What follows belongs to an exercise in optimizing a design on an open flow for small area, a short achievable clock period and few clock cycles; a production flow would make more cautious choices.
At most, simulation tests tie the RTL to the original design; equivalence was not proved.
Some runs may be left out. An edit can pass the tests and still lose a function that they never use.
The RTL of runs 2 to 6 and 10 to 13 was laid out without a check of its function.

run_1/m1.png
Drawn at 2 px/um.
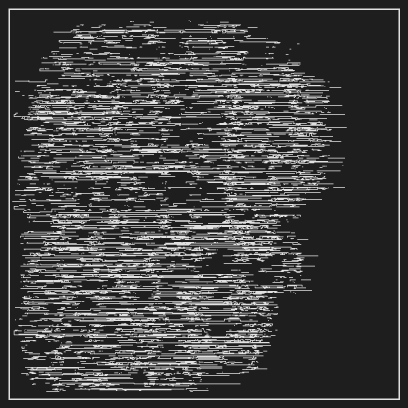
run_1/route_heat.png
Drawn at 2 px/um. The die is cut into 39 by 39 equal tiles; dark purple is low, yellow is high, scaled to the fullest tile. Values are wire area over tile area, all layers added.
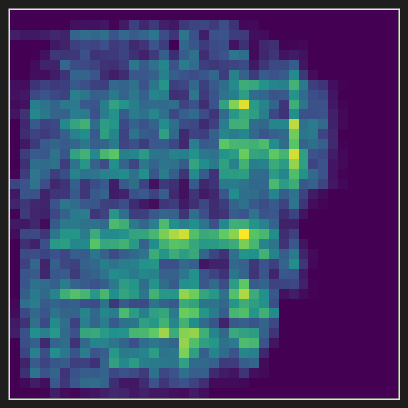
run_1/gates.png
Drawn at 2 px/um.
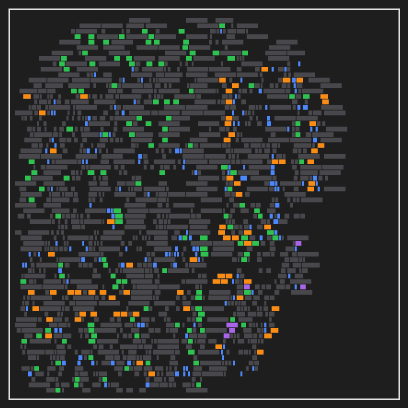
run_1/routed.png
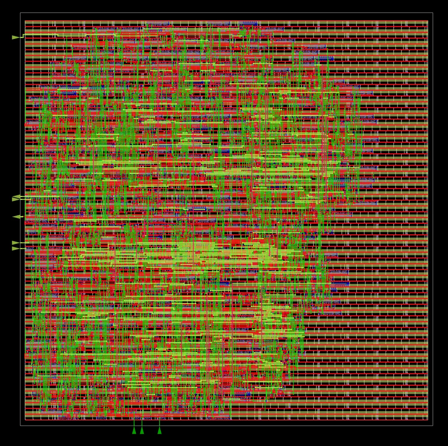
==> design.v <==
module SORT_IP #(parameter IP_WIDTH = 8) (
           IN_character, IN_weight,
           OUT_character
       );
input [IP_WIDTH*4-1:0]  IN_character;   
input [IP_WIDTH*5-1:0]  IN_weight;      
output  [IP_WIDTH*4-1:0] OUT_character;  
reg [4:0] w_temp;
reg [4:0] c_temp;
wire [3:0]  character_temp [IP_WIDTH - 1 : 0 ];   
wire [4:0]  weight_temp    [IP_WIDTH - 1 : 0 ];   
reg [3:0]  character [IP_WIDTH - 1 : 0 ];   
reg [4:0]  weight    [IP_WIDTH - 1 : 0 ];   
genvar  gen_i;
generate
    for( gen_i = 0 ; gen_i < IP_WIDTH ; gen_i =  gen_i + 1) begin
        assign weight_temp[gen_i] =    IN_weight[ (gen_i*5) + 4 : (gen_i * 5)];
        assign character_temp[gen_i] = IN_character[ (gen_i*4) + 3 : (gen_i * 4)];
    end
endgenerate
integer  i , j ;
always@(*) begin
    for( i = 0 ; i < IP_WIDTH ; i =  i + 1) begin
        weight[i] =  weight_temp[i];
        character[i] = character_temp[i];
    end
    for( i = 0 ; i < IP_WIDTH ; i =  i + 1) begin
        for( j = IP_WIDTH - 1 ; j > i  ; j =  j - 1) begin
            if(weight[j] < weight[j - 1]) begin
                c_temp = character[j];
                character[j] = character[j - 1];
                character[j - 1] =  c_temp ;
                w_temp = weight[j];
                weight[j] = weight[j - 1];
                weight[j - 1] =  w_temp ;
            end
        end
    end
end
generate
    for( gen_i = 0 ; gen_i < IP_WIDTH ; gen_i =  gen_i + 1) begin
        assign OUT_character[(gen_i*4) + 3: (gen_i*4)] =  character[gen_i];
    end
endgenerate
endmodule
module HT_TOP(
           clk,
           rst_n,
           in_valid,
           in_weight,
           out_mode,
           out_valid,
           out_code
       );
input clk, rst_n, in_valid, out_mode;
input [2:0] in_weight;
output reg out_valid, out_code;
reg  [31 : 0]sort_c_in ;
reg  [39 : 0]sort_w    ;
wire [31 : 0]sort_c_out ;
SORT_IP #(.IP_WIDTH(8)) SORT(.IN_character(sort_c_in), .IN_weight(sort_w), .OUT_character(sort_c_out));
reg [3:0]state;
reg [2:0] counter ;
reg mode;
parameter Output_I = 6,
          Output_L = 7,
          Output_O = 8,
          Output_V = 9,
          Output_E = 10,
          Output_C = 11,
          Output_A = 13,
          Output_B = 14;
reg [2:0] test_number[7:0] ;  
reg [4:0] group_weight[7:0] ;  
reg [7:0] group_member[7:0] ;  
reg [3:0] group_number      ;
reg [6:0] HC [7:0]     ;  
reg [2:0] HC_long[7:0] ;  
reg [7:0]check ;  
reg [3:0]last ;
reg [3:0]second_last;
reg [3:0]weight_last ;
reg [3:0]weight_second_last;
always@(*) begin
    case(group_number)
        default: begin
            second_last =  test_number[( 8 - group_number) ];
            last        =  test_number[( 7 - group_number) ];
            weight_second_last =  ( 8 - group_number) ;
            weight_last =   ( 7 - group_number) ;
        end
    endcase
end
wire [4:0] new_weight ;
assign new_weight = group_weight[ weight_second_last] + group_weight[ weight_last];
integer  i;
always@(posedge clk or negedge rst_n) begin
    if(!rst_n) begin
        out_valid <= 0 ;
        out_code  <= 0 ;
        state <= 0;
        counter <= 0;
    end
    else begin
        case(state)
            0: begin
                group_number <= 7;
                for( i = 7 ; i >= 0 ; i = i - 1) begin
                    HC[i] <= 1;
                    HC_long[i] <= 0;
                    group_weight[i] <= 0;  
                end
                check <= 8'b01111111;
                group_member[7] <= 8'b10000000;
                group_member[6] <= 8'b01000000;
                group_member[5] <= 8'b00100000;
                group_member[4] <= 8'b00010000;
                group_member[3] <= 8'b00001000;
                group_member[2] <= 8'b00000100;
                group_member[1] <= 8'b00000010;
                group_member[0] <= 8'b00000001;
                if(in_valid) begin
                    mode <= out_mode;
                    group_weight[7] <= in_weight;
                    test_number[7] <= 7;
                    counter <= 6;
                    state <= state + 1;
                end
            end
            1: begin
                if(in_weight > group_weight [4] || check[4] ) begin
                    if(in_weight > group_weight [6] || check[6]) begin
                        if(in_weight > group_weight [7] ) begin
                            group_weight[7] <= in_weight;
                            test_number[7] <= counter ;
                            for(i = 7 ; i > 0 ; i = i - 1) begin
                                group_weight[i - 1] <= group_weight[i];
                                test_number[i - 1] <= test_number[i];
                                check[i - 1] <= check[i] ;
                            end
                        end
                        else begin
                            group_weight[6] <= in_weight;
                            test_number[6] <= counter ;
                            check[6] <= 0;
                            for(i = 6 ; i > 0 ; i = i - 1) begin
                                group_weight[i - 1] <= group_weight[i];
                                test_number[i - 1] <= test_number[i];
                                check[i - 1] <= check[i] ;
                            end
                        end
                    end
                    else begin
                        if(in_weight > group_weight [5] || check[5]) begin
                            group_weight[5] <= in_weight;
                            test_number[5] <= counter;
                            check[5] <= 0;
                            for(i = 5 ; i > 0 ; i = i - 1) begin
                                group_weight[i - 1] <= group_weight[i];
                                test_number[i - 1] <= test_number[i];
                                check[i - 1] <= check[i] ;
                            end
                        end
                        else begin
                            group_weight[4] <= in_weight;
                            test_number[4] <= counter;
                            check[4] <= 0;
                            for(i = 4 ; i > 0 ; i = i - 1) begin
                                group_weight[i - 1] <= group_weight[i];
                                test_number[i - 1] <= test_number[i];
                                check[i - 1] <= check[i] ;
                            end
                        end
                    end
                end
                else begin
                    if(in_weight > group_weight [2] || check[2]) begin
                        if(in_weight > group_weight [3] || check[3]) begin
                            group_weight[3] <= in_weight;
                            test_number[3] <= counter;
                            check[3] <= 0;
                            for(i = 3 ; i > 0 ; i = i - 1) begin
                                group_weight[i - 1] <= group_weight[i];
                                test_number[i - 1] <= test_number[i];
                                check[i - 1] <= check[i] ;
                            end
                        end
                        else begin
                            group_weight[2] <= in_weight;
                            test_number[2] <= counter;
                            check[2] <= 0;
                            for(i = 2 ; i > 0 ; i = i - 1) begin
                                group_weight[i - 1] <= group_weight[i];
                                test_number[i - 1] <= test_number[i];
                                check[i - 1] <= check[i] ;
                            end
                        end
                    end
                    else begin
                        if(in_weight > group_weight [1] || check[1]) begin
                            group_weight[1] <= in_weight;
                            test_number[1] <= counter;
                            check[1] <= 0;
                            for(i = 1 ; i > 0 ; i = i - 1) begin
                                group_weight[i - 1] <= group_weight[i];
                                test_number[i - 1] <= test_number[i];
                                check[i - 1] <= check[i] ;
                            end
                        end
                        else begin
                            group_weight[0] <= in_weight;
                            test_number[0] <= counter;
                            check[0] <= 0;
                        end
                    end
                end
                if(counter == 0) begin
                    state <= state + 1;
                end
                else
                    counter <= counter - 1;
            end
            2: begin   
                for(i = 0 ; i < 8; i = i + 1) begin
                    if(group_member[last][i]) begin   
                        HC[i] <= {HC[i][6:0],1'b1 };
                        HC_long[i] <= HC_long[i] + 1;
                    end
                    if(group_member[second_last][i]) begin   
                        HC[i] <= {HC[i][6:0],1'b0 };
                        HC_long[i] <= HC_long[i] + 1;
                    end
                end
                group_number <= group_number - 1;
                group_member[ second_last ] <= group_member[ last] | group_member[ second_last];
                if(new_weight > group_weight [4]) begin
                    if(new_weight > group_weight [6]) begin
                        if(new_weight > group_weight [7]) begin
                            group_weight[7] <= new_weight;
                            test_number[7] <= second_last ;
                            for(i = 7 ; i > 0 ; i = i - 1) begin
                                group_weight[i - 1] <= group_weight[i];
                                test_number[i - 1] <= test_number[i];
                            end
                        end
                        else begin
                            group_weight[6] <= new_weight;
                            test_number[6] <= second_last ;
                            for(i = 6 ; i > 0 ; i = i - 1) begin
                                group_weight[i - 1] <= group_weight[i];
                                test_number[i - 1] <= test_number[i];
                            end
                        end
                    end
                    else begin
                        if(new_weight > group_weight [5]) begin
                            group_weight[5] <= new_weight;
                            test_number[5] <= second_last;
                            for(i = 5 ; i > 0 ; i = i - 1) begin
                                group_weight[i - 1] <= group_weight[i];
                                test_number[i - 1] <= test_number[i];
                            end
                        end
                        else begin
                            group_weight[4] <= new_weight;
                            test_number[4] <= second_last;
                            for(i = 4 ; i > 0 ; i = i - 1) begin
                                group_weight[i - 1] <= group_weight[i];
                                test_number[i - 1] <= test_number[i];
                            end
                        end
                    end
                end
                else begin
                    if(new_weight > group_weight [2]) begin
                        if(new_weight > group_weight [3]) begin
                            group_weight[3] <= new_weight;
                            test_number[3] <= second_last;
                            for(i = 3 ; i > 0 ; i = i - 1) begin
                                group_weight[i - 1] <= group_weight[i];
                                test_number[i - 1] <= test_number[i];
                            end
                        end
                        else begin
                            group_weight[2] <= new_weight;
                            test_number[2] <= second_last;
                            for(i = 2 ; i > 0 ; i = i - 1) begin
                                group_weight[i - 1] <= group_weight[i];
                                test_number[i - 1] <= test_number[i];
                            end
                        end
                    end
                    else begin
                        if(new_weight > group_weight [1]) begin
                            group_weight[1] <= new_weight;
                            test_number[1] <= second_last;
                            for(i = 1 ; i > 0 ; i = i - 1) begin
                                group_weight[i - 1] <= group_weight[i];
                                test_number[i - 1] <= test_number[i];
                            end
                        end
                        else begin
                            group_weight[0] <= new_weight;
                            test_number[0] <= second_last;
                        end
                    end
                end
                if(group_number == 1)
                    state <=  Output_I;
            end
            Output_I: begin  
                out_valid  <= 1 ;
                out_code <= HC[3][0];
                HC[3] <= ( HC[3] >> 1);
                if(HC_long[3] == 1) begin
                    if(mode == 0)  
                        state <=  state + 1;
                    else  
                        state <= Output_C;
                end
                else begin
                    HC_long[3] <= HC_long[3] - 1;
                end
            end
            Output_L: begin  
                out_code <= HC[2][0];
                HC[2] <= ( HC[2] >> 1);
                if(HC_long[2] == 1) begin
                    if(mode == 0)  
                        state <= state + 1;
                    else  
                        state <= Output_A;
                end
                else
                    HC_long[2] <= HC_long[2] - 1;
            end
            Output_O: begin 
                out_code <= HC[1][0];
                HC[1] <= ( HC[1] >> 1);
                if(HC_long[1] == 1)
                    state <= state + 1;
                else
                    HC_long[1] <= HC_long[1] - 1;
            end
            Output_V: begin  
                out_code <= HC[0][0];
                HC[0] <= ( HC[0] >> 1);
                if(HC_long[0] == 1)
                    state <= state + 1;
                else
                    HC_long[0] <= HC_long[0] - 1;
            end
            Output_E: begin  
                out_code <= HC[4][0];
                HC[4] <= ( HC[4] >> 1);
                if(HC_long[4] == 1)
                    state <= 15;
                else
                    HC_long[4] <= HC_long[4] - 1;
            end
            Output_C: begin  
                out_code <= HC[5][0];
                HC[5] <= ( HC[5] >> 1);
                if(HC_long[5] == 1)
                    state <= Output_L;
                else
                    HC_long[5] <= HC_long[5] - 1;
            end
            Output_A: begin  
                out_code <= HC[7][0];
                HC[7] <= ( HC[7] >> 1);
                if(HC_long[7] == 1)
                    state <= state + 1;
                else
                    HC_long[7] <= HC_long[7] - 1;
            end
            Output_B: begin  
                out_code <= HC[6][0];
                HC[6] <= ( HC[6] >> 1);
                if(HC_long[6] == 1)
                    state <= state + 1;
                else
                    HC_long[6] <= HC_long[6] - 1;
            end
            15: begin
                out_valid <= 0;
                out_code  <= 0;
                state <= 0;
            end
        endcase
    end
end
endmodule  
==> run.sh <==
#!/bin/bash
# synth_recipe.tcl (not shown) runs the flow's synth.tcl, then flattens the netlist and writes it again
# the make line also repeats each setting of config.mk as NAME=value (left out here)
make -C /OpenROAD-flow-scripts/flow DESIGN_CONFIG=/design/flow/config.mk WORK_HOME=/design/flow/orfs CLKGATE_MAP_FILE= SYNTH_SCRIPT=/design/flow/synth_recipe.tcl finish
==> config.mk <==
export PLATFORM = sky130hd
export DESIGN_NAME = HT_TOP
export DESIGN_NICKNAME = HT_TOP
export VERILOG_FILES = /design/flow/design.v
export SDC_FILE = /design/flow/constraint.sdc
export NUM_CORES = 4
export LEC_CHECK = 0
export CAP_MARGIN = 20
export CORE_MARGIN = 2
export CORE_UTILIZATION = 40
export SLEW_MARGIN = 20
==> constraint.sdc <==
create_clock -name core_clock -period 6.0 [get_ports {clk}]
set_input_delay 1.2000 -clock core_clock [delete_from_list [all_inputs] [get_ports {clk}]]
set_output_delay 1.2000 -clock core_clock [all_outputs]
set_load 0.01 [all_outputs]
==> results.py, run 1 <==
metrics = {
    "synthesis": {
        "synth_top_flop_cell": "edfxtp_1",
        "yosys_warnings": 9,
        "synthXorXnorAreaFrac_pct": 0.363,
        "synth_seq_area_share_pct": 47.0,
        "synth_fa_ha_area_share_pct": 8.52,
        "synth_area_leaders": "edfxtp_1 (45%), ha_1 (8.4%), mux2i_1 (3.9%)",
        "synth_edf_count": 219,
        "synthCells": 1400,
        "ys_async_sr_fraction_pct": 3.95,
        "synthesis.area_um2": 14500,
        "synth_top_area_share_pct": 45.4,
        "synthSimpleGateAreaFrac_pct": 12.4,
        "ys_ff_latch": 228,
        "synth-compound-area-share_pct": 22.0,
        "synthMuxAreaShare_pct": 5.04,
    },
    "finish": {
        "nets": 1513,
        "top_area_cell_class": "multi-input gates",
        "multi_input_area_share_pct": 43.6,
        "seqCellArea_um2": 6800,
        "regMostFlops": "group_member",
        "multi_input_gates": 1002,
        "num-nonclk-inverters": 85,
        "reg_top3": "group_member (64), HC (56), group_weight (40)",
        "drive_gt1_share_pct": 10.1,
        "area_share_nonclk_buffers_pct": 3.10,
        "syn2layout_area_growth_pct": 11.6,
        "signal_buffers": 64,
        "fill_cells": 3362,
        "design.seq.count": 228,
    },
    "clock_tree": {
        "h-tree-depth": 1,
        "cts.sinks": 228,
        "tritoncts": "yes",
        "clk_pin_slew_ns": 0.06,
        "postCtsSetupBuffers": 0,
    },
    "setup_path": {
        "critical_path_class": "reg -> reg",
        "crit_path_top_delay_cell": "xor2_2",
        "r2r-end": "group_weight[0][1]",
        "startpoint": "group_number[0]",
        "crit_path_end": "group_weight[0][1]",
        "max_stage_delay_ns": 0.58,
        "crit_fanout": 9,
        "r2r_cells": 19,
        "cp-end-kind": "flip-flop",
        "reg2reg_slack_ns": 0.27,
        "setup.worst_path.start_class": "flip-flop",
        "cp_common_cell": "ha_1",
        "crit_chain": "inv_1 -> ha_1 -> ha_1 -> or3_4 -> or3_1 -> nor2_1 -> a41oi_1 -> ha_1 -> fa_1 -> xor2_2 -> buf_4 -> ha_1 -> o21a_1 -> o21a_1 -> o21a_1 -> o22ai_1 -> and2_0 -> o22ai_1 -> a221o_1",
    },
    "floorplanning": {
        "die_h_um": 194,
        "ios": 9,
        "dieArea_um2": 37700,
        "n_tap_cell": 461,
        "rows": 69,
        "die_w_um": 194,
    },
    "placement": {
        "gp_congestion": 0.949,
        "dp_slack_ns": 0.0771,
        "dp_cells": 1839,
        "dpl_cell_area_um2": 15200,
    },
    "global_routing": {
        "use_met1_pct": 32.5,
        "antenna_found_initial": 1,
        "grt_pass1_wl_um": 68100,
        "use_met2_pct": 34.8,
        "use_met3_pct": 6.00,
    },
    "route": {
        "ant_nets": 0,
        "drt_iter0_markers": 1110,
        "via_per_inst": 6.26,
        "wl_met1_um": 19300,
        "routed_wl_um": 44300,
        "routedWlPerCell_um": 23.4,
        "drc_errors": 0,
        "wl_met2_um": 19400,
        "dr.pass1.iters": 5,
    },
    "timing": {
        "finalSetupTns_ns": 0,
        "setup_viol": 0,
        "slew_viol_final": 0,
        "hold_ws_ns": 0.544,
        "period_share_pct": 95.6,
        "slew_headroom_pct": 33.8,
        "fmax_ghz": 0.174,
    },
    "outcome": {
        "status": "complete, no violations",
    },
    "min_path": {
        "hold_class": "reg -> reg",
    },
}
Testbench counts for the RTL of run 1, summed over its fixed seeds: cycles 17,669.
-- m1.png (at the start) --
main direction: horizontal
share of all routed wire: 44%
nets with wire on the layer: 1447

-- route_heat.png (at the start) --
mean over tiles: 0.20
nearly empty tiles: 29%
fullest tile: 0.84

-- gates.png (at the start) --
legend:
  blue:
    family: nand cells
    cells: 151
  purple:
    family: xor and xnor cells
    cells: 6
    where: bottom centre
  orange:
    family: mux cells
    cells: 71
  green:
    family: non-inverting ao/oa cells
    cells: 130

-- routed.png (at the start) --
routed wl met3: 4730 um
Top Layer Used: met4
GRT Total Usage: 22.9%

[run 1: worst min-delay path by stage]
| stage | depth (start not counted) | slack, ns | endpoint |
|---|---|---|---|
| floorplan | 1 | 0.51 | check[1] |
| global placement | 1 | 0.52 | HC[5][5] |
| detailed placement | 1 | 0.52 | HC[7][5] |
| CTS | 1 | 0.53 | check[2] |
| global route | 1 | 0.55 | check[2] |
| finish | 1 | 0.54 | HC[7][5] |
[run 1: critical path: cells and delay by family (launching register included)]
kind                     cells  cell delay (ns)
flip-flops                   1             0.42
adder cells (fa/ha/maj)      5             1.38
XOR/XNOR                     1             0.58
buffers and inverters        2             0.40
AO/OA/AOI/OAI                7             1.25
AND/OR/NAND/NOR              4             1.43
[run 1: layout by cell type, fill, tap and decap left out, drive strengths merged, types with 21 or more instances in the layout]
| master | instances |
|---|---|
| nor2b | 21 |
| nor2 | 101 |
| o21ai | 76 |
| edfxtp | 219 |
| nand3 | 28 |
| o22ai | 43 |
| clkbuf | 31 |
| a21oi | 95 |
| nand2 | 99 |
| and3 | 30 |
| o21a | 21 |
| inv | 84 |
| buf | 56 |
| a22o | 55 |
| a22oi | 26 |
| mux2i | 56 |
| ha | 97 |
| nor3 | 21 |
--- run 2 (diff from run 1) ---
==> design.v (replaced) <==
module HT_TOP(
    input clk,
    input rst_n,
    input in_valid,
    input [2:0] in_weight,
    input out_mode,
    output reg out_valid,
    output reg out_code
);
localparam IDLE = 2'd0, IN = 2'd1, MERGE = 2'd2, OUT = 2'd3;
reg [1:0] phase;
reg [2:0] cnt;
reg [2:0] cur;
reg       mode;
reg [5:0] w [0:7];
reg [4:0] m [0:7];
reg [5:0] S;               
reg [7:0] cr [0:4];        
wire in_phase = (phase != MERGE);
wire [2:0] k = (phase == IN) ? cnt : 3'd0;    
wire md = (phase == IN) ? mode : out_mode;
reg [4:0] leaf_m;
always @(*) begin
    leaf_m = 5'd0;
    if (!md) begin
        case (k)
            3'd4: leaf_m = 5'b00001;
            3'd5: leaf_m = 5'b00010;
            3'd6: leaf_m = 5'b00100;
            3'd7: leaf_m = 5'b01000;
            3'd3: leaf_m = 5'b10000;
            default: leaf_m = 5'd0;
        endcase
    end else begin
        case (k)
            3'd4: leaf_m = 5'b00001;
            3'd2: leaf_m = 5'b00010;
            3'd5: leaf_m = 5'b00100;
            3'd0: leaf_m = 5'b01000;
            3'd1: leaf_m = 5'b10000;
            default: leaf_m = 5'd0;
        endcase
    end
end
wire [5:0] x = {3'd0, in_weight};
wire [9:0] st, c;
genvar g;
generate
    for (g = 0; g < 8; g = g + 1) begin : cmp
        assign st[g] = (k > 7 - g) && (w[g] >= x);
        assign c[g]  = (w[g] >= S);
    end
endgenerate
assign st[9:8] = 2'b11;
assign c[9:8]  = 2'b11;
wire [5:0] nw = in_phase ? x : S;
wire [4:0] nm = in_phase ? leaf_m : (m[0] | m[1]);
wire [5:0] wx [0:9];
wire [4:0] mx [0:9];
generate
    for (g = 0; g < 8; g = g + 1) begin : ext
        assign wx[g] = w[g];
        assign mx[g] = m[g];
    end
endgenerate
assign wx[8] = 6'h3f; assign wx[9] = 6'h3f;
assign mx[8] = 5'd0;  assign mx[9] = 5'd0;
integer i;
always @(posedge clk) begin
    for (i = 0; i < 8; i = i + 1) begin
        if (in_phase) begin
            if (st[i]) begin
                w[i] <= wx[i];  m[i] <= mx[i];
            end else if (st[i+1]) begin
                w[i] <= nw;     m[i] <= nm;
            end else begin
                w[i] <= wx[i+1]; m[i] <= mx[i+1];
            end
        end else begin
            if (i > 0 && c[i+1]) begin
                w[i] <= wx[i+1]; m[i] <= mx[i+1];
            end else if (c[i+2]) begin
                w[i] <= nw;      m[i] <= nm;
            end else begin
                w[i] <= wx[i+2]; m[i] <= mx[i+2];
            end
        end
    end
    if (in_phase)
        S <= st[2] ? (x + w[1]) : (w[1] + w[2]);
    else
        S <= c[3] ? (S + w[2]) : (w[2] + w[3]);
end
wire root = (phase == MERGE) && (cnt == 3'd6);
integer j;
always @(posedge clk) begin
    for (j = 0; j < 5; j = j + 1) begin
        if (phase == IDLE || phase == IN)
            cr[j] <= 8'd1;
        else if (phase == MERGE) begin
            if ((m[0][j] | m[1][j]) && !(root && j == 0))
                cr[j] <= {cr[j][6:0], m[0][j]};
        end else if (cur == j)
            cr[j] <= {1'b0, cr[j][7:1]};
    end
end
wire [7:0] ccur = cr[cur];
wire last = (ccur[7:1] == 7'd1);
always @(posedge clk or negedge rst_n) begin
    if (!rst_n) begin
        phase <= IDLE;
        out_valid <= 1'b0;
        out_code <= 1'b0;
    end else begin
        case (phase)
            IDLE: begin
                out_valid <= 1'b0;
                if (in_valid) phase <= IN;
            end
            IN: begin
                if (cnt == 3'd7) phase <= MERGE;
            end
            MERGE: begin
                if (root) begin
                    phase <= OUT;
                    out_valid <= 1'b1;
                    out_code <= m[0][0];
                end
            end
            OUT: begin
                out_code <= ccur[0];
                if (last && cur == 3'd4) phase <= IDLE;
            end
        endcase
    end
end
always @(posedge clk) begin
    case (phase)
        IDLE: begin
            cnt <= 3'd1;
            mode <= out_mode;
        end
        IN: cnt <= cnt + 3'd1;
        MERGE: begin
            cnt <= cnt + 3'd1;
            cur <= (cr[0] == 8'd1) ? 3'd1 : 3'd0;
        end
        OUT: if (last) cur <= cur + 3'd1;
    endcase
end
endmodule
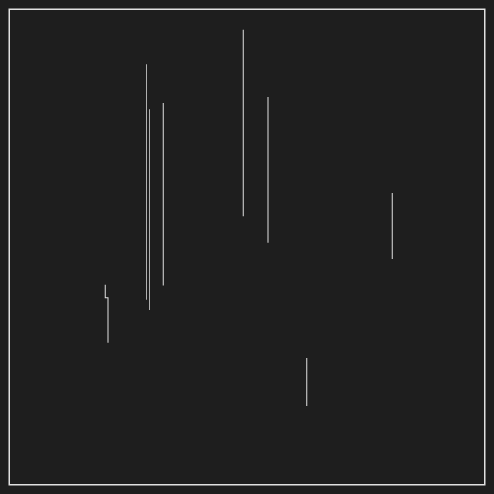
run_2/m4.png
Drawn at 3 px/um.
wire length on this layer: 373 um
share of all routed wire: 1.6%
longest straight run: 78.2 um
main direction: vertical
nets with wire on the layer: 5

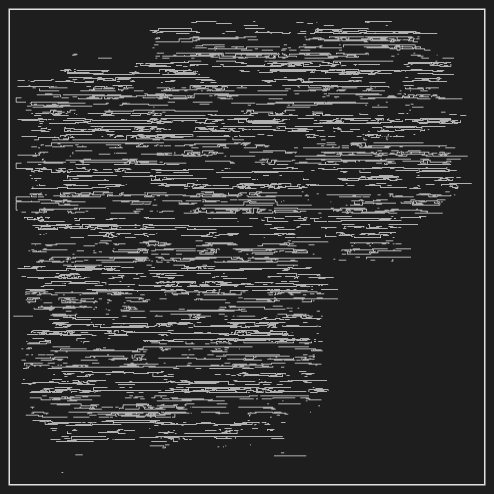
run_2/m1.png
Drawn at 3 px/um.
share of all routed wire: 47%
main direction: horizontal
longest straight run: 42.3 um
nets with wire on the layer: 1045

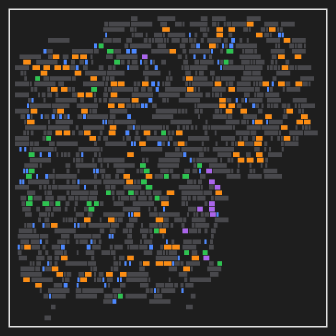
run_2/gates.png
Drawn at 2 px/um.
legend:
  purple:
    family: xor and xnor cells
    cells: 10
  green:
    family: non-inverting ao/oa cells
    cells: 34
  blue:
    family: nand cells
    cells: 107
    where: widely spread
  orange:
    family: mux cells
    cells: 108
    where: widely spread

==> run 2 against run 1 <==
Net effect: still clean on timing, DRC and antenna; via count shrank 37%; largest cell class unchanged; die area shrank 34%; utilization fell by 0.90 points; synthesized cell count decreased by 27%; clock skew down 0.0021 ns; fmax rose by 33%; first-iteration DRC count down 50%; routed wire length down 48%; clock-buffer cell count decreased by 13; non-clock buffer count down 41; register-to-register slack better by 1.7 ns.
==> results.py, run 2 <==
metrics = {
    "outcome": {
        "status": "complete, no violations",
    },
    "route": {
        "drc_errors": 0,
        "wl_met3_um": 739,
        "routedWlPerCell_um": 17.4,
        "vias": 7434,
        "via_per_inst": 5.57,
        "wl_met2_um": 11200,
        "dr.pass1.iters": 5,
        "routed_wl_um": 23200,
        "drt_iter0_markers": 557,
        "maxUsedRoutingLayer": "met4",
        "ant_nets": 0,
        "wl_met1_um": 11000,
    },
    "placement": {
        "gp_congestion": 0.808,
        "dpl_cell_area_um2": 9830,
        "portBuffers": 8,
        "dp_cells": 1302,
        "dp.final_hpwl_um": 16700,
    },
    "setup_path": {
        "critical_path_class": "in -> reg",
        "crit_path_top_delay_cell": "clkdlybuf4s50_1",
        "crit_path_end": "S[5]",
        "r2r-end": "S[5]",
        "cp-end-kind": "flip-flop",
        "cp.arrival_ns": 4.60,
        "required_ns": 6.30,
        "setup.worst_path.start_class": "input pin",
        "crit_chain": "clkdlybuf4s50_1 -> buf_4 -> inv_1 -> ha_1 -> a21boi_0 -> o21ai_0 -> a21o_1 -> mux2_2 -> ha_1 -> a21o_1 -> a21oi_1 -> o21bai_1 -> a21oi_1 -> xnor2_1 -> mux2i_1",
        "r2r_cells": 12,
        "max_stage_delay_ns": 0.45,
        "crit_fanout": 10,
        "reg2reg_slack_ns": 1.95,
        "startpoint": "in_weight[1]",
    },
    "finish": {
        "nets": 1091,
        "top_area_cell_class": "multi-input gates",
        "seqCellArea_um2": 3580,
        "area_share_nonclk_buffers_pct": 1.85,
        "largest_reg_flops": 42,
        "finalNonFillerCells": 1334,
        "layout_commonest_cell": "nor2_1",
        "drive_gt1_share_pct": 6.50,
        "diodes": 0,
        "design.seq.count": 139,
        "fill_cells": 2291,
        "signal_buffers": 23,
        "reg_top3": "w (42), cr (40), m (40)",
        "multiInputGateArea_um2": 5470,
        "num-nonclk-inverters": 49,
        "regMostFlops": "w",
        "syn2layout_area_growth_pct": 9.76,
        "multi_input_gates": 772,
        "final_cell_mix": "nor2_1 (102), mux2i_1 (94), ha_1 (79)",
        "multi_input_area_share_pct": 52.5,
    },
    "floorplanning": {
        "die_w_um": 158,
        "n_tap_cell": 319,
        "dieArea_um2": 25000,
        "ios": 9,
        "rows": 56,
        "start_util_pct": 40.5,
        "core_um2": 23400,
        "die_h_um": 158,
    },
    "global_routing": {
        "grt_overflow": 0,
        "use_met2_pct": 32.6,
        "use_met1_pct": 25.8,
        "track_usage_pct": 19.4,
        "grt_max_degree": 54,
        "antenna_found_initial": 0,
        "use_met3_pct": 3.04,
        "grt_pass1_wl_um": 38200,
    },
    "synthesis": {
        "synthMuxAreaShare_pct": 11.6,
        "synth_top_family_by_area": "compound AO/OA/AOI/OAI gates",
        "synth_fa_ha_area_share_pct": 11.0,
        "synth_area_leaders": "edfxtp_1 (25%), dfxtp_1 (12%), ha_1 (11%)",
        "synth_top_flop_cell": "edfxtp_1",
        "ys_async_sr_fraction_pct": 2.88,
        "synth_seq_area_share_pct": 37.8,
        "yosys_warnings": 4,
        "synth-compound-area-share_pct": 21.0,
        "synthTopCellsByCount": "nor2_1 (102), mux2i_1 (94), ha_1 (80)",
        "synthXorXnorAreaFrac_pct": 0.923,
        "synthCells": 1025,
        "synth.most_common_cell": "nor2_1",
        "synth_top_area_share_pct": 24.7,
        "ys_ff_latch": 139,
        "synth_edf_count": 78,
        "ys_types": 68,
        "synthSimpleGateAreaFrac_pct": 12.9,
        "synthesis.area_um2": 9490,
    },
    "clock_tree": {
        "tritoncts": "yes",
        "cts_made_buffers": 17,
        "clk_pin_slew_ns": 0.06,
        "hold_buffers": 0,
        "clk_latency_ns": 0.44,
        "postCtsSetupBuffers": 0,
        "root_buffer": "clkbuf_16",
        "cts_resized": 0,
        "cts.sinks": 139,
        "h-tree-depth": 4,
    },
    "timing": {
        "setup_viol": 0,
        "worst_pin_slew_ns": 1.02,
        "slew_viol_final": 0,
        "finalSetupTns_ns": 0,
        "slew_headroom_pct": 31.8,
        "fmax_ghz": 0.232,
        "clock-skew-final_ns": 0.0120,
        "period_share_pct": 71.7,
        "period_needed_ns": 4.30,
    },
    "min_path": {
        "hold_end": "w[7][3]",
        "hold_class": "reg -> reg",
        "min_delay_path_depth": 2,
        "hp-start": "w[7][3]",
    },
    "flow_run": {
        "maxCapViolCount": 0,
    },
}
-- run 2: cells by family after synthesis --
kind of cell / after synthesis
AO/OA/AOI/OAI: 298
AND/OR/NAND/NOR: 269
flip-flops: 139
buffers and inverters: 118
multiplexers: 108
adder cells (fa/ha/maj): 82
XOR/XNOR: 10
other: 1
-- run 2: worst max-delay path, delay by kind of cell --
family,cells,cell delay [ns]
buf+inv,3,0.78
xor+xnor,1,0.14
fa+ha+maj,2,0.60
compound gates,7,1.36
mux,2,0.52
-- run 2: per-stage QoR --
stage / worst slack, ns / utilization [%] / hold WS [ns]
floorplan: 1.90 / - / 0.444
global placement: 1.32 / 42.0 / 0.477
detailed placement: 1.27 / 42.0 / 0.492
CTS: 1.72 / 44.5 / 0.503
global route: 1.48 / 44.5 / 0.523
finish: 1.70 / 44.5 / 0.506
--- run 3 (diff from run 2) ---
--- a/config.mk
+++ b/config.mk
@@ -8,4 +8,5 @@
 export CAP_MARGIN = 20
 export CORE_MARGIN = 2
 export CORE_UTILIZATION = 40
+export SETUP_SLACK_MARGIN = 3.6
 export SLEW_MARGIN = 20
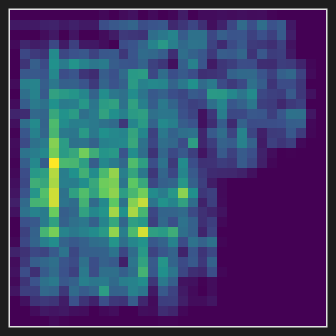
run_3/route_heat.png
Drawn at 2 px/um. The die is cut into 32 by 32 equal tiles; dark purple is low, yellow is high, scaled to the fullest tile. Values are wire area over tile area, all layers added.
mean over tiles: 0.18
fullest tile: 0.77
emptiest ninth of the die: lower right
nearly empty tiles: 26%
tiles over half the peak: 11%
densest ninth of the die: middle left

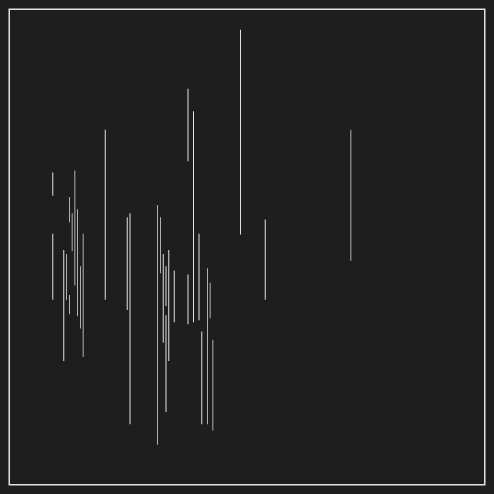
run_3/m4.png
Drawn at 3 px/um.
share of all routed wire: 3.7%
wire length on this layer: 1030 um
longest straight run: 79.6 um
nets with wire on the layer: 29

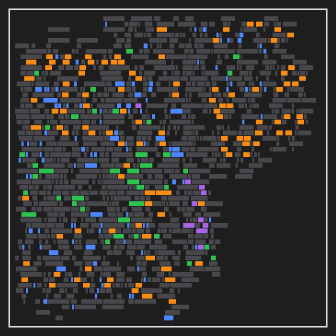
run_3/gates.png
Drawn at 2 px/um.
legend:
  orange:
    family: mux cells
    cells: 108
    where: widely spread
  green:
    family: non-inverting ao/oa cells
    cells: 38
  purple:
    family: xor and xnor cells
    cells: 10
  blue:
    family: nand cells
    cells: 110

==> run 3 against run 2 <==
Net effect: still clean on timing, DRC and antenna; hold slack got worse by 0.024 ns; die area unchanged; clock skew is 0.0047 ns higher; sequential share of layout area decreased by 5.6 points; non-clock buffer count is 87 higher; first-iteration DRC count up 17%; flip-flop and latch count unchanged; area after synthesis is the same.
==> results.py, run 3 <==
metrics = {
    "clock_tree": {
        "root_buffer": "clkbuf_16",
        "tritoncts": "yes",
        "clock_path_buffers": 2,
        "postCtsSetupBuffers": 42,
        "cts_made_buffers": 17,
        "h-tree-depth": 4,
        "clk_pin_slew_ns": 0.07,
        "clk_latency_ns": 0.43,
        "cts_resized": 149,
        "cts.sinks": 139,
        "hold_buffers": 0,
    },
    "floorplanning": {
        "rows": 56,
        "die_w_um": 158,
        "start_util_pct": 40.5,
        "dieArea_um2": 25000,
        "die_h_um": 158,
        "n_tap_cell": 319,
        "core_um2": 23400,
        "ios": 9,
    },
    "finish": {
        "regMostFlops": "w",
        "largest_reg_flops": 42,
        "multi_input_gates": 779,
        "num-clock-buffers": 19,
        "multi_input_area_share_pct": 52.2,
        "fill_cells": 2082,
        "nets": 1186,
        "area_share_nonclk_buffers_pct": 9.46,
        "seq_area_share_pct": 28.8,
        "multiInputGateArea_um2": 6530,
        "diodes": 0,
        "design.seq.count": 139,
        "seqCellArea_um2": 3600,
        "drive_gt1_share_pct": 28.0,
        "final_cell_mix": "nor2_1 (91), mux2i_1 (91), edfxtp_1 (78)",
        "final_area_um2": 12500,
        "signal_buffers": 110,
        "syn2layout_area_growth_pct": 31.8,
        "reg_top3": "w (42), cr (40), m (40)",
        "num-nonclk-inverters": 50,
        "top_area_cell_class": "multi-input gates",
        "finalNonFillerCells": 1429,
        "clkCellAreaFrac_pct": 4.65,
        "utilization_pct": 53.4,
    },
    "route": {
        "routedWlPerCell_um": 19.4,
        "maxUsedRoutingLayer": "met4",
        "ant_nets": 0,
        "via_per_inst": 5.81,
        "routed_wl_um": 27700,
        "dr.pass1.iters": 6,
        "wl_met2_um": 13900,
        "wl_met1_um": 11600,
        "vias": 8307,
        "wl_met3_um": 1220,
        "drc_errors": 0,
        "drt_iter0_markers": 654,
    },
    "timing": {
        "setup_viol": 0,
        "finalSetupTns_ns": 0,
        "rsz0062_at_grt": "yes",
        "hold_ws_ns": 0.481,
        "slew_headroom_pct": 49.9,
        "slew_viol_final": 0,
        "period_needed_ns": 3.19,
        "hold_violations": 0,
        "worst_pin_slew_ns": 0.745,
        "clock-skew-final_ns": 0.0167,
        "setup_ws_ns": 2.81,
        "fmax_ghz": 0.313,
        "period_share_pct": 53.2,
    },
    "setup_path": {
        "cp.arrival_ns": 3.49,
        "critPathBufInv": 3,
        "required_ns": 6.30,
        "crit_chain": "buf_6 -> buf_6 -> ha_4 -> inv_2 -> a21boi_2 -> o21ai_1 -> a21o_2 -> mux2_4 -> ha_4 -> fa_2 -> a21oi_2 -> nor2_1 -> nor2_1 -> xor2_1 -> o21ai_1",
        "cp-end-kind": "flip-flop",
        "r2r_cells": 12,
        "max_stage_delay_ns": 0.37,
        "cp_top_family": "adder cells",
        "cp_num_cells": 15,
        "reg2reg_slack_ns": 2.85,
        "critical_path_class": "in -> reg",
        "crit_path_top_delay_cell": "fa_2",
        "setup.worst_path.start_class": "input pin",
        "crit_fanout": 5,
    },
    "synthesis": {
        "synth.most_common_cell": "nor2_1",
        "ys_async_sr_fraction_pct": 2.88,
        "synthesis.area_um2": 9490,
        "yosys.area.top_type": "edfxtp_1",
        "synth_area_leaders": "edfxtp_1 (25%), dfxtp_1 (12%), ha_1 (11%)",
        "synth_edf_count": 78,
        "synth_seq_area_share_pct": 37.8,
        "yosys_warnings": 4,
        "ys_types": 68,
        "synth_top_flop_cell": "edfxtp_1",
        "synthTopCellsByCount": "nor2_1 (102), mux2i_1 (94), ha_1 (80)",
        "ys_ff_latch": 139,
        "synth_top_area_share_pct": 24.7,
        "syn_avg_cell_area_um2": 9.26,
        "synthCells": 1025,
    },
    "global_routing": {
        "antenna_found_initial": 0,
        "track_usage_pct": 21.4,
        "use_met1_pct": 26.6,
        "use_met2_pct": 37.7,
        "busiest_layer": "met2",
        "use_met3_pct": 3.18,
        "grt_pass1_wl_um": 41500,
        "grt_pass1_vias": 7669,
        "grt_overflow": 0,
        "grt_max_degree": 49,
    },
    "min_path": {
        "min_delay_path_depth": 2,
        "hold_class": "reg -> reg",
    },
    "placement": {
        "portBuffers": 8,
        "dp_cells": 1301,
        "dp.final_hpwl_um": 16700,
        "gp_congestion": 0.785,
        "dp_slack_ns": 1.49,
        "dpl_cell_area_um2": 9960,
    },
    "outcome": {
        "status": "complete, no violations",
    },
    "flow_run": {
        "maxCapViolCount": 0,
    },
}
==> run 3: changes by cell type in the layout (fill, tap and decap cells not counted), moves of 9 or more <==
cell     before  now
nor2_1      102   91
inv_1        48   35
buf_12        0    9
a21oi_2       0   11
buf_6         0   38
ha_1         79   64
ha_4          1   15
a21oi_1      77   60
buf_4        15   51
o21ai_0      39   26
==> run 3: path summary, 6_finish.rpt <==
path,startpoint,end
hold / removal,cr[0][7],cr[0][7]
hold reg to reg,cr[0][7],cr[0][7]
max in group asynchronous,rst_n,out_code
setup / recovery,in_weight[0],S[4]
min in group asynchronous,rst_n,phase[0]
setup reg to reg,S[3],S[5]
==> run 3: kinds of logic (layout without fill, tap and decap cells) <==
logic type	after synthesis	after routing	share of synthesized area (%)
simple gates	269	272	12.9
mux	108	108	11.6
fa+ha+maj	82	82	11.0
buf+inv	118	192	4.88
compound gates	298	302	21.0
other cells	1	5	0.0395
xor+xnor	10	10	0.923
flops	139	139	37.8
--- run 4 (diff from run 3) ---
--- a/config.mk
+++ b/config.mk
@@ -5,6 +5,7 @@
 export SDC_FILE = /design/flow/constraint.sdc
 export NUM_CORES = 4
 export LEC_CHECK = 0
+export ABC_CLOCK_PERIOD_IN_PS = 2000
 export CAP_MARGIN = 20
 export CORE_MARGIN = 2
 export CORE_UTILIZATION = 40
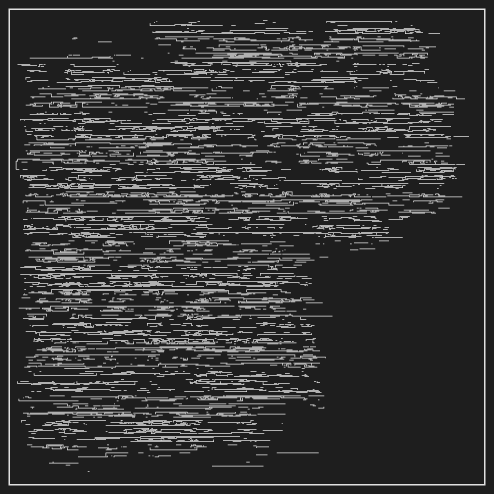
run_4/m1.png
Drawn at 3 px/um.
main direction: horizontal
nets with wire on the layer: 1118
wire length on this layer: 11600 um
longest straight run: 61.2 um

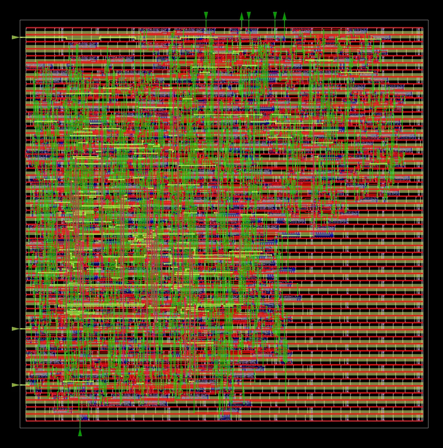
run_4/routed.png
Total Wirelength: 27700 um
wl on met1: 11600 um
met2 routed WL: 13900 um
total number of vias: 8307
Wirelength per Cell: 19.4 um

==> run 4 against run 3 <==
Net effect: still clean on timing, DRC and antenna; synthesized cell count unchanged; non-clock buffer count unchanged; cell count unchanged; critical endpoint unchanged; highest routed layer unchanged.
==> results.py, run 4 <==
metrics = {
    "global_routing": {
        "grt_pass1_wl_um": 41500,
        "use_met3_pct": 3.18,
        "grt_pass1_vias": 7669,
        "busiest_layer": "met2",
        "grt_max_degree": 49,
        "use_met1_pct": 26.6,
        "use_met2_pct": 37.7,
        "grt_overflow": 0,
        "antenna_found_initial": 0,
        "track_usage_pct": 21.4,
    },
    "timing": {
        "setup_ws_ns": 2.81,
        "period_share_pct": 53.2,
        "fmax_ghz": 0.313,
        "worst_pin_slew_ns": 0.745,
        "setup_viol": 0,
        "clock-skew-final_ns": 0.0167,
        "hold_ws_ns": 0.481,
        "finalSetupTns_ns": 0,
        "period_needed_ns": 3.19,
        "rsz0062_at_grt": "yes",
        "hold_violations": 0,
        "slew_headroom_pct": 49.9,
        "slew_viol_final": 0,
    },
    "finish": {
        "final_cell_mix": "nor2_1 (91), mux2i_1 (91), edfxtp_1 (78)",
        "fill_cells": 2082,
        "diodes": 0,
        "final_area_um2": 12500,
        "regMostFlops": "w",
        "reg_top3": "w (42), cr (40), m (40)",
        "finalNonFillerCells": 1429,
        "largest_reg_flops": 42,
        "utilization_pct": 53.4,
        "multiInputGateArea_um2": 6530,
        "seqCellArea_um2": 3600,
        "syn2layout_area_growth_pct": 31.8,
        "drive_gt1_share_pct": 28.0,
        "nets": 1186,
    },
    "min_path": {
        "hold_class": "reg -> reg",
        "hp-start": "cr[0][7]",
    },
    "clock_tree": {
        "root_buffer": "clkbuf_16",
        "hold_buffers": 0,
        "clk_pin_slew_ns": 0.07,
        "postCtsSetupBuffers": 42,
        "h-tree-depth": 4,
        "cts_resized": 149,
        "cts_made_buffers": 17,
        "tritoncts": "yes",
        "clk_latency_ns": 0.43,
        "clock_path_buffers": 2,
        "cts.sinks": 139,
    },
    "route": {
        "drc_errors": 0,
        "drt_iter0_markers": 654,
        "wl_met3_um": 1220,
        "maxUsedRoutingLayer": "met4",
        "ant_nets": 0,
        "via_per_inst": 5.81,
        "dr.pass1.iters": 6,
    },
    "setup_path": {
        "critical_path_class": "in -> reg",
        "r2r-end": "S[5]",
        "crit_path_end": "S[4]",
        "cp.arrival_ns": 3.49,
        "r2r_cells": 12,
        "max_stage_delay_ns": 0.37,
        "cp_top_family": "adder cells",
        "crit_fanout": 5,
        "startpoint": "in_weight[0]",
        "reg2reg_slack_ns": 2.85,
        "critPathBufInv": 3,
        "crit_path_top_delay_cell": "fa_2",
        "setup.worst_path.start_class": "input pin",
        "cp_num_cells": 15,
        "cp-end-kind": "flip-flop",
        "r2r-start": "S[3]",
        "crit_chain": "buf_6 -> buf_6 -> ha_4 -> inv_2 -> a21boi_2 -> o21ai_1 -> a21o_2 -> mux2_4 -> ha_4 -> fa_2 -> a21oi_2 -> nor2_1 -> nor2_1 -> xor2_1 -> o21ai_1",
        "required_ns": 6.30,
    },
    "synthesis": {
        "synth_area_leaders": "edfxtp_1 (25%), dfxtp_1 (12%), ha_1 (11%)",
        "synthesis.area_um2": 9490,
        "synth_edf_count": 78,
        "ys_async_sr_fraction_pct": 2.88,
        "ys_ff_latch": 139,
        "syn_avg_cell_area_um2": 9.26,
        "ys_types": 68,
        "synth_seq_area_share_pct": 37.8,
        "yosys.area.top_type": "edfxtp_1",
        "synth_top_flop_cell": "edfxtp_1",
        "synthCells": 1025,
        "synth.most_common_cell": "nor2_1",
        "synth_top_area_share_pct": 24.7,
        "yosys_warnings": 4,
        "synthTopCellsByCount": "nor2_1 (102), mux2i_1 (94), ha_1 (80)",
    },
    "placement": {
        "dp_slack_ns": 1.49,
        "gp_congestion": 0.785,
        "dp_cells": 1301,
        "dp.final_hpwl_um": 16700,
        "dpl_cell_area_um2": 9960,
        "portBuffers": 8,
    },
    "floorplanning": {
        "dieArea_um2": 25000,
        "die_w_um": 158,
        "die_h_um": 158,
        "rows": 56,
        "ios": 9,
        "start_util_pct": 40.5,
        "core_um2": 23400,
    },
    "flow_run": {
        "maxCapViolCount": 0,
    },
    "outcome": {
        "status": "complete, no violations",
    },
}
[run 4: logic make-up (layout without fill, tap and decap cells)]
logic type | count (synthesis) | count (layout) | synth area share (%)
muxes | 108 | 108 | 11.6
and+or+nand+nor | 269 | 272 | 12.9
AOI/OAI and AO/OA | 298 | 302 | 21.0
xor gates and xnor gates | 10 | 10 | 0.923
DFF | 139 | 139 | 37.8
other | 1 | 5 | 0.0395
buffers and inverters | 118 | 192 | 4.88
adders and majority gates | 82 | 82 | 11.0
[run 4: how the worst min path moves through the flow]
stage	to	slack, ns	depth (start not counted)
floorplan	cr[0][7]	0.44	2
global placement	cr[0][7]	0.46	2
detailed placement	cr[0][7]	0.47	2
CTS	cr[0][7]	0.48	2
global route	m[7][0]	0.51	2
finish	cr[0][7]	0.48	2
[run 4: final cells by class]
type | count | area share, %
timing repair inverter | 1 | 0.0500
multi-input combinational | 779 | 52.2
clock inverter | 13 | 0.940
inverter | 49 | 1.68
tap | 319 | 3.19
sequential | 139 | 28.8
clock buffer | 19 | 3.71
timing repair buffer | 110 | 9.46
--- run 5 (diff from run 4) ---
--- a/design.v
+++ b/design.v
@@ -7,6 +7,46 @@
     output reg out_valid,
     output reg out_code
 );
+function [3:0] add3(input [2:0] a, input [2:0] b);
+    reg [2:0] g, p; reg [3:0] c;
+    begin
+        g = a & b; p = a ^ b;
+        c[0] = 1'b0;
+        c[1] = g[0];
+        c[2] = g[1] | (p[1] & g[0]);
+        c[3] = g[2] | (p[2] & g[1]) | (p[2] & p[1] & g[0]);
+        add3 = {c[3], p ^ c[2:0]};
+    end
+endfunction
+function [5:0] add6(input [5:0] a, input [5:0] b);
+    reg [5:0] g, p, c;
+    begin
+        g = a & b; p = a ^ b;
+        c[0] = 1'b0;
+        c[1] = g[0];
+        c[2] = g[1] | (p[1] & g[0]);
+        c[3] = g[2] | (p[2] & g[1]) | (p[2] & p[1] & g[0]);
+        c[4] = g[3] | (p[3] & g[2]) | (p[3] & p[2] & g[1]) | (p[3] & p[2] & p[1] & g[0]);
+        c[5] = g[4] | (p[4] & g[3]) | (p[4] & p[3] & g[2]) | (p[4] & p[3] & p[2] & g[1])
+             | (p[4] & p[3] & p[2] & p[1] & g[0]);
+        add6 = p ^ c;
+    end
+endfunction
+function ge3(input [2:0] a, input [2:0] b);
+    reg [2:0] gt, lt;
+    begin
+        gt = a & ~b; lt = ~a & b;
+        ge3 = ~(lt[2] | (~gt[2] & (lt[1] | (~gt[1] & lt[0]))));
+    end
+endfunction
+function ge6(input [5:0] a, input [5:0] b);
+    reg [5:0] gt, lt;
+    begin
+        gt = a & ~b; lt = ~a & b;
+        ge6 = ~(lt[5] | (~gt[5] & (lt[4] | (~gt[4] & (lt[3] | (~gt[3] &
+              (lt[2] | (~gt[2] & (lt[1] | (~gt[1] & lt[0]))))))))));
+    end
+endfunction
 localparam IDLE = 2'd0, IN = 2'd1, MERGE = 2'd2, OUT = 2'd3;
 reg [1:0] phase;
 reg [2:0] cnt;
@@ -47,8 +87,8 @@
 genvar g;
 generate
     for (g = 0; g < 8; g = g + 1) begin : cmp
-        assign st[g] = (k > 7 - g) && (w[g] >= x);
-        assign c[g]  = (w[g] >= S);
+        assign st[g] = (k > 7 - g) && ge3(w[g][2:0], in_weight);
+        assign c[g]  = ge6(w[g], S);
     end
 endgenerate
 assign st[9:8] = 2'b11;
@@ -65,6 +105,10 @@
 endgenerate
 assign wx[8] = 6'h3f; assign wx[9] = 6'h3f;
 assign mx[8] = 5'd0;  assign mx[9] = 5'd0;
+wire [3:0] s_in_a = add3(in_weight, w[1][2:0]);
+wire [3:0] s_in_b = add3(w[1][2:0], w[2][2:0]);
+wire [5:0] s_m_a = add6(S, w[2]);
+wire [5:0] s_m_b = add6(w[2], w[3]);
 integer i;
 always @(posedge clk) begin
     for (i = 0; i < 8; i = i + 1) begin
@@ -87,9 +131,9 @@
         end
     end
     if (in_phase)
-        S <= st[2] ? (x + w[1]) : (w[1] + w[2]);
+        S <= st[2] ? {2'd0, s_in_a} : {2'd0, s_in_b};
     else
-        S <= c[3] ? (S + w[2]) : (w[2] + w[3]);
+        S <= c[3] ? s_m_a : s_m_b;
 end
 wire root = (phase == MERGE) && (cnt == 3'd6);
 integer j;
==> config.mk (replaced) <==
export PLATFORM = sky130hd
export DESIGN_NAME = HT_TOP
export DESIGN_NICKNAME = HT_TOP
export VERILOG_FILES = /design/flow/design.v
export SDC_FILE = /design/flow/constraint.sdc
export NUM_CORES = 4
export LEC_CHECK = 0
export CAP_MARGIN = 20
export CORE_MARGIN = 2
export CORE_UTILIZATION = 65
export SETUP_SLACK_MARGIN = 4.0
export SLEW_MARGIN = 20
==> run 5 against run 4 <==
Net effect: the flow now stops in global routing; area after synthesis shrank 3.7%; synthesized cell count shrank 0.98%.
==> results.py, run 5 <==
metrics = {
    "outcome": {
        "status": "aborted with a tool error",
        "lastStage": "global routing",
        "error_line": "[ERROR GRT-0232] Routing congestion too high. Check the congestion heatmap in the GUI.",
    },
    "placement": {
        "gp_congestion": 0.910,
        "dp.final_hpwl_um": 16900,
        "dpl_cell_area_um2": 9580,
        "dp_cells": 1151,
        "portBuffers": 8,
    },
    "synthesis": {
        "synth_top_area_share_pct": 24.6,
        "ys_types": 77,
        "syn_avg_cell_area_um2": 9.00,
        "synthCells": 1015,
        "synth_edf_count": 75,
        "synth_top_flop_cell": "edfxtp_1",
        "synthTopCellsByCount": "nor2_1 (124), mux2i_1 (82), a21oi_1 (79)",
        "synth.most_common_cell": "nor2_1",
        "synthesis.area_um2": 9140,
        "yosys_warnings": 4,
        "ys_ff_latch": 136,
        "synth_area_leaders": "edfxtp_1 (25%), dfxtp_1 (12%), mux2i_1 (9.0%)",
        "synth_seq_area_share_pct": 38.2,
        "ys_async_sr_fraction_pct": 2.94,
        "yosys.area.top_type": "edfxtp_1",
    },
    "global_routing": {
        "track_usage_pct": 90.7,
        "grt_max_degree": 60,
        "grt_overflow": 486,
    },
    "clock_tree": {
        "cts_made_buffers": 17,
        "cts.sinks": 136,
        "clock_path_buffers": 2,
        "h-tree-depth": 4,
        "root_buffer": "clkbuf_16",
    },
    "floorplanning": {
        "start_util_pct": 66.1,
        "rows": 43,
        "die_w_um": 123,
        "ios": 9,
        "die_h_um": 123,
    },
    "timing": {
        "worst_endpoint": "m[6][2]$_DFFE_PP_/D",
        "worstEndpointType": "sequential cell input",
    },
}
[run 5: cell types whose count changed after synthesis, moves of 13 or more]
cell,delta
a2bb2oi_1,-13
ha_1,-35
nand2b_1,+13
nor2_1,+22
o21ai_1,+13
[run 5: timing repair]
item                       4_1_cts
setup endpoints to repair      196
pin swaps                       59
hold buffers                     0
resized for setup              287
setup buffers                  126
gates cloned                    12
[run 5: worst max path at each step]
stage	endpoint	slack, ns
after CTS	phase[1]	3.46
after detailed placement	m[3][1]	1.92
after global placement	m[3][1]	2.06
after floorplan	m[6][0]	3.11
[run 5: cell families after synthesis]
group / after synthesis / share of synthesized area (%)
other cells: 1 / 0.0410
flops: 136 / 38.2
compound gates: 282 / 20.6
fa+ha+maj: 55 / 7.72
buf+inv: 129 / 5.68
simple gates: 295 / 14.7
mux: 105 / 11.9
xor+xnor: 12 / 1.15
[run 5: per-stage QoR]
step	util [%]	setup slack (ns)
detailed placement	69.3	1.92
floorplan	-	3.11
CTS	89.6	3.46
global placement	69.3	2.06
[run 5: per-layer routing]
layer	global-route usage (%)	overflow
met3	74.4	8
met1	87.1	11
met2	107	301
met5	43.8	2
met4	99.6	164
--- run 6 (diff from run 5) ---
--- a/config.mk
+++ b/config.mk
@@ -7,6 +7,6 @@
 export LEC_CHECK = 0
 export CAP_MARGIN = 20
 export CORE_MARGIN = 2
-export CORE_UTILIZATION = 65
-export SETUP_SLACK_MARGIN = 4.0
+export CORE_UTILIZATION = 40
+export SETUP_SLACK_MARGIN = 3.6
 export SLEW_MARGIN = 20
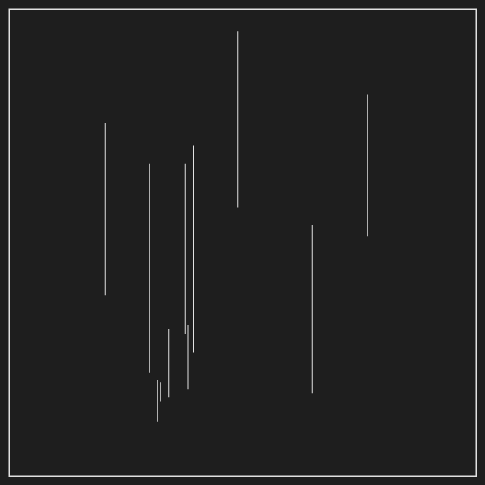
run_6/m4.png
Drawn at 3 px/um.
nets with wire on the layer: 10
main direction: vertical
share of all routed wire: 1.8%
longest straight run: 69.4 um
wire length on this layer: 476 um

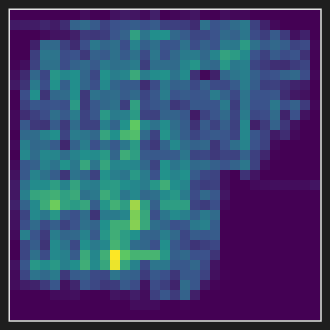
run_6/route_heat.png
Drawn at 2 px/um. The die is cut into 31 by 31 equal tiles; dark purple is low, yellow is high, scaled to the fullest tile. Values are wire area over tile area, all layers added.
tiles over half the peak: 9.2%
nearly empty tiles: 26%
emptiest ninth of the die: lower right
mean over tiles: 0.17
fullest tile: 0.73

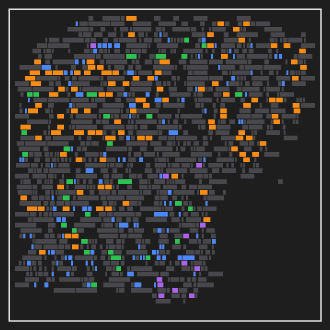
run_6/gates.png
Drawn at 2 px/um.
legend:
  green:
    family: non-inverting ao/oa cells
    cells: 31
  purple:
    family: xor and xnor cells
    cells: 12
    where: bottom centre
  blue:
    family: nand cells
    cells: 119
  orange:
    family: mux cells
    cells: 105

==> run 6 against run 5 <==
Net effect: the run now finishes clean; synthesized cell count is the same; area after synthesis did not move.
==> results.py, run 6 <==
metrics = {
    "synthesis": {
        "ys_ff_latch": 136,
        "synth_top_flop_cell": "edfxtp_1",
        "synthTopCellsByCount": "nor2_1 (124), mux2i_1 (82), a21oi_1 (79)",
        "synthCells": 1015,
        "synthesis.area_um2": 9140,
        "synth_area_leaders": "edfxtp_1 (25%), dfxtp_1 (12%), mux2i_1 (9.0%)",
        "syn_avg_cell_area_um2": 9.00,
        "yosys_warnings": 4,
        "yosys.area.top_type": "edfxtp_1",
        "synth_top_area_share_pct": 24.6,
        "ys_types": 77,
        "synth_edf_count": 75,
        "ys_async_sr_fraction_pct": 2.94,
        "synth.most_common_cell": "nor2_1",
        "synth_seq_area_share_pct": 38.2,
    },
    "global_routing": {
        "use_met3_pct": 3.40,
        "grt_overflow": 0,
        "use_met1_pct": 28.8,
        "track_usage_pct": 21.2,
        "grt_pass1_wl_um": 40300,
        "grt_pass1_vias": 7300,
        "use_met2_pct": 35.1,
        "busiest_layer": "met2",
        "grt_max_degree": 54,
        "antenna_found_initial": 0,
    },
    "clock_tree": {
        "root_buffer": "clkbuf_16",
        "tritoncts": "yes",
        "clock_path_buffers": 2,
        "clk_latency_ns": 0.43,
        "clk_pin_slew_ns": 0.06,
        "cts_made_buffers": 17,
        "h-tree-depth": 4,
        "cts.sinks": 136,
    },
    "finish": {
        "utilization_pct": 51.6,
        "drive_gt1_share_pct": 27.0,
        "final_cell_mix": "nor2_1 (114), mux2i_1 (81), edfxtp_1 (75)",
        "syn2layout_area_growth_pct": 27.0,
        "diodes": 0,
        "layout_commonest_cell": "nor2_1",
        "finalNonFillerCells": 1378,
        "final_area_um2": 11600,
        "nets": 1136,
        "reg_top3": "cr (40), m (40), w (39)",
    },
    "setup_path": {
        "max_stage_delay_ns": 0.27,
        "r2r-start": "w[4][0]",
        "crit_path_top_delay_cell": "o21ai_4",
        "startpoint": "in_weight[0]",
        "required_ns": 6.18,
        "cp.arrival_ns": 2.69,
        "cp_common_cell": "o21ai_4",
        "cp_top_family": "compound AO/OA/AOI/OAI gates",
        "cp-end-kind": "flip-flop",
        "critPathBufInv": 3,
        "reg2reg_slack_ns": 3.52,
        "cp_num_cells": 9,
        "critical_path_class": "in -> reg",
        "setup.worst_path.start_class": "input pin",
        "r2r-end": "w[2][1]",
        "r2r_cells": 9,
        "crit_fanout": 8,
        "crit_path_end": "m[3][1]",
        "crit_chain": "buf_12 -> clkinv_8 -> buf_4 -> o21ai_4 -> a31oi_2 -> o21ai_4 -> nor3_1 -> a31o_2 -> a311o_1",
    },
    "route": {
        "wl_met3_um": 1020,
        "wl_met1_um": 11800,
        "routedWlPerCell_um": 18.8,
        "ant_nets": 0,
        "drc_errors": 0,
        "vias": 7842,
        "wl_met2_um": 12700,
        "via_per_inst": 5.69,
        "maxUsedRoutingLayer": "met4",
        "dr.pass1.iters": 6,
        "routed_wl_um": 25900,
        "drt_iter0_markers": 658,
    },
    "timing": {
        "period_share_pct": 41.8,
        "period_needed_ns": 2.51,
        "setup_viol": 0,
        "finalSetupTns_ns": 0,
        "slew_viol_final": 0,
        "fmax_ghz": 0.399,
        "hold_ws_ns": 0.462,
        "clock-skew-final_ns": 0.0185,
        "setup_ws_ns": 3.49,
        "rsz0062_at_grt": "yes",
        "worst_pin_slew_ns": 0.688,
        "slew_headroom_pct": 53.7,
        "hold_violations": 0,
    },
    "min_path": {
        "hp-start": "m[7][1]",
        "min_delay_path_depth": 2,
        "hold_end": "m[7][1]",
        "hold_class": "reg -> reg",
    },
    "placement": {
        "gp_congestion": 0.792,
        "portBuffers": 8,
        "dp_slack_ns": 1.98,
        "dpl_cell_area_um2": 9640,
        "dp.final_hpwl_um": 16700,
        "dp_cells": 1260,
    },
    "outcome": {
        "status": "complete, no violations",
    },
    "floorplanning": {
        "die_w_um": 155,
        "core_um2": 22500,
        "die_h_um": 155,
        "rows": 55,
        "dieArea_um2": 24100,
        "start_util_pct": 40.6,
        "ios": 9,
    },
    "flow_run": {
        "maxCapViolCount": 0,
    },
}
## run 6: cell counts after synthesis
Identical to the previous run, type by type.
## run 6: cell type report
type,instances,area (um^2)
timing repair inverter,1,7.51
inverter,66,295
multi-input combinational,755,5920
clock buffer,17,425
clock inverter,15,140
fill,2029,10900
timing repair buffer,103,945
tap,285,357
sequential,136,3510
## run 6: repair_timing
action                                  4_1_cts  5_1_grt
gates resized for setup                     110       87
hold buffers                                  0        0
pin swaps                                    23       33
endpoints found under the setup margin      190       65
gates cloned                                  1        1
buffers inserted                             54       30
## run 6: cell families (layout without fill, tap and decap cells)
family / after synthesis / in the layout / synth area share (%)
AND/OR/NAND/NOR: 295 / 296 / 14.7
AO/OA/AOI/OAI: 282 / 282 / 20.6
flip-flops: 136 / 136 / 38.2
buffers and inverters: 129 / 202 / 5.68
multiplexers: 105 / 105 / 11.9
adder cells (fa/ha/maj): 55 / 55 / 7.72
XOR/XNOR: 12 / 12 / 1.15
other: 1 / 5 / 0.0410
--- run 7 (diff from run 6) ---
--- a/design.v
+++ b/design.v
@@ -55,7 +55,9 @@
 reg [5:0] w [0:7];
 reg [4:0] m [0:7];
 reg [5:0] S;               
-reg [7:0] cr [0:4];        
+reg [6:0] cr [0:4];        
+reg [4:0] rootbit;         
+reg       rb;              
 wire in_phase = (phase != MERGE);
 wire [2:0] k = (phase == IN) ? cnt : 3'd0;    
 wire md = (phase == IN) ? mode : out_mode;
@@ -135,21 +137,25 @@
     else
         S <= c[3] ? s_m_a : s_m_b;
 end
-wire root = (phase == MERGE) && (cnt == 3'd6);
+wire fuse = (phase == MERGE) && (cnt == 3'd5);
 integer j;
 always @(posedge clk) begin
     for (j = 0; j < 5; j = j + 1) begin
         if (phase == IDLE || phase == IN)
-            cr[j] <= 8'd1;
+            cr[j] <= 7'd1;
         else if (phase == MERGE) begin
-            if ((m[0][j] | m[1][j]) && !(root && j == 0))
-                cr[j] <= {cr[j][6:0], m[0][j]};
-        end else if (cur == j)
-            cr[j] <= {1'b0, cr[j][7:1]};
-    end
-end
-wire [7:0] ccur = cr[cur];
-wire last = (ccur[7:1] == 7'd1);
+            if (m[0][j] | m[1][j])
+                cr[j] <= {cr[j][5:0], m[0][j]};
+            if (fuse)
+                rootbit[j] <= ~((m[0][j] | m[1][j]) ^ c[2]);
+        end else if (cur == j && !rb)
+            cr[j] <= {1'b0, cr[j][6:1]};
+    end
+end
+wire [6:0] ccur = cr[cur];
+wire cempty = (ccur == 7'd1);
+wire last = (ccur[6:1] == 6'd1);
+wire empty0 = (cr[0] == 7'd1) && !(m[0][0] | m[1][0]);
 always @(posedge clk or negedge rst_n) begin
     if (!rst_n) begin
         phase <= IDLE;
@@ -165,15 +171,15 @@
                 if (cnt == 3'd7) phase <= MERGE;
             end
             MERGE: begin
-                if (root) begin
+                if (fuse) begin
                     phase <= OUT;
                     out_valid <= 1'b1;
-                    out_code <= m[0][0];
+                    out_code <= ~((m[0][0] | m[1][0]) ^ c[2]);
                 end
             end
             OUT: begin
-                out_code <= ccur[0];
-                if (last && cur == 3'd4) phase <= IDLE;
+                out_code <= rb ? rootbit[cur] : ccur[0];
+                if ((rb ? cempty : last) && cur == 3'd4) phase <= IDLE;
             end
         endcase
     end
@@ -187,9 +193,16 @@
         IN: cnt <= cnt + 3'd1;
         MERGE: begin
             cnt <= cnt + 3'd1;
-            cur <= (cr[0] == 8'd1) ? 3'd1 : 3'd0;
-        end
-        OUT: if (last) cur <= cur + 3'd1;
+            cur <= empty0 ? 3'd1 : 3'd0;
+            rb <= empty0;
+        end
+        OUT: begin
+            if (rb ? cempty : last) begin
+                cur <= cur + 3'd1;
+                rb <= 1'b1;
+            end else
+                rb <= 1'b0;
+        end
     endcase
 end
 endmodule
--- a/config.mk
+++ b/config.mk
@@ -7,6 +7,6 @@
 export LEC_CHECK = 0
 export CAP_MARGIN = 20
 export CORE_MARGIN = 2
-export CORE_UTILIZATION = 40
-export SETUP_SLACK_MARGIN = 3.6
+export CORE_UTILIZATION = 50
+export SETUP_SLACK_MARGIN = 3.9
 export SLEW_MARGIN = 20
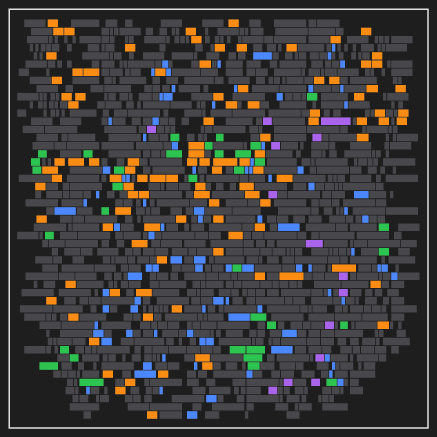
run_7/gates.png
Drawn at 3 px/um.
legend:
  orange:
    family: mux cells
    cells: 105
    where: widely spread
  purple:
    family: xor and xnor cells
    cells: 14
  blue:
    family: nand cells
    cells: 94
  green:
    family: non-inverting ao/oa cells
    cells: 34

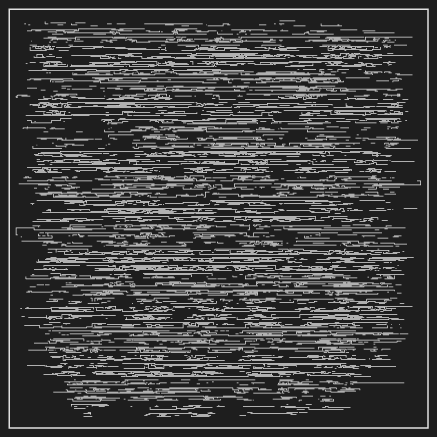
run_7/m1.png
Drawn at 3 px/um.
main direction: horizontal
share of all routed wire: 43%
longest straight run: 46.5 um
nets with wire on the layer: 1115
wire length on this layer: 13900 um

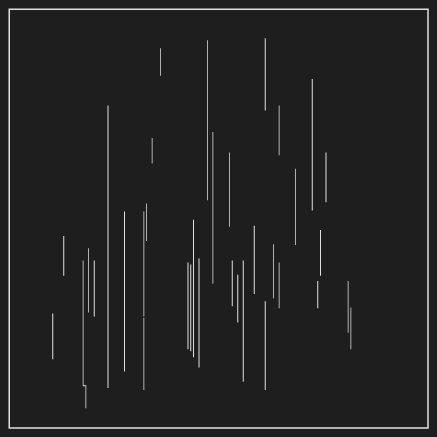
run_7/m4.png
Drawn at 3 px/um.
wire length on this layer: 953 um
share of all routed wire: 3.0%
main direction: vertical
longest straight run: 93.8 um
nets with wire on the layer: 29

==> run 7 against run 6 <==
Net effect: still clean; via count rose by 12%; die area fell by 20%; critical path depth fell by 1; utilization rose by 23 points; fmax rose by 0.21%; final area rose by 14%; area after synthesis fell by 0.16%; register-to-register slack improved by 0.06 ns; critical endpoint is now m[6][4].
==> results.py, run 7 <==
metrics = {
    "finish": {
        "top_area_cell_class": "multi-input gates",
        "final_area_um2": 13300,
        "finalNonFillerCells": 1371,
        "multi_input_gates": 722,
        "reg_top3": "m (40), w (39), cr (35)",
        "area_share_nonclk_buffers_pct": 14.8,
        "seqCellArea_um2": 3600,
        "design.seq.count": 137,
        "diodes": 0,
        "final_cell_mix": "buf_4 (109), nor2_1 (95), edfxtp_1 (81)",
        "fill_cells": 1185,
        "clkCellAreaFrac_pct": 4.49,
        "multi_input_area_share_pct": 49.0,
        "num-nonclk-inverters": 64,
        "multiInputGateArea_um2": 6500,
        "signal_buffers": 187,
        "largest_reg_flops": 40,
        "utilization_pct": 74.1,
        "regMostFlops": "m",
        "layout_commonest_cell": "buf_4",
        "num-clock-buffers": 19,
        "nets": 1185,
        "drive_gt1_share_pct": 42.5,
        "seq_area_share_pct": 27.1,
        "syn2layout_area_growth_pct": 45.4,
    },
    "global_routing": {
        "grt_pass1_vias": 8195,
        "grt_max_degree": 33,
        "antenna_found_initial": 0,
        "grt_overflow": 0,
        "track_usage_pct": 30.6,
        "grt_pass1_wl_um": 46200,
    },
    "setup_path": {
        "critPathBufInv": 2,
        "cp-end-kind": "flip-flop",
        "r2r-start": "w[3][2]",
        "critical_path_class": "in -> reg",
        "setup.worst_path.start_class": "input pin",
        "required_ns": 6.19,
        "cp.arrival_ns": 2.70,
        "crit_chain": "buf_12 -> clkinv_4 -> nor2_2 -> maj3_2 -> maj3_2 -> nor3_4 -> a21oi_4 -> mux2_4",
        "crit_fanout": 5,
        "cp_common_cell": "maj3_2",
        "max_stage_delay_ns": 0.35,
        "r2r_cells": 7,
        "cp_top_family": "adder cells",
        "cp_num_cells": 8,
        "crit_path_top_delay_cell": "maj3_2",
        "r2r-end": "m[1][2]",
        "reg2reg_slack_ns": 3.58,
    },
    "synthesis": {
        "synth.most_common_cell": "nor2_1",
        "synth_area_leaders": "edfxtp_1 (27%), dfxtp_1 (11%), mux2i_1 (9.2%)",
        "synth_seq_area_share_pct": 39.2,
        "ys_async_sr_fraction_pct": 2.92,
        "synth_top_family_by_area": "compound AO/OA/AOI/OAI gates",
        "synthSimpleGateAreaFrac_pct": 14.7,
        "synthesis.area_um2": 9120,
        "synthTopCellsByCount": "nor2_1 (118), mux2i_1 (84), edfxtp_1 (81)",
        "ys_types": 89,
        "synthXorXnorAreaFrac_pct": 1.34,
        "synth_top_area_share_pct": 26.7,
        "yosys.area.top_type": "edfxtp_1",
        "syn_avg_cell_area_um2": 9.46,
        "synthMuxAreaShare_pct": 11.9,
        "synth_top_flop_cell": "edfxtp_1",
        "yosys_warnings": 4,
        "synth_fa_ha_area_share_pct": 8.38,
        "synth_edf_count": 81,
        "ys_ff_latch": 137,
        "synthCells": 964,
        "synth-compound-area-share_pct": 19.1,
    },
    "floorplanning": {
        "core_um2": 17900,
        "n_tap_cell": 229,
        "rows": 49,
        "die_h_um": 139,
        "die_w_um": 139,
        "ios": 9,
        "dieArea_um2": 19300,
        "start_util_pct": 51.0,
    },
    "clock_tree": {
        "clk_pin_slew_ns": 0.07,
        "root_buffer": "clkbuf_16",
        "clk_latency_ns": 0.44,
        "clock_path_buffers": 2,
        "cts.sinks": 137,
        "cts_made_buffers": 17,
        "hold_buffers": 0,
        "h-tree-depth": 4,
        "tritoncts": "yes",
    },
    "timing": {
        "slew_viol_final": 0,
        "slew_headroom_pct": 38.3,
        "hold_ws_ns": 0.493,
        "finalSetupTns_ns": 0,
        "fmax_ghz": 0.399,
        "period_share_pct": 41.7,
        "hold_violations": 0,
        "worst_pin_slew_ns": 0.921,
        "period_needed_ns": 2.50,
        "clock-skew-final_ns": 0.00973,
        "setup_ws_ns": 3.50,
        "setup_viol": 0,
        "rsz0062_at_grt": "yes",
    },
    "route": {
        "dr.pass1.iters": 6,
        "via_per_inst": 6.39,
        "vias": 8767,
        "routedWlPerCell_um": 23.3,
        "ant_nets": 0,
        "drc_errors": 0,
        "routed_wl_um": 32000,
        "drt_iter0_markers": 993,
    },
    "placement": {
        "portBuffers": 8,
        "gp_congestion": 0.900,
        "dp.final_hpwl_um": 18000,
        "dpl_cell_area_um2": 9590,
        "dp_cells": 1157,
        "dp_slack_ns": 1.64,
    },
    "min_path": {
        "hold_end": "m[7][3]",
        "hold_class": "reg -> reg",
        "hp-start": "m[7][3]",
        "min_delay_path_depth": 1,
    },
    "flow_run": {
        "maxCapViolCount": 0,
    },
    "outcome": {
        "status": "complete, no violations",
    },
}
Testbench counts for the RTL of run 7, summed over its fixed seeds: cycles 16,645.
## run 7: cell types whose count changed after synthesis, sizes merged, moves of 7 or more
cell    change
nand3       -7
nor2        -7
clkbuf     -15
o21ai      -17
o311a       +7
a211oi     -33
nand2      -13
nand2b      -7
## run 7: repair_timing
action | 4_1_cts | 5_1_grt
setup endpoints to repair | 203 | 191
gates cloned | 10 | 5
resized for setup | 227 | 142
pin swaps | 48 | 73
setup buffers | 115 | 52
## run 7: routing by layer
metal / up-vias / share of wire (%) / GRT usage [%]
met3: 76 / 7.7 / 6.91
met1: 4327 / 43 / 42.3
met5: - / 0 / 0
li1: 3908 / - / -
met2: 456 / 46 / 46.7
met4: 0 / 3.0 / 12.2
## run 7: how the worst max path moves through the flow
stage	startpoint	to	slack, ns
finish	in_weight[0]	m[6][4]	3.50
global route	in_weight[0]	m[6][4]	3.48
CTS	in_weight[0]	m[6][4]	3.52
detailed placement	in_weight[1]	m[5][4]	1.64
global placement	in_weight[1]	m[5][4]	1.68
floorplan	in_weight[0]	m[6][4]	2.95
--- run 8 (diff from run 7) ---
--- a/config.mk
+++ b/config.mk
@@ -7,6 +7,6 @@
 export LEC_CHECK = 0
 export CAP_MARGIN = 20
 export CORE_MARGIN = 2
-export CORE_UTILIZATION = 50
-export SETUP_SLACK_MARGIN = 3.9
+export CORE_UTILIZATION = 40
+export SETUP_SLACK_MARGIN = 3.3
 export SLEW_MARGIN = 20
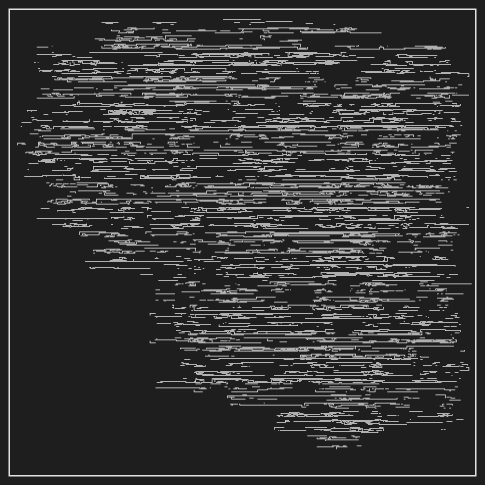
run_8/m1.png
Drawn at 3 px/um.
share of all routed wire: 44%
nets with wire on the layer: 976
wire length on this layer: 11200 um
longest straight run: 57.5 um
main direction: horizontal

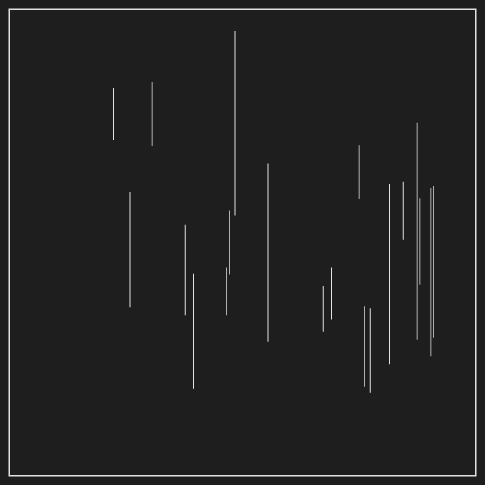
run_8/m4.png
Drawn at 3 px/um.
wire length on this layer: 691 um
nets with wire on the layer: 17
longest straight run: 72.1 um
share of all routed wire: 2.7%

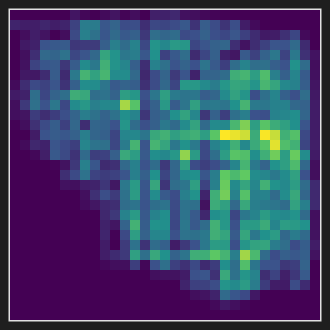
run_8/route_heat.png
Drawn at 2 px/um. The die is cut into 31 by 31 equal tiles; dark purple is low, yellow is high, scaled to the fullest tile. Values are wire area over tile area, all layers added.
nearly empty tiles: 25%
mean over tiles: 0.17
densest ninth of the die: middle right
emptiest ninth of the die: lower left
fullest tile: 0.66

==> run 8 against run 7 <==
Net effect: global-route usage shrank 9.1 points; clock-buffer cell count up 2; critical path depth rose by 1; fmax decreased by 7.3%; routed wire length decreased by 21%; die area increased by 24%; final area fell by 20%; via count fell by 16%; non-clock buffer count decreased by 144.
==> results.py, run 8 <==
metrics = {
    "floorplanning": {
        "die_w_um": 155,
        "rows": 55,
        "start_util_pct": 40.5,
        "die_h_um": 155,
    },
    "synthesis": {
        "ys_async_sr_fraction_pct": 2.92,
        "ys_types": 89,
        "synth_seq_area_share_pct": 39.2,
        "synthesis.area_um2": 9120,
        "synthCells": 964,
        "synth_area_leaders": "edfxtp_1 (27%), dfxtp_1 (11%), mux2i_1 (9.2%)",
        "yosys_warnings": 4,
        "synth_top_area_share_pct": 26.7,
        "synthTopCellsByCount": "nor2_1 (118), mux2i_1 (84), edfxtp_1 (81)",
        "syn_avg_cell_area_um2": 9.46,
    },
    "setup_path": {
        "crit_fanout": 12,
        "startpoint": "in_weight[0]",
        "critical_path_class": "in -> reg",
        "cp_num_cells": 9,
        "r2r-start": "phase[0]",
        "critPathBufInv": 2,
        "crit_path_end": "m[1][3]",
        "reg2reg_slack_ns": 3.37,
        "r2r_cells": 7,
        "cp.arrival_ns": 2.87,
        "max_stage_delay_ns": 0.37,
        "r2r-end": "w[3][1]",
        "required_ns": 6.17,
        "cp_top_family": "buffers and inverters",
        "crit_chain": "buf_2 -> nand2b_1 -> maj3_1 -> a21oi_2 -> a2111oi_4 -> buf_4 -> mux2_4 -> o22ai_1 -> a21oi_1",
        "cp-end-kind": "flip-flop",
    },
    "timing": {
        "period_needed_ns": 2.70,
        "clock-skew-final_ns": 0.0168,
        "fmax_ghz": 0.370,
        "rsz0062_at_grt": "yes",
        "slew_headroom_pct": 46.9,
        "worst_pin_slew_ns": 0.791,
        "slew_viol_final": 0,
        "setup_viol": 0,
    },
    "flow_run": {
        "maxCapViolCount": 0,
    },
    "finish": {
        "layout_commonest_cell": "nor2_1",
        "diodes": 0,
        "drive_gt1_share_pct": 18.6,
        "final_cell_mix": "nor2_1 (110), mux2i_1 (82), edfxtp_1 (81)",
        "regMostFlops": "m",
        "finalNonFillerCells": 1277,
        "reg_top3": "m (40), w (39), cr (35)",
        "nets": 1035,
        "largest_reg_flops": 40,
        "syn2layout_area_growth_pct": 15.7,
    },
    "clock_tree": {
        "clk_latency_ns": 0.43,
        "tritoncts": "yes",
        "h-tree-depth": 4,
        "cts.sinks": 137,
        "clock_path_buffers": 2,
        "clk_pin_slew_ns": 0.06,
        "cts_made_buffers": 17,
        "hold_buffers": 0,
    },
    "global_routing": {
        "use_met1_pct": 28.1,
        "grt_pass1_vias": 7177,
        "use_met3_pct": 3.79,
        "track_usage_pct": 21.5,
        "busiest_layer": "met2",
        "grt_pass1_wl_um": 40300,
        "grt_overflow": 0,
        "use_met2_pct": 35.7,
    },
    "route": {
        "drc_errors": 0,
        "vias": 7404,
        "dr.pass1.iters": 6,
        "wl_met3_um": 1350,
        "maxUsedRoutingLayer": "met4",
        "via_per_inst": 5.80,
        "wl_met2_um": 12200,
        "ant_nets": 0,
        "routed_wl_um": 25400,
    },
    "min_path": {
        "hold_class": "reg -> reg",
        "hold_end": "m[7][2]",
        "hp-start": "m[7][2]",
        "min_delay_path_depth": 1,
    },
    "outcome": {
        "status": "complete, no violations",
    },
    "placement": {
        "dp.final_hpwl_um": 17200,
    },
}
## run 8: what timing repair did
action	CTS	global route
pin swaps	4	3
gates cloned	1	0
gates resized for setup	52	17
setup endpoints to repair	185	51
setup buffers	16	15
## run 8: area by class of cell
cell class | count | area [um^2]
clock buffers | 21 | 493
clock inverters | 11 | 105
fillers | 2123 | 11900
inverters | 63 | 258
multi-input cells | 717 | 5350
flip-flops and latches | 137 | 3580
well taps | 285 | 357
repair buffers | 43 | 409
## run 8: logic make-up after synthesis
kind of cell             share of synthesized area (%)
AND/OR/NAND/NOR                                   14.7
adder cells (fa/ha/maj)                           8.38
AO/OA/AOI/OAI                                     19.1
other                                           0.0411
flip-flops                                        39.2
XOR/XNOR                                          1.34
multiplexers                                      11.9
buffers and inverters                             5.43
## run 8: through the flow
step	hold WS, ns	setup WS (ns)	area [um^2]	util [%]
5_1_grt	0.500	3.24	10600	46.9
2_1_floorplan	0.449	2.94	9310	-
3_3_place_gp	0.465	1.70	9500	42.2
4_1_cts	0.485	3.30	10400	46.1
3_5_place_dp	0.466	1.72	9500	42.2
6_report	0.483	3.30	10600	46.9
--- run 9 (diff from run 8) ---
--- a/config.mk
+++ b/config.mk
@@ -8,5 +8,5 @@
 export CAP_MARGIN = 20
 export CORE_MARGIN = 2
 export CORE_UTILIZATION = 40
-export SETUP_SLACK_MARGIN = 3.3
+export SETUP_SLACK_MARGIN = 3.6
 export SLEW_MARGIN = 20
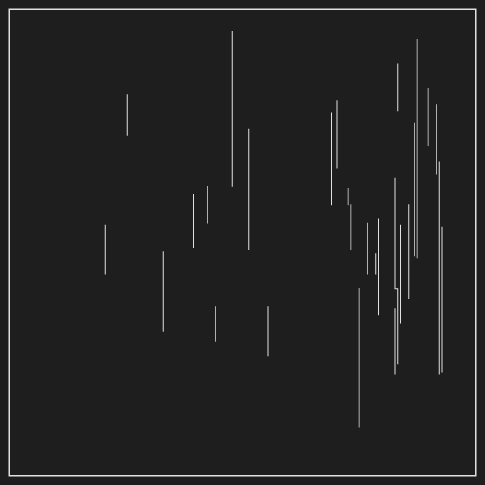
run_9/m4.png
Drawn at 3 px/um.
wire length on this layer: 824 um
share of all routed wire: 2.9%
longest straight run: 72.8 um

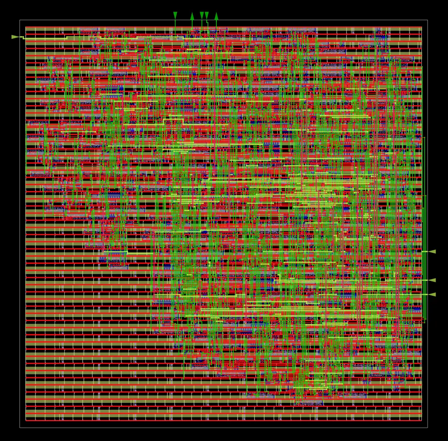
run_9/routed.png
Total Wirelength: 28100 um
Wirelength per Cell: 20.6 um

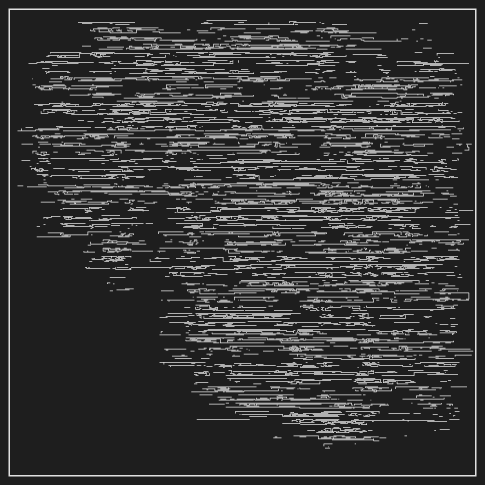
run_9/m1.png
Drawn at 3 px/um.
share of all routed wire: 42%
main direction: horizontal
nets with wire on the layer: 1044

==> run 9 against run 8 <==
Net effect: synthesized cell count unchanged; hold slack improved by 0.0045 ns; highest routed layer unchanged; register-to-register slack improved by 0.23 ns.
==> results.py, run 9 <==
metrics = {
    "timing": {
        "setup_viol": 0,
        "fmax_ghz": 0.402,
        "rsz0062_at_grt": "yes",
        "clock-skew-final_ns": 0.0188,
        "period_share_pct": 41.5,
        "period_needed_ns": 2.49,
        "slew_viol_final": 0,
        "worst_pin_slew_ns": 0.754,
        "finalSetupTns_ns": 0,
        "hold_violations": 0,
        "slew_headroom_pct": 49.3,
    },
    "clock_tree": {
        "root_buffer": "clkbuf_16",
        "h-tree-depth": 4,
        "tritoncts": "yes",
        "postCtsSetupBuffers": 45,
        "clk_latency_ns": 0.44,
        "cts_made_buffers": 17,
        "clock_path_buffers": 2,
        "cts_resized": 108,
        "hold_buffers": 0,
        "clk_pin_slew_ns": 0.06,
        "cts.sinks": 137,
    },
    "setup_path": {
        "cp_top_family": "adder cells",
        "r2r_cells": 8,
        "crit_fanout": 6,
        "startpoint": "in_weight[0]",
        "cp_num_cells": 8,
        "required_ns": 6.19,
        "critPathBufInv": 2,
        "crit_path_end": "m[6][4]",
        "crit_chain": "buf_12 -> clkinv_8 -> nor2_2 -> maj3_2 -> maj3_2 -> nor3_4 -> a21oi_4 -> mux2_4",
        "critical_path_class": "in -> reg",
        "r2r-start": "phase[1]",
        "r2r-end": "w[2][4]",
        "cp-end-kind": "flip-flop",
        "crit_path_top_delay_cell": "maj3_2",
        "cp.arrival_ns": 2.68,
        "setup.worst_path.start_class": "input pin",
        "cp_common_cell": "maj3_2",
        "max_stage_delay_ns": 0.34,
        "reg2reg_slack_ns": 3.60,
    },
    "outcome": {
        "status": "complete, no violations",
    },
    "synthesis": {
        "synth.most_common_cell": "nor2_1",
        "yosys.area.top_type": "edfxtp_1",
        "synthCells": 964,
        "synth_top_flop_cell": "edfxtp_1",
        "synth_area_leaders": "edfxtp_1 (27%), dfxtp_1 (11%), mux2i_1 (9.2%)",
        "synth_edf_count": 81,
        "synthesis.area_um2": 9120,
        "ys_ff_latch": 137,
        "yosys_warnings": 4,
        "synth_seq_area_share_pct": 39.2,
        "ys_async_sr_fraction_pct": 2.92,
        "synth_top_area_share_pct": 26.7,
        "synthTopCellsByCount": "nor2_1 (118), mux2i_1 (84), edfxtp_1 (81)",
        "syn_avg_cell_area_um2": 9.46,
        "ys_types": 89,
    },
    "finish": {
        "multi_input_area_share_pct": 48.6,
        "multiInputGateArea_um2": 5740,
        "largest_reg_flops": 40,
        "top_area_cell_class": "multi-input gates",
        "clkCellAreaFrac_pct": 5.15,
        "reg_top3": "m (40), w (39), cr (35)",
        "regMostFlops": "m",
        "signal_buffers": 127,
        "fill_cells": 1990,
        "nets": 1119,
        "multi_input_gates": 717,
        "seqCellArea_um2": 3600,
        "drive_gt1_share_pct": 30.0,
        "syn2layout_area_growth_pct": 29.5,
        "num-clock-buffers": 21,
        "design.seq.count": 137,
        "seq_area_share_pct": 30.4,
        "diodes": 0,
        "final_area_um2": 11800,
        "area_share_nonclk_buffers_pct": 10.2,
        "final_cell_mix": "nor2_1 (97), buf_4 (95), edfxtp_1 (81)",
        "num-nonclk-inverters": 63,
        "layout_commonest_cell": "nor2_1",
    },
    "global_routing": {
        "grt_max_degree": 51,
        "grt_pass1_wl_um": 41500,
        "grt_pass1_vias": 7385,
        "grt_overflow": 0,
        "track_usage_pct": 22.5,
        "antenna_found_initial": 0,
    },
    "floorplanning": {
        "ios": 9,
        "n_tap_cell": 285,
        "rows": 55,
        "die_h_um": 155,
        "dieArea_um2": 24000,
        "core_um2": 22500,
        "die_w_um": 155,
        "start_util_pct": 40.5,
    },
    "placement": {
        "portBuffers": 8,
        "dpl_cell_area_um2": 9630,
        "dp.final_hpwl_um": 17400,
        "gp_congestion": 0.843,
    },
    "route": {
        "drt_iter0_markers": 511,
        "drc_errors": 0,
        "ant_nets": 0,
        "via_per_inst": 5.79,
        "dr.pass1.iters": 5,
        "vias": 7883,
    },
    "flow_run": {
        "maxCapViolCount": 0,
    },
    "min_path": {
        "min_delay_path_depth": 1,
        "hold_class": "reg -> reg",
        "hp-start": "m[7][2]",
        "hold_end": "m[7][2]",
    },
}
[run 9: cells by family after synthesis]
logic type      Yosys count  share of synthesized area [%]
flops                   137                           39.2
mux                     105                           11.9
xor+xnor                 14                           1.34
simple gates            281                           14.7
compound gates          251                           19.1
other cells               1                         0.0411
buf+inv                 115                           5.43
fa+ha+maj                60                           8.38
[run 9: worst reg2reg max path: stages, from the launching register on]
cell      delay [ns]
dfrtp_1         0.46
inv_1           0.14
ha_4            0.22
nand2_4         0.16
nor3_1          0.25
o221ai_2        0.20
a21oi_4         0.29
inv_4           0.16
a31o_2          0.28
[run 9: through the flow]
stage	cells	setup slack, ns	util, %	hold WS [ns]
after floorplan	968	2.95	-	0.452
after global placement	1214	1.90	42.8	0.468
after detailed placement	1214	1.87	42.8	0.470
after CTS	1292	3.51	48.7	0.488
after global routing	1361	3.49	52.5	0.496
final	1361	3.51	52.5	0.488
[run 9: metal layers]
metal | routed length [um] | vias up | global-route usage (%)
li1 | - | 3748 | -
met1 | 11800 | 3796 | 28.5
met2 | 13600 | 273 | 37.9
met3 | 1870 | 66 | 4.82
met4 | 823 | 0 | 7.80
met5 | 0 | - | 0
--- run 10 (diff from run 9) ---
--- a/design.v
+++ b/design.v
@@ -58,7 +58,8 @@
 reg [6:0] cr [0:4];        
 reg [4:0] rootbit;         
 reg       rb;              
-wire in_phase = (phase != MERGE);
+reg in_phase;               
+reg [7:0] valid;            
 wire [2:0] k = (phase == IN) ? cnt : 3'd0;    
 wire md = (phase == IN) ? mode : out_mode;
 reg [4:0] leaf_m;
@@ -89,7 +90,7 @@
 genvar g;
 generate
     for (g = 0; g < 8; g = g + 1) begin : cmp
-        assign st[g] = (k > 7 - g) && ge3(w[g][2:0], in_weight);
+        assign st[g] = valid[g] && ge3(w[g][2:0], in_weight);
         assign c[g]  = ge6(w[g], S);
     end
 endgenerate
@@ -184,7 +185,18 @@
         endcase
     end
 end
+always @(posedge clk or negedge rst_n) begin
+    if (!rst_n)
+        in_phase <= 1'b1;
+    else
+        in_phase <= !((phase == IN && cnt == 3'd7) || (phase == MERGE && !fuse));
+end
 always @(posedge clk) begin
+    case (phase)
+        IDLE: valid <= in_valid ? 8'h80 : 8'h00;
+        IN: valid <= {1'b1, valid[7:1]};
+        default: valid <= 8'h00;
+    endcase
     case (phase)
         IDLE: begin
             cnt <= 3'd1;
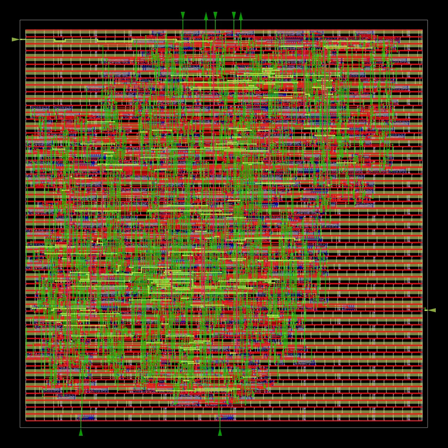
run_10/routed.png
routed wl met3: 1510 um
GRT Total Usage: 21.6%
wl on met1: 12800 um

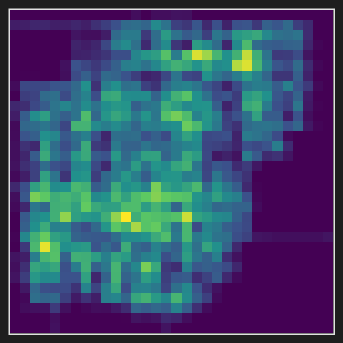
run_10/route_heat.png
Drawn at 2 px/um. The die is cut into 32 by 32 equal tiles; dark purple is low, yellow is high, scaled to the fullest tile. Values are wire area over tile area, all layers added.
tiles over half the peak: 18%
emptiest ninth of the die: lower right
nearly empty tiles: 27%
fullest tile: 0.65
densest ninth of the die: centre

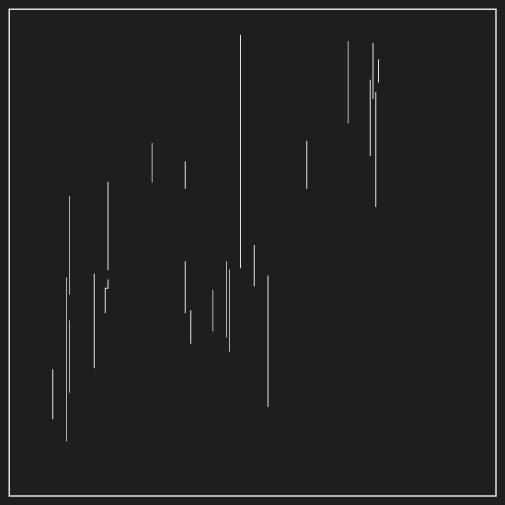
run_10/m4.png
Drawn at 3 px/um.
wire length on this layer: 582 um
share of all routed wire: 2.1%

==> run 10 against run 9 <==
Net effect: still clean on timing, DRC and antenna; final area increased by 4.0%; non-clock buffer count is 21 lower; via count increased by 6.9%; synthesized cell count grew 12%; clock-buffer cell count rose by 1; critical path depth stayed put; sequential share of layout area rose by 1.1 points; fmax down 0.99%; worst setup slack got worse by 0.025 ns; global-route usage shrank 0.83 points; clock skew fell by 0.0059 ns; critical path type unchanged; largest cell class unchanged.
==> results.py, run 10 <==
metrics = {
    "finish": {
        "diodes": 0,
        "drive_gt1_share_pct": 23.6,
        "top_area_cell_class": "multi-input gates",
        "final_cell_mix": "mux2i_1 (108), nor2_1 (101), edfxtp_1 (84)",
        "finalNonFillerCells": 1476,
        "nets": 1195,
        "multiInputGateArea_um2": 6130,
        "reg_top3": "w (42), m (40), cr (35)",
        "fill_cells": 2207,
        "final_area_um2": 12300,
        "signal_buffers": 106,
        "syn2layout_area_growth_pct": 23.5,
        "regMostFlops": "w",
        "clkCellAreaFrac_pct": 4.57,
        "layout_commonest_cell": "mux2i_1",
        "area_share_nonclk_buffers_pct": 8.61,
        "num-nonclk-inverters": 64,
        "largest_reg_flops": 42,
        "multi_input_area_share_pct": 49.9,
        "seqCellArea_um2": 3870,
        "multi_input_gates": 801,
        "utilization_pct": 50.4,
        "num-clock-buffers": 22,
        "design.seq.count": 149,
        "seq_area_share_pct": 31.5,
    },
    "clock_tree": {
        "clk_pin_slew_ns": 0.07,
        "clock_path_buffers": 2,
        "cts_resized": 121,
        "cts_made_buffers": 17,
        "hold_buffers": 0,
        "postCtsSetupBuffers": 54,
        "clk_latency_ns": 0.43,
        "root_buffer": "clkbuf_16",
        "cts.sinks": 149,
        "h-tree-depth": 4,
        "tritoncts": "yes",
    },
    "synthesis": {
        "ys_async_sr_fraction_pct": 3.36,
        "synth.most_common_cell": "mux2i_1",
        "syn_avg_cell_area_um2": 9.22,
        "synth_area_leaders": "edfxtp_1 (25%), dfxtp_1 (12%), mux2i_1 (11%)",
        "synth_top_family_by_area": "compound AO/OA/AOI/OAI gates",
        "synthSimpleGateAreaFrac_pct": 14.8,
        "synth-compound-area-share_pct": 17.4,
        "yosys_warnings": 4,
        "synthXorXnorAreaFrac_pct": 1.23,
        "synthTopCellsByCount": "mux2i_1 (109), nor2_1 (105), nand2_1 (87)",
        "synth_edf_count": 84,
        "ys_types": 72,
        "synth_top_flop_cell": "edfxtp_1",
        "synthCells": 1080,
        "yosys.area.top_type": "edfxtp_1",
        "synth_seq_area_share_pct": 38.7,
        "ys_ff_latch": 149,
        "synthesis.area_um2": 9950,
        "synth_fa_ha_area_share_pct": 7.28,
        "synth_top_area_share_pct": 25.3,
        "synthMuxAreaShare_pct": 15.3,
    },
    "timing": {
        "hold_ws_ns": 0.489,
        "rsz0062_at_grt": "yes",
        "clock-skew-final_ns": 0.0129,
        "setup_viol": 0,
        "fmax_ghz": 0.398,
        "worst_pin_slew_ns": 0.969,
        "setup_ws_ns": 3.49,
        "finalSetupTns_ns": 0,
        "slew_viol_final": 0,
        "period_share_pct": 41.9,
        "slew_headroom_pct": 34.7,
        "period_needed_ns": 2.51,
        "hold_violations": 0,
    },
    "setup_path": {
        "critical_path_class": "in -> reg",
        "r2r-start": "w[4][4]",
        "reg2reg_slack_ns": 3.64,
        "cp.arrival_ns": 2.68,
        "cp-end-kind": "flip-flop",
        "required_ns": 6.17,
        "r2r_cells": 6,
        "crit_fanout": 8,
        "setup.worst_path.start_class": "input pin",
        "r2r-end": "m[3][1]",
    },
    "global_routing": {
        "grt_overflow": 0,
        "use_met3_pct": 3.12,
        "grt_max_degree": 55,
        "busiest_layer": "met2",
        "grt_pass1_vias": 8125,
        "use_met1_pct": 29.7,
        "antenna_found_initial": 0,
        "grt_pass1_wl_um": 44900,
        "use_met2_pct": 35.3,
    },
    "placement": {
        "dp.final_hpwl_um": 17500,
        "dp_cells": 1356,
        "dpl_cell_area_um2": 10400,
        "portBuffers": 8,
        "dp_slack_ns": 1.74,
        "gp_congestion": 0.834,
    },
    "min_path": {
        "min_delay_path_depth": 2,
        "hp-start": "w[7][4]",
        "hold_class": "reg -> reg",
        "hold_end": "w[7][4]",
    },
    "route": {
        "maxUsedRoutingLayer": "met4",
        "wl_met2_um": 13500,
        "via_per_inst": 5.71,
        "dr.pass1.iters": 5,
        "vias": 8429,
        "drc_errors": 0,
        "routedWlPerCell_um": 19.2,
        "routed_wl_um": 28400,
        "drt_iter0_markers": 567,
        "ant_nets": 0,
    },
    "floorplanning": {
        "rows": 57,
        "n_tap_cell": 324,
        "dieArea_um2": 26200,
        "die_h_um": 162,
        "start_util_pct": 40.8,
        "die_w_um": 162,
        "core_um2": 24400,
        "ios": 9,
    },
    "outcome": {
        "status": "complete, no violations",
    },
    "flow_run": {
        "maxCapViolCount": 0,
    },
}
==> run 10: cell count changes after synthesis, sizes merged, moves of 15 or more <==
cell,delta
nor2b,+16
clkbuf,+19
a21oi,-33
mux2,+15
nand2,+32
o21ai,+42
mux2i,+25
a211oi,+26
==> run 10: cell families after synthesis <==
kind of cell             after synthesis
multiplexers                         146
flip-flops                           149
adder cells (fa/ha/maj)               57
buffers and inverters                132
AO/OA/AOI/OAI                        269
AND/OR/NAND/NOR                      313
XOR/XNOR                              14
==> run 10: worst max-delay path by stage <==
stage,cells past startpoint,start,slack (ns),end
after global routing,8,in_weight[0],3.48,w[3][0]
final,8,in_weight[0],3.49,m[3][2]
after floorplan,7,in_weight[1],3.27,m[3][1]
after global placement,7,in_weight[0],1.77,w[5][0]
after CTS,8,in_weight[0],3.49,m[3][2]
after detailed placement,7,in_weight[0],1.74,w[5][0]
==> run 10: worst max-delay path, stage by stage <==
cell and delay (ns):
buf_12 0.12, nor2b_4 0.12, maj3_2 0.32, a21oi_4 0.21, buf_6 0.16, mux2_4 0.29
a22oi_1 0.15, o21ai_1 0.10
--- run 11 (diff from run 10) ---
--- a/design.v
+++ b/design.v
@@ -112,27 +112,25 @@
 wire [3:0] s_in_b = add3(w[1][2:0], w[2][2:0]);
 wire [5:0] s_m_a = add6(S, w[2]);
 wire [5:0] s_m_b = add6(w[2], w[3]);
-integer i;
+wire [7:0] selA, selB;
+wire [10:0] dA [0:7];
+wire [10:0] dB [0:7];
+wire [10:0] dN = {nm, nw};
+generate
+    for (g = 0; g < 8; g = g + 1) begin : upd
+        assign selA[g] = in_phase ? st[g] : (g > 0 ? c[g+1] : 1'b0);
+        assign selB[g] = in_phase ? st[g+1] : c[g+2];
+        assign dA[g] = in_phase ? {mx[g], wx[g]} : {mx[g+1], wx[g+1]};
+        assign dB[g] = in_phase ? {mx[g+1], wx[g+1]} : {mx[g+2], wx[g+2]};
+        wire [10:0] nxt = ({11{selA[g]}} & dA[g]) | ({11{~selA[g] & selB[g]}} & dN)
+                        | ({11{~selB[g]}} & dB[g]);
+        always @(posedge clk) begin
+            w[g] <= nxt[5:0];
+            m[g] <= nxt[10:6];
+        end
+    end
+endgenerate
 always @(posedge clk) begin
-    for (i = 0; i < 8; i = i + 1) begin
-        if (in_phase) begin
-            if (st[i]) begin
-                w[i] <= wx[i];  m[i] <= mx[i];
-            end else if (st[i+1]) begin
-                w[i] <= nw;     m[i] <= nm;
-            end else begin
-                w[i] <= wx[i+1]; m[i] <= mx[i+1];
-            end
-        end else begin
-            if (i > 0 && c[i+1]) begin
-                w[i] <= wx[i+1]; m[i] <= mx[i+1];
-            end else if (c[i+2]) begin
-                w[i] <= nw;      m[i] <= nm;
-            end else begin
-                w[i] <= wx[i+2]; m[i] <= mx[i+2];
-            end
-        end
-    end
     if (in_phase)
         S <= st[2] ? {2'd0, s_in_a} : {2'd0, s_in_b};
     else
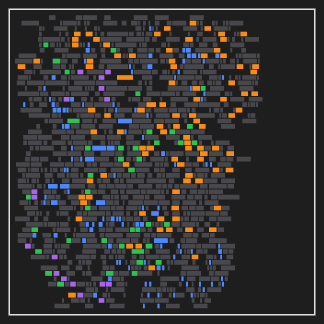
run_11/gates.png
Drawn at 2 px/um.
legend:
  blue:
    family: nand cells
    cells: 113
  orange:
    family: mux cells
    cells: 93
  purple:
    family: xor and xnor cells
    cells: 17
  green:
    family: non-inverting ao/oa cells
    cells: 40

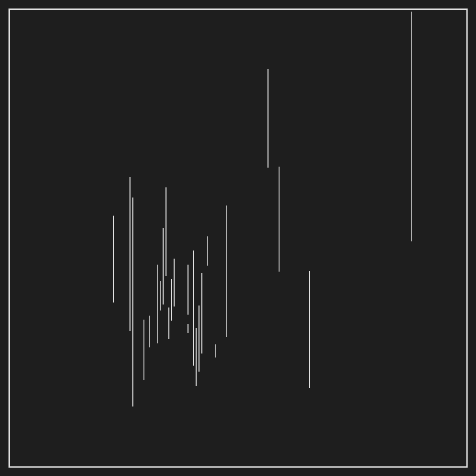
run_11/m4.png
Drawn at 3 px/um.
longest straight run: 76.2 um
wire length on this layer: 672 um
nets with wire on the layer: 19
share of all routed wire: 2.4%

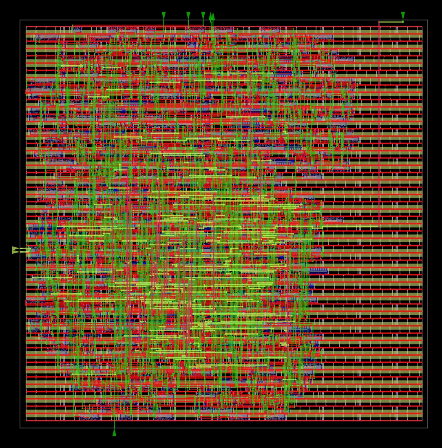
run_11/routed.png
met2 routed WL: 12100 um
wl on met1: 13000 um
GRT Total Usage: 22.5%

==> run 11 against run 10 <==
Net effect: still clean; clock skew increased by 0.0026 ns; final area decreased by 8.3%; fmax decreased by 2.8%; worst setup slack got worse by 0.072 ns; via count decreased by 4.6%; non-clock buffer count decreased by 12; register-to-register slack got worse by 0.12 ns; area after synthesis decreased by 12%; first-iteration DRC count increased by 53%; critical endpoint is now m[1][2]; largest cell class unchanged.
==> results.py, run 11 <==
metrics = {
    "outcome": {
        "status": "complete, no violations",
    },
    "placement": {
        "gp_congestion": 0.848,
        "dp_slack_ns": 1.89,
        "dpl_cell_area_um2": 9170,
        "portBuffers": 8,
        "dp.final_hpwl_um": 17000,
    },
    "flow_run": {
        "maxCapViolCount": 0,
    },
    "finish": {
        "largest_reg_flops": 42,
        "drive_gt1_share_pct": 27.5,
        "utilization_pct": 52.0,
        "syn2layout_area_growth_pct": 28.5,
        "reg_top3": "w (42), m (40), cr (35)",
        "layout_commonest_cell": "dfxtp_1",
    },
    "setup_path": {
        "crit_path_top_delay_cell": "or3_4",
        "crit_fanout": 8,
        "required_ns": 6.35,
        "max_stage_delay_ns": 0.46,
        "critPathBufInv": 3,
        "cp.arrival_ns": 2.94,
        "setup.worst_path.start_class": "input pin",
    },
    "timing": {
        "period_needed_ns": 2.59,
        "setup_viol": 0,
        "hold_ws_ns": 0.472,
        "period_share_pct": 43.1,
        "hold_violations": 0,
        "setup_ws_ns": 3.41,
        "clock-skew-final_ns": 0.0155,
        "rsz0062_at_grt": "yes",
        "worst_pin_slew_ns": 1.33,
    },
    "synthesis": {
        "ys_async_sr_fraction_pct": 3.36,
        "yosys.area.top_type": "dfxtp_1",
        "synth_seq_area_share_pct": 35.8,
        "ys_types": 73,
        "syn_avg_cell_area_um2": 8.85,
        "synth.most_common_cell": "dfxtp_1",
        "synthesis.area_um2": 8770,
        "synth_top_flop_cell": "dfxtp_1",
        "synth_edf_count": 13,
        "synthCells": 991,
    },
    "clock_tree": {
        "clk_pin_slew_ns": 0.07,
        "tritoncts": "yes",
        "postCtsSetupBuffers": 56,
        "cts_made_buffers": 17,
        "clock_path_buffers": 2,
        "root_buffer": "clkbuf_16",
        "h-tree-depth": 4,
        "cts.sinks": 149,
    },
    "global_routing": {
        "grt_overflow": 0,
        "grt_pass1_vias": 7364,
        "grt_max_degree": 72,
        "use_met2_pct": 33.5,
        "busiest_layer": "met2",
        "grt_pass1_wl_um": 41900,
    },
    "route": {
        "vias": 8042,
        "ant_nets": 0,
        "dr.pass1.iters": 9,
        "wl_met3_um": 1890,
        "drc_errors": 0,
    },
    "floorplanning": {
        "start_util_pct": 40.4,
        "ios": 9,
    },
    "min_path": {
        "hold_class": "reg -> reg",
    },
}
[run 11: cell count changes in the layout (fill, tap and decap cells not counted), sizes merged, moves of 19 or more]
| cell | delta |
|---|---|
| mux2i | -41 |
| edfxtp | -71 |
| dfxtp | +71 |
| o22a | +19 |
| a222oi | +20 |
| nor2b | -20 |
[run 11: logic make-up after synthesis]
kind of cell / share of synthesized area, %
simple gates: 14.3
fa+ha+maj: 9.55
compound gates: 22.6
xor+xnor: 1.70
mux: 11.1
flops: 35.8
buf+inv: 4.89
[run 11: worst paths after layout]
kind	from	to	cells past startpoint
setup / recovery	in_weight[1]	m[1][2]	8
hold reg to reg	valid[1]	valid[0]	1
min in group asynchronous	rst_n	out_valid	1
hold / removal	valid[1]	valid[0]	1
setup reg to reg	in_phase	w[2][3]	8
max in group asynchronous	rst_n	in_phase	1
[run 11: final cells by class]
| cell class | count | area [um^2] |
|---|---|---|
| timing repair inverter | 1 | 7.51 |
| multi-input combinational | 741 | 5940 |
| clock buffer | 19 | 443 |
| timing repair buffer | 94 | 986 |
| fill | 1892 | 10400 |
| sequential | 149 | 3160 |
| clock inverter | 13 | 168 |
| tap | 280 | 350 |
| inverter | 52 | 219 |
--- run 12 (diff from run 11) ---
--- a/config.mk
+++ b/config.mk
@@ -8,5 +8,5 @@
 export CAP_MARGIN = 20
 export CORE_MARGIN = 2
 export CORE_UTILIZATION = 40
-export SETUP_SLACK_MARGIN = 3.6
+export SETUP_SLACK_MARGIN = 3.3
 export SLEW_MARGIN = 20
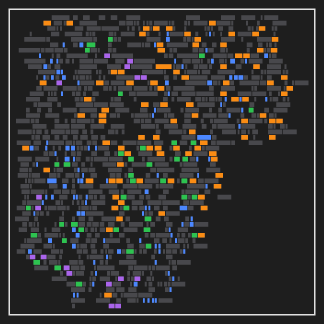
run_12/gates.png
Drawn at 2 px/um.
legend:
  green:
    family: non-inverting ao/oa cells
    cells: 39
  purple:
    family: xor and xnor cells
    cells: 17
  orange:
    family: mux cells
    cells: 93
  blue:
    family: nand cells
    cells: 111

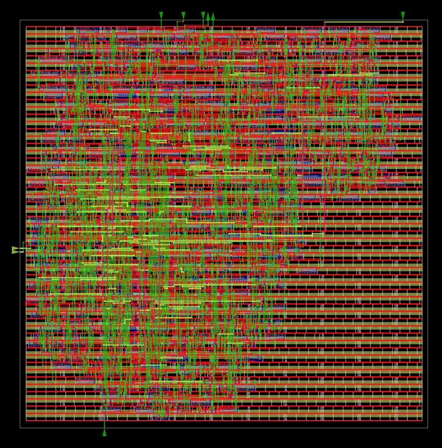
run_12/routed.png
wl on met1: 12100 um
routed wl met3: 1190 um
Wirelength per Cell: 19.3 um
GRT Total Usage: 20.9%

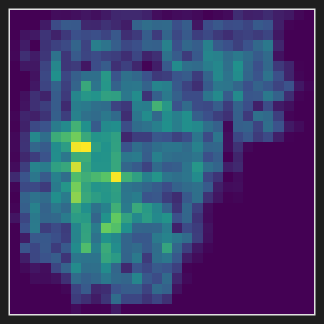
run_12/route_heat.png
Drawn at 2 px/um. The die is cut into 30 by 30 equal tiles; dark purple is low, yellow is high, scaled to the fullest tile. Values are wire area over tile area, all layers added.
tiles over half the peak: 8.4%
emptiest ninth of the die: lower right
densest ninth of the die: middle left
nearly empty tiles: 29%
fullest tile: 0.79
mean over tiles: 0.17

==> run 12 against run 11 <==
Net effect: sequential share of layout area is 3.2 points higher; final area is 11% lower; register-to-register slack got worse by 0.10 ns; global-route usage decreased by 1.6 points; flip-flop and latch count is the same; cell count down 4.1%; non-clock buffer count fell by 48; clock-buffer cell count increased by 3; first-iteration DRC count decreased by 12%; via count decreased by 6.4%; critical endpoint unchanged; highest routed layer unchanged.
==> results.py, run 12 <==
metrics = {
    "synthesis": {
        "synth_seq_area_share_pct": 35.8,
        "synthXorXnorAreaFrac_pct": 1.70,
        "synthMuxAreaShare_pct": 11.1,
        "syn_avg_cell_area_um2": 8.85,
        "synth_top_flop_cell": "dfxtp_1",
        "yosys_warnings": 4,
        "ys_types": 73,
        "synth.most_common_cell": "dfxtp_1",
        "synthesis.area_um2": 8770,
        "ys_async_sr_fraction_pct": 3.36,
        "yosys.area.top_type": "dfxtp_1",
        "synth_edf_count": 13,
        "synthSimpleGateAreaFrac_pct": 14.3,
        "synth_area_leaders": "dfxtp_1 (30%), mux2i_1 (7.8%), ha_1 (6.4%)",
        "synthCells": 991,
        "synth_top_area_share_pct": 29.9,
        "ys_ff_latch": 149,
        "synth_top_family_by_area": "compound AO/OA/AOI/OAI gates",
        "synth-compound-area-share_pct": 22.6,
        "synth_fa_ha_area_share_pct": 9.55,
        "synthTopCellsByCount": "dfxtp_1 (131), nor2_1 (88), nand2_1 (77)",
    },
    "timing": {
        "clock-skew-final_ns": 0.0131,
        "hold_ws_ns": 0.476,
        "setup_ws_ns": 3.30,
        "rsz0062_at_grt": "yes",
        "period_share_pct": 45.0,
        "worst_pin_slew_ns": 1.12,
        "setup_viol": 0,
        "slew_headroom_pct": 24.2,
        "period_needed_ns": 2.70,
        "finalSetupTns_ns": 0,
        "slew_viol_final": 0,
        "fmax_ghz": 0.370,
        "hold_violations": 0,
    },
    "placement": {
        "dp_slack_ns": 2.03,
        "portBuffers": 8,
        "gp_congestion": 0.858,
        "dp_cells": 1232,
        "dp.final_hpwl_um": 17000,
        "dpl_cell_area_um2": 9110,
    },
    "global_routing": {
        "use_met3_pct": 2.80,
        "use_met1_pct": 30.3,
        "grt_pass1_wl_um": 39000,
        "grt_pass1_vias": 6940,
        "use_met2_pct": 32.5,
        "antenna_found_initial": 0,
        "grt_overflow": 0,
        "busiest_layer": "met2",
        "grt_max_degree": 67,
    },
    "floorplanning": {
        "die_w_um": 152,
        "dieArea_um2": 23100,
        "start_util_pct": 40.4,
        "ios": 9,
        "core_um2": 21700,
        "rows": 54,
        "die_h_um": 152,
    },
    "finish": {
        "regMostFlops": "w",
        "layout_commonest_cell": "dfxtp_1",
        "fill_cells": 2066,
        "final_area_um2": 10100,
        "syn2layout_area_growth_pct": 14.9,
        "largest_reg_flops": 42,
        "nets": 1057,
        "utilization_pct": 46.5,
        "finalNonFillerCells": 1294,
        "diodes": 0,
        "drive_gt1_share_pct": 15.5,
        "reg_top3": "w (42), m (40), cr (35)",
        "final_cell_mix": "dfxtp_1 (127), nor2_1 (88), nand2_1 (75)",
    },
    "setup_path": {
        "max_stage_delay_ns": 0.48,
        "crit_fanout": 8,
        "critPathBufInv": 2,
        "r2r-start": "w[6][0]",
        "crit_path_top_delay_cell": "or3_4",
        "setup.worst_path.start_class": "input pin",
        "critical_path_class": "in -> reg",
        "cp-end-kind": "flip-flop",
        "r2r_cells": 9,
        "cp_common_cell": "maj3_2",
        "cp_num_cells": 8,
        "crit_chain": "buf_8 -> inv_12 -> maj3_2 -> maj3_2 -> and3_4 -> or3_4 -> nand2_8 -> o221ai_1",
        "cp.arrival_ns": 2.95,
        "r2r-end": "w[4][1]",
        "cp_top_family": "simple AND/OR/NAND/NOR gates",
        "required_ns": 6.25,
        "reg2reg_slack_ns": 3.42,
    },
    "route": {
        "dr.pass1.iters": 8,
        "via_per_inst": 5.82,
        "drt_iter0_markers": 758,
        "ant_nets": 0,
        "routed_wl_um": 25000,
        "drc_errors": 0,
        "vias": 7528,
    },
    "clock_tree": {
        "h-tree-depth": 4,
        "clk_latency_ns": 0.43,
        "cts_made_buffers": 17,
        "clk_pin_slew_ns": 0.06,
        "hold_buffers": 0,
        "cts_resized": 38,
        "root_buffer": "clkbuf_16",
        "cts.sinks": 149,
        "tritoncts": "yes",
        "postCtsSetupBuffers": 19,
        "clock_path_buffers": 2,
    },
    "min_path": {
        "hold_end": "w[7][5]",
        "hp-start": "w[7][5]",
        "hold_class": "reg -> reg",
        "min_delay_path_depth": 2,
    },
    "flow_run": {
        "maxCapViolCount": 0,
    },
    "outcome": {
        "status": "complete, no violations",
    },
}
[run 12: cell counts after synthesis]
No cell type changed its count.
[run 12: cell type report]
type	instances	area [um^2]	area share, %
Sequential cell	149	3150	31.2
Multi-Input combinational cell	735	5390	53.4
Clock buffer	22	495	4.92
Clock inverter	10	86.3	0.857
Inverter	52	220	2.19
Timing Repair Buffer	46	392	3.89
Tap cell	280	350	3.48
[run 12: per-layer routing]
layer  up-vias  part of all wire, %
met4         0                  1.8
li1       3647                    -
met2       228                   45
met5         -                    0
met1      3616                   49
met3        37                  4.8
[run 12: how the worst max path moves through the flow]
stage,start,to,slack (ns)
after floorplan,in_weight[0],m[1][2],3.19
after global placement,in_weight[0],w[3][2],2.02
after detailed placement,in_weight[0],w[3][2],2.03
after CTS,S[4],w[5][0],3.26
after global routing,in_weight[1],m[1][2],3.27
final,in_weight[1],m[1][2],3.30
--- run 13 (diff from run 12) ---
--- a/design.v
+++ b/design.v
@@ -47,6 +47,19 @@
               (lt[2] | (~gt[2] & (lt[1] | (~gt[1] & lt[0]))))))))));
     end
 endfunction
+reg       iv;               
+reg [2:0] iw;               
+reg       om;               
+always @(posedge clk or negedge rst_n) begin
+    if (!rst_n)
+        iv <= 1'b0;
+    else
+        iv <= in_valid;
+end
+always @(posedge clk) begin
+    iw <= in_weight;
+    om <= out_mode;
+end
 localparam IDLE = 2'd0, IN = 2'd1, MERGE = 2'd2, OUT = 2'd3;
 reg [1:0] phase;
 reg [2:0] cnt;
@@ -59,9 +72,8 @@
 reg [4:0] rootbit;         
 reg       rb;              
 reg in_phase;               
-reg [7:0] valid;            
 wire [2:0] k = (phase == IN) ? cnt : 3'd0;    
-wire md = (phase == IN) ? mode : out_mode;
+wire md = (phase == IN) ? mode : om;
 reg [4:0] leaf_m;
 always @(*) begin
     leaf_m = 5'd0;
@@ -85,12 +97,12 @@
         endcase
     end
 end
-wire [5:0] x = {3'd0, in_weight};
+wire [5:0] x = {3'd0, iw};
 wire [9:0] st, c;
 genvar g;
 generate
     for (g = 0; g < 8; g = g + 1) begin : cmp
-        assign st[g] = valid[g] && ge3(w[g][2:0], in_weight);
+        assign st[g] = (k > 7 - g) && ge3(w[g][2:0], iw);
         assign c[g]  = ge6(w[g], S);
     end
 endgenerate
@@ -108,7 +120,7 @@
 endgenerate
 assign wx[8] = 6'h3f; assign wx[9] = 6'h3f;
 assign mx[8] = 5'd0;  assign mx[9] = 5'd0;
-wire [3:0] s_in_a = add3(in_weight, w[1][2:0]);
+wire [3:0] s_in_a = add3(iw, w[1][2:0]);
 wire [3:0] s_in_b = add3(w[1][2:0], w[2][2:0]);
 wire [5:0] s_m_a = add6(S, w[2]);
 wire [5:0] s_m_b = add6(w[2], w[3]);
@@ -164,7 +176,7 @@
         case (phase)
             IDLE: begin
                 out_valid <= 1'b0;
-                if (in_valid) phase <= IN;
+                if (iv) phase <= IN;
             end
             IN: begin
                 if (cnt == 3'd7) phase <= MERGE;
@@ -191,14 +203,9 @@
 end
 always @(posedge clk) begin
     case (phase)
-        IDLE: valid <= in_valid ? 8'h80 : 8'h00;
-        IN: valid <= {1'b1, valid[7:1]};
-        default: valid <= 8'h00;
-    endcase
-    case (phase)
         IDLE: begin
             cnt <= 3'd1;
-            mode <= out_mode;
+            mode <= om;
         end
         IN: cnt <= cnt + 3'd1;
         MERGE: begin
--- a/config.mk
+++ b/config.mk
@@ -8,5 +8,5 @@
 export CAP_MARGIN = 20
 export CORE_MARGIN = 2
 export CORE_UTILIZATION = 40
-export SETUP_SLACK_MARGIN = 3.3
+export SETUP_SLACK_MARGIN = 3.6
 export SLEW_MARGIN = 20
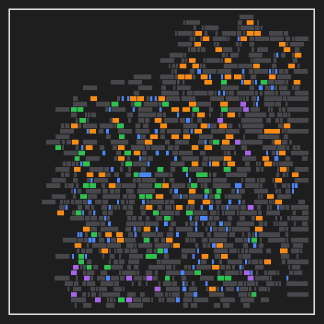
run_13/gates.png
Drawn at 2 px/um.
legend:
  green:
    family: non-inverting ao/oa cells
    cells: 53
  orange:
    family: mux cells
    cells: 102
  blue:
    family: nand cells
    cells: 116
  purple:
    family: xor and xnor cells
    cells: 17

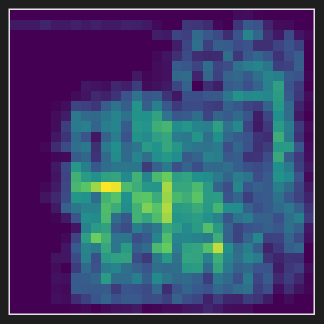
run_13/route_heat.png
Drawn at 2 px/um. The die is cut into 30 by 30 equal tiles; dark purple is low, yellow is high, scaled to the fullest tile. Values are wire area over tile area, all layers added.
emptiest ninth of the die: upper left
fullest tile: 0.76
tiles over half the peak: 13%
densest ninth of the die: centre

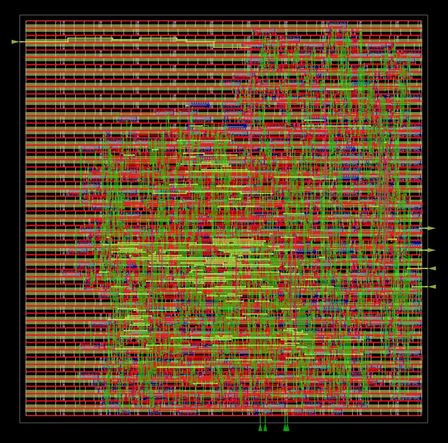
run_13/routed.png
met2 routed WL: 11600 um
GRT Total Usage: 22.5%
total number of vias: 7625

==> run 13 against run 12 <==
Net effect: still clean; critical path depth fell by 3; synthesized cell count up 0.30%; first-iteration DRC count is 2.1% lower; register-to-register slack better by 0.23 ns; clock-buffer cell count shrank 1; worst setup slack improved by 0.35 ns; sequential share of layout area down 1.6 points; hold slack worse by 0.0058 ns; flip-flop and latch count decreased by 6; non-clock buffer count rose by 14; critical path type is now reg -> reg; largest cell class unchanged.
==> results.py, run 13 <==
metrics = {
    "clock_tree": {
        "root_buffer": "clkbuf_16",
        "h-tree-depth": 4,
        "tritoncts": "yes",
        "clk_latency_ns": 0.43,
        "clk_pin_slew_ns": 0.07,
    },
    "finish": {
        "drive_gt1_share_pct": 18.2,
        "finalNonFillerCells": 1317,
        "num-nonclk-inverters": 55,
        "syn2layout_area_growth_pct": 18.0,
        "final_area_um2": 10300,
        "diodes": 0,
        "utilization_pct": 47.7,
        "layout_commonest_cell": "dfxtp_1",
        "nets": 1080,
        "top_area_cell_class": "multi-input gates",
        "signal_buffers": 60,
        "fill_cells": 2061,
        "multiInputGateArea_um2": 5550,
        "regMostFlops": "m",
        "reg_top3": "m (40), w (39), cr (35)",
        "seq_area_share_pct": 29.6,
        "largest_reg_flops": 40,
        "multi_input_gates": 747,
        "area_share_nonclk_buffers_pct": 5.37,
    },
    "synthesis": {
        "synth_top_area_share_pct": 28.4,
        "synthMuxAreaShare_pct": 12.2,
        "synth.most_common_cell": "dfxtp_1",
        "ys_types": 81,
        "synthTopCellsByCount": "dfxtp_1 (124), nor2_1 (102), nand2_1 (78)",
        "yosys_warnings": 4,
        "synthXorXnorAreaFrac_pct": 1.71,
        "synthSimpleGateAreaFrac_pct": 13.7,
        "synth-compound-area-share_pct": 23.8,
        "yosys.area.top_type": "dfxtp_1",
        "synth_area_leaders": "dfxtp_1 (28%), mux2i_1 (8.7%), ha_1 (6.4%)",
        "synth_fa_ha_area_share_pct": 9.00,
    },
    "setup_path": {
        "setup.worst_path.start_class": "flip-flop",
        "reg2reg_slack_ns": 3.65,
        "crit_path_end": "w[1][0]",
        "critical_path_class": "reg -> reg",
        "cp-end-kind": "flip-flop",
        "crit_fanout": 59,
        "r2r-start": "in_phase",
        "cp.arrival_ns": 2.67,
    },
    "route": {
        "via_per_inst": 5.79,
        "drc_errors": 0,
        "dr.pass1.iters": 5,
    },
    "placement": {
        "dpl_cell_area_um2": 9050,
        "portBuffers": 8,
        "dp_cells": 1242,
        "dp.final_hpwl_um": 16800,
    },
    "timing": {
        "finalSetupTns_ns": 0,
        "slew_headroom_pct": 43.2,
        "period_share_pct": 39.2,
        "worst_pin_slew_ns": 0.852,
        "fmax_ghz": 0.425,
        "period_needed_ns": 2.35,
    },
    "floorplanning": {
        "die_w_um": 152,
        "n_tap_cell": 280,
        "rows": 54,
        "dieArea_um2": 23000,
        "die_h_um": 152,
    },
    "global_routing": {
        "grt_pass1_vias": 7071,
        "antenna_found_initial": 0,
        "grt_overflow": 0,
    },
    "outcome": {
        "status": "complete, no violations",
    },
    "min_path": {
        "hold_end": "cr[3][6]",
        "min_delay_path_depth": 2,
        "hp-start": "cr[3][6]",
    },
}
## run 13: cell types whose count changed after synthesis, sizes merged, moves of 10 or more
cell,delta
a221o,+18
o21ai,-22
o22a,-19
a21oi,+10
a222oi,-19
nand3,+16
nor2,+13
## run 13: metal layers
layer  GRT usage (%)  wire [um]
met1            32.4      12400
met2            34.8      11600
met3            3.92       1430
met4            5.93        447
met5               0          0
## run 13: timing repair
action | in CTS | in global routing
gates resized for setup | 53 | 44
buffers inserted | 16 | 23
hold buffers | 0 | 0
cloned | 2 | 2
hold endpoints to repair | 0 | 0
pin swaps | 6 | 10
endpoints found under the setup margin | 103 | 81
## run 13: critical path: stages (launching register included)
cell	delay, ns
dfstp_4	0.68
buf_4	0.16
clkbuf_8	0.45
mux2i_1	0.54
nor3_1	0.12
a221o_1	0.27

[separate check: timing with driven ports]
Ports are ideal in the flow. The routed layouts listed here were re-timed in OpenROAD. Step 1: set_driving_cell puts a clkbuf_16 on clk and a buf_2 on each other input, an assumption about the parent block. Step 2 adds t to the input delays and takes it off the output delays; t is the mean of the earliest and latest rising clock arrival at the registers after step 1. Input paths then give back, and output paths get back, about the clock's delay inside the block. a / b / c = no drivers / after step 1 / after step 2; a / b = the first two.
run	t (ns)	setup slack, ns	worst hold slack (ns)
run 1	0.600	0.267 / 0.267 / 0.267	0.544 / 0.544 / 0.544
run 2	0.475	1.696 / 1.711 / 1.235	0.506 / 0.506 / 0.506
run 3	0.475	2.810 / 2.828 / 2.353	0.481 / 0.481 / 0.481
run 4	0.475	2.810 / 2.828 / 2.353	0.481 / 0.481 / 0.481
run 6	0.473	3.491 / 3.478 / 3.005	0.462 / 0.462 / 0.462
run 7	0.484	3.496 / 3.436 / 2.952	0.493 / 0.493 / 0.493
run 8	0.472	3.300 / 3.305 / 2.834	0.483 / 0.483 / 0.483
run 9	0.478	3.511 / 3.460 / 2.982	0.488 / 0.488 / 0.488
run 10	0.475	3.486 / 3.490 / 3.016	0.489 / 0.489 / 0.489
run 11	0.478	3.414 / 3.396 / 2.918	0.472 / 0.472 / 0.472
run 12	0.467	3.299 / 3.295 / 2.828	0.476 / 0.476 / 0.476
run 13	0.475	3.649 / 3.633 / 3.649	0.470 / 0.470 / 0.470
After both steps every run listed still meets setup and hold. The setup slack of run 7, which loses most, moves by -0.060 ns with the drivers and by -0.544 ns with both steps.
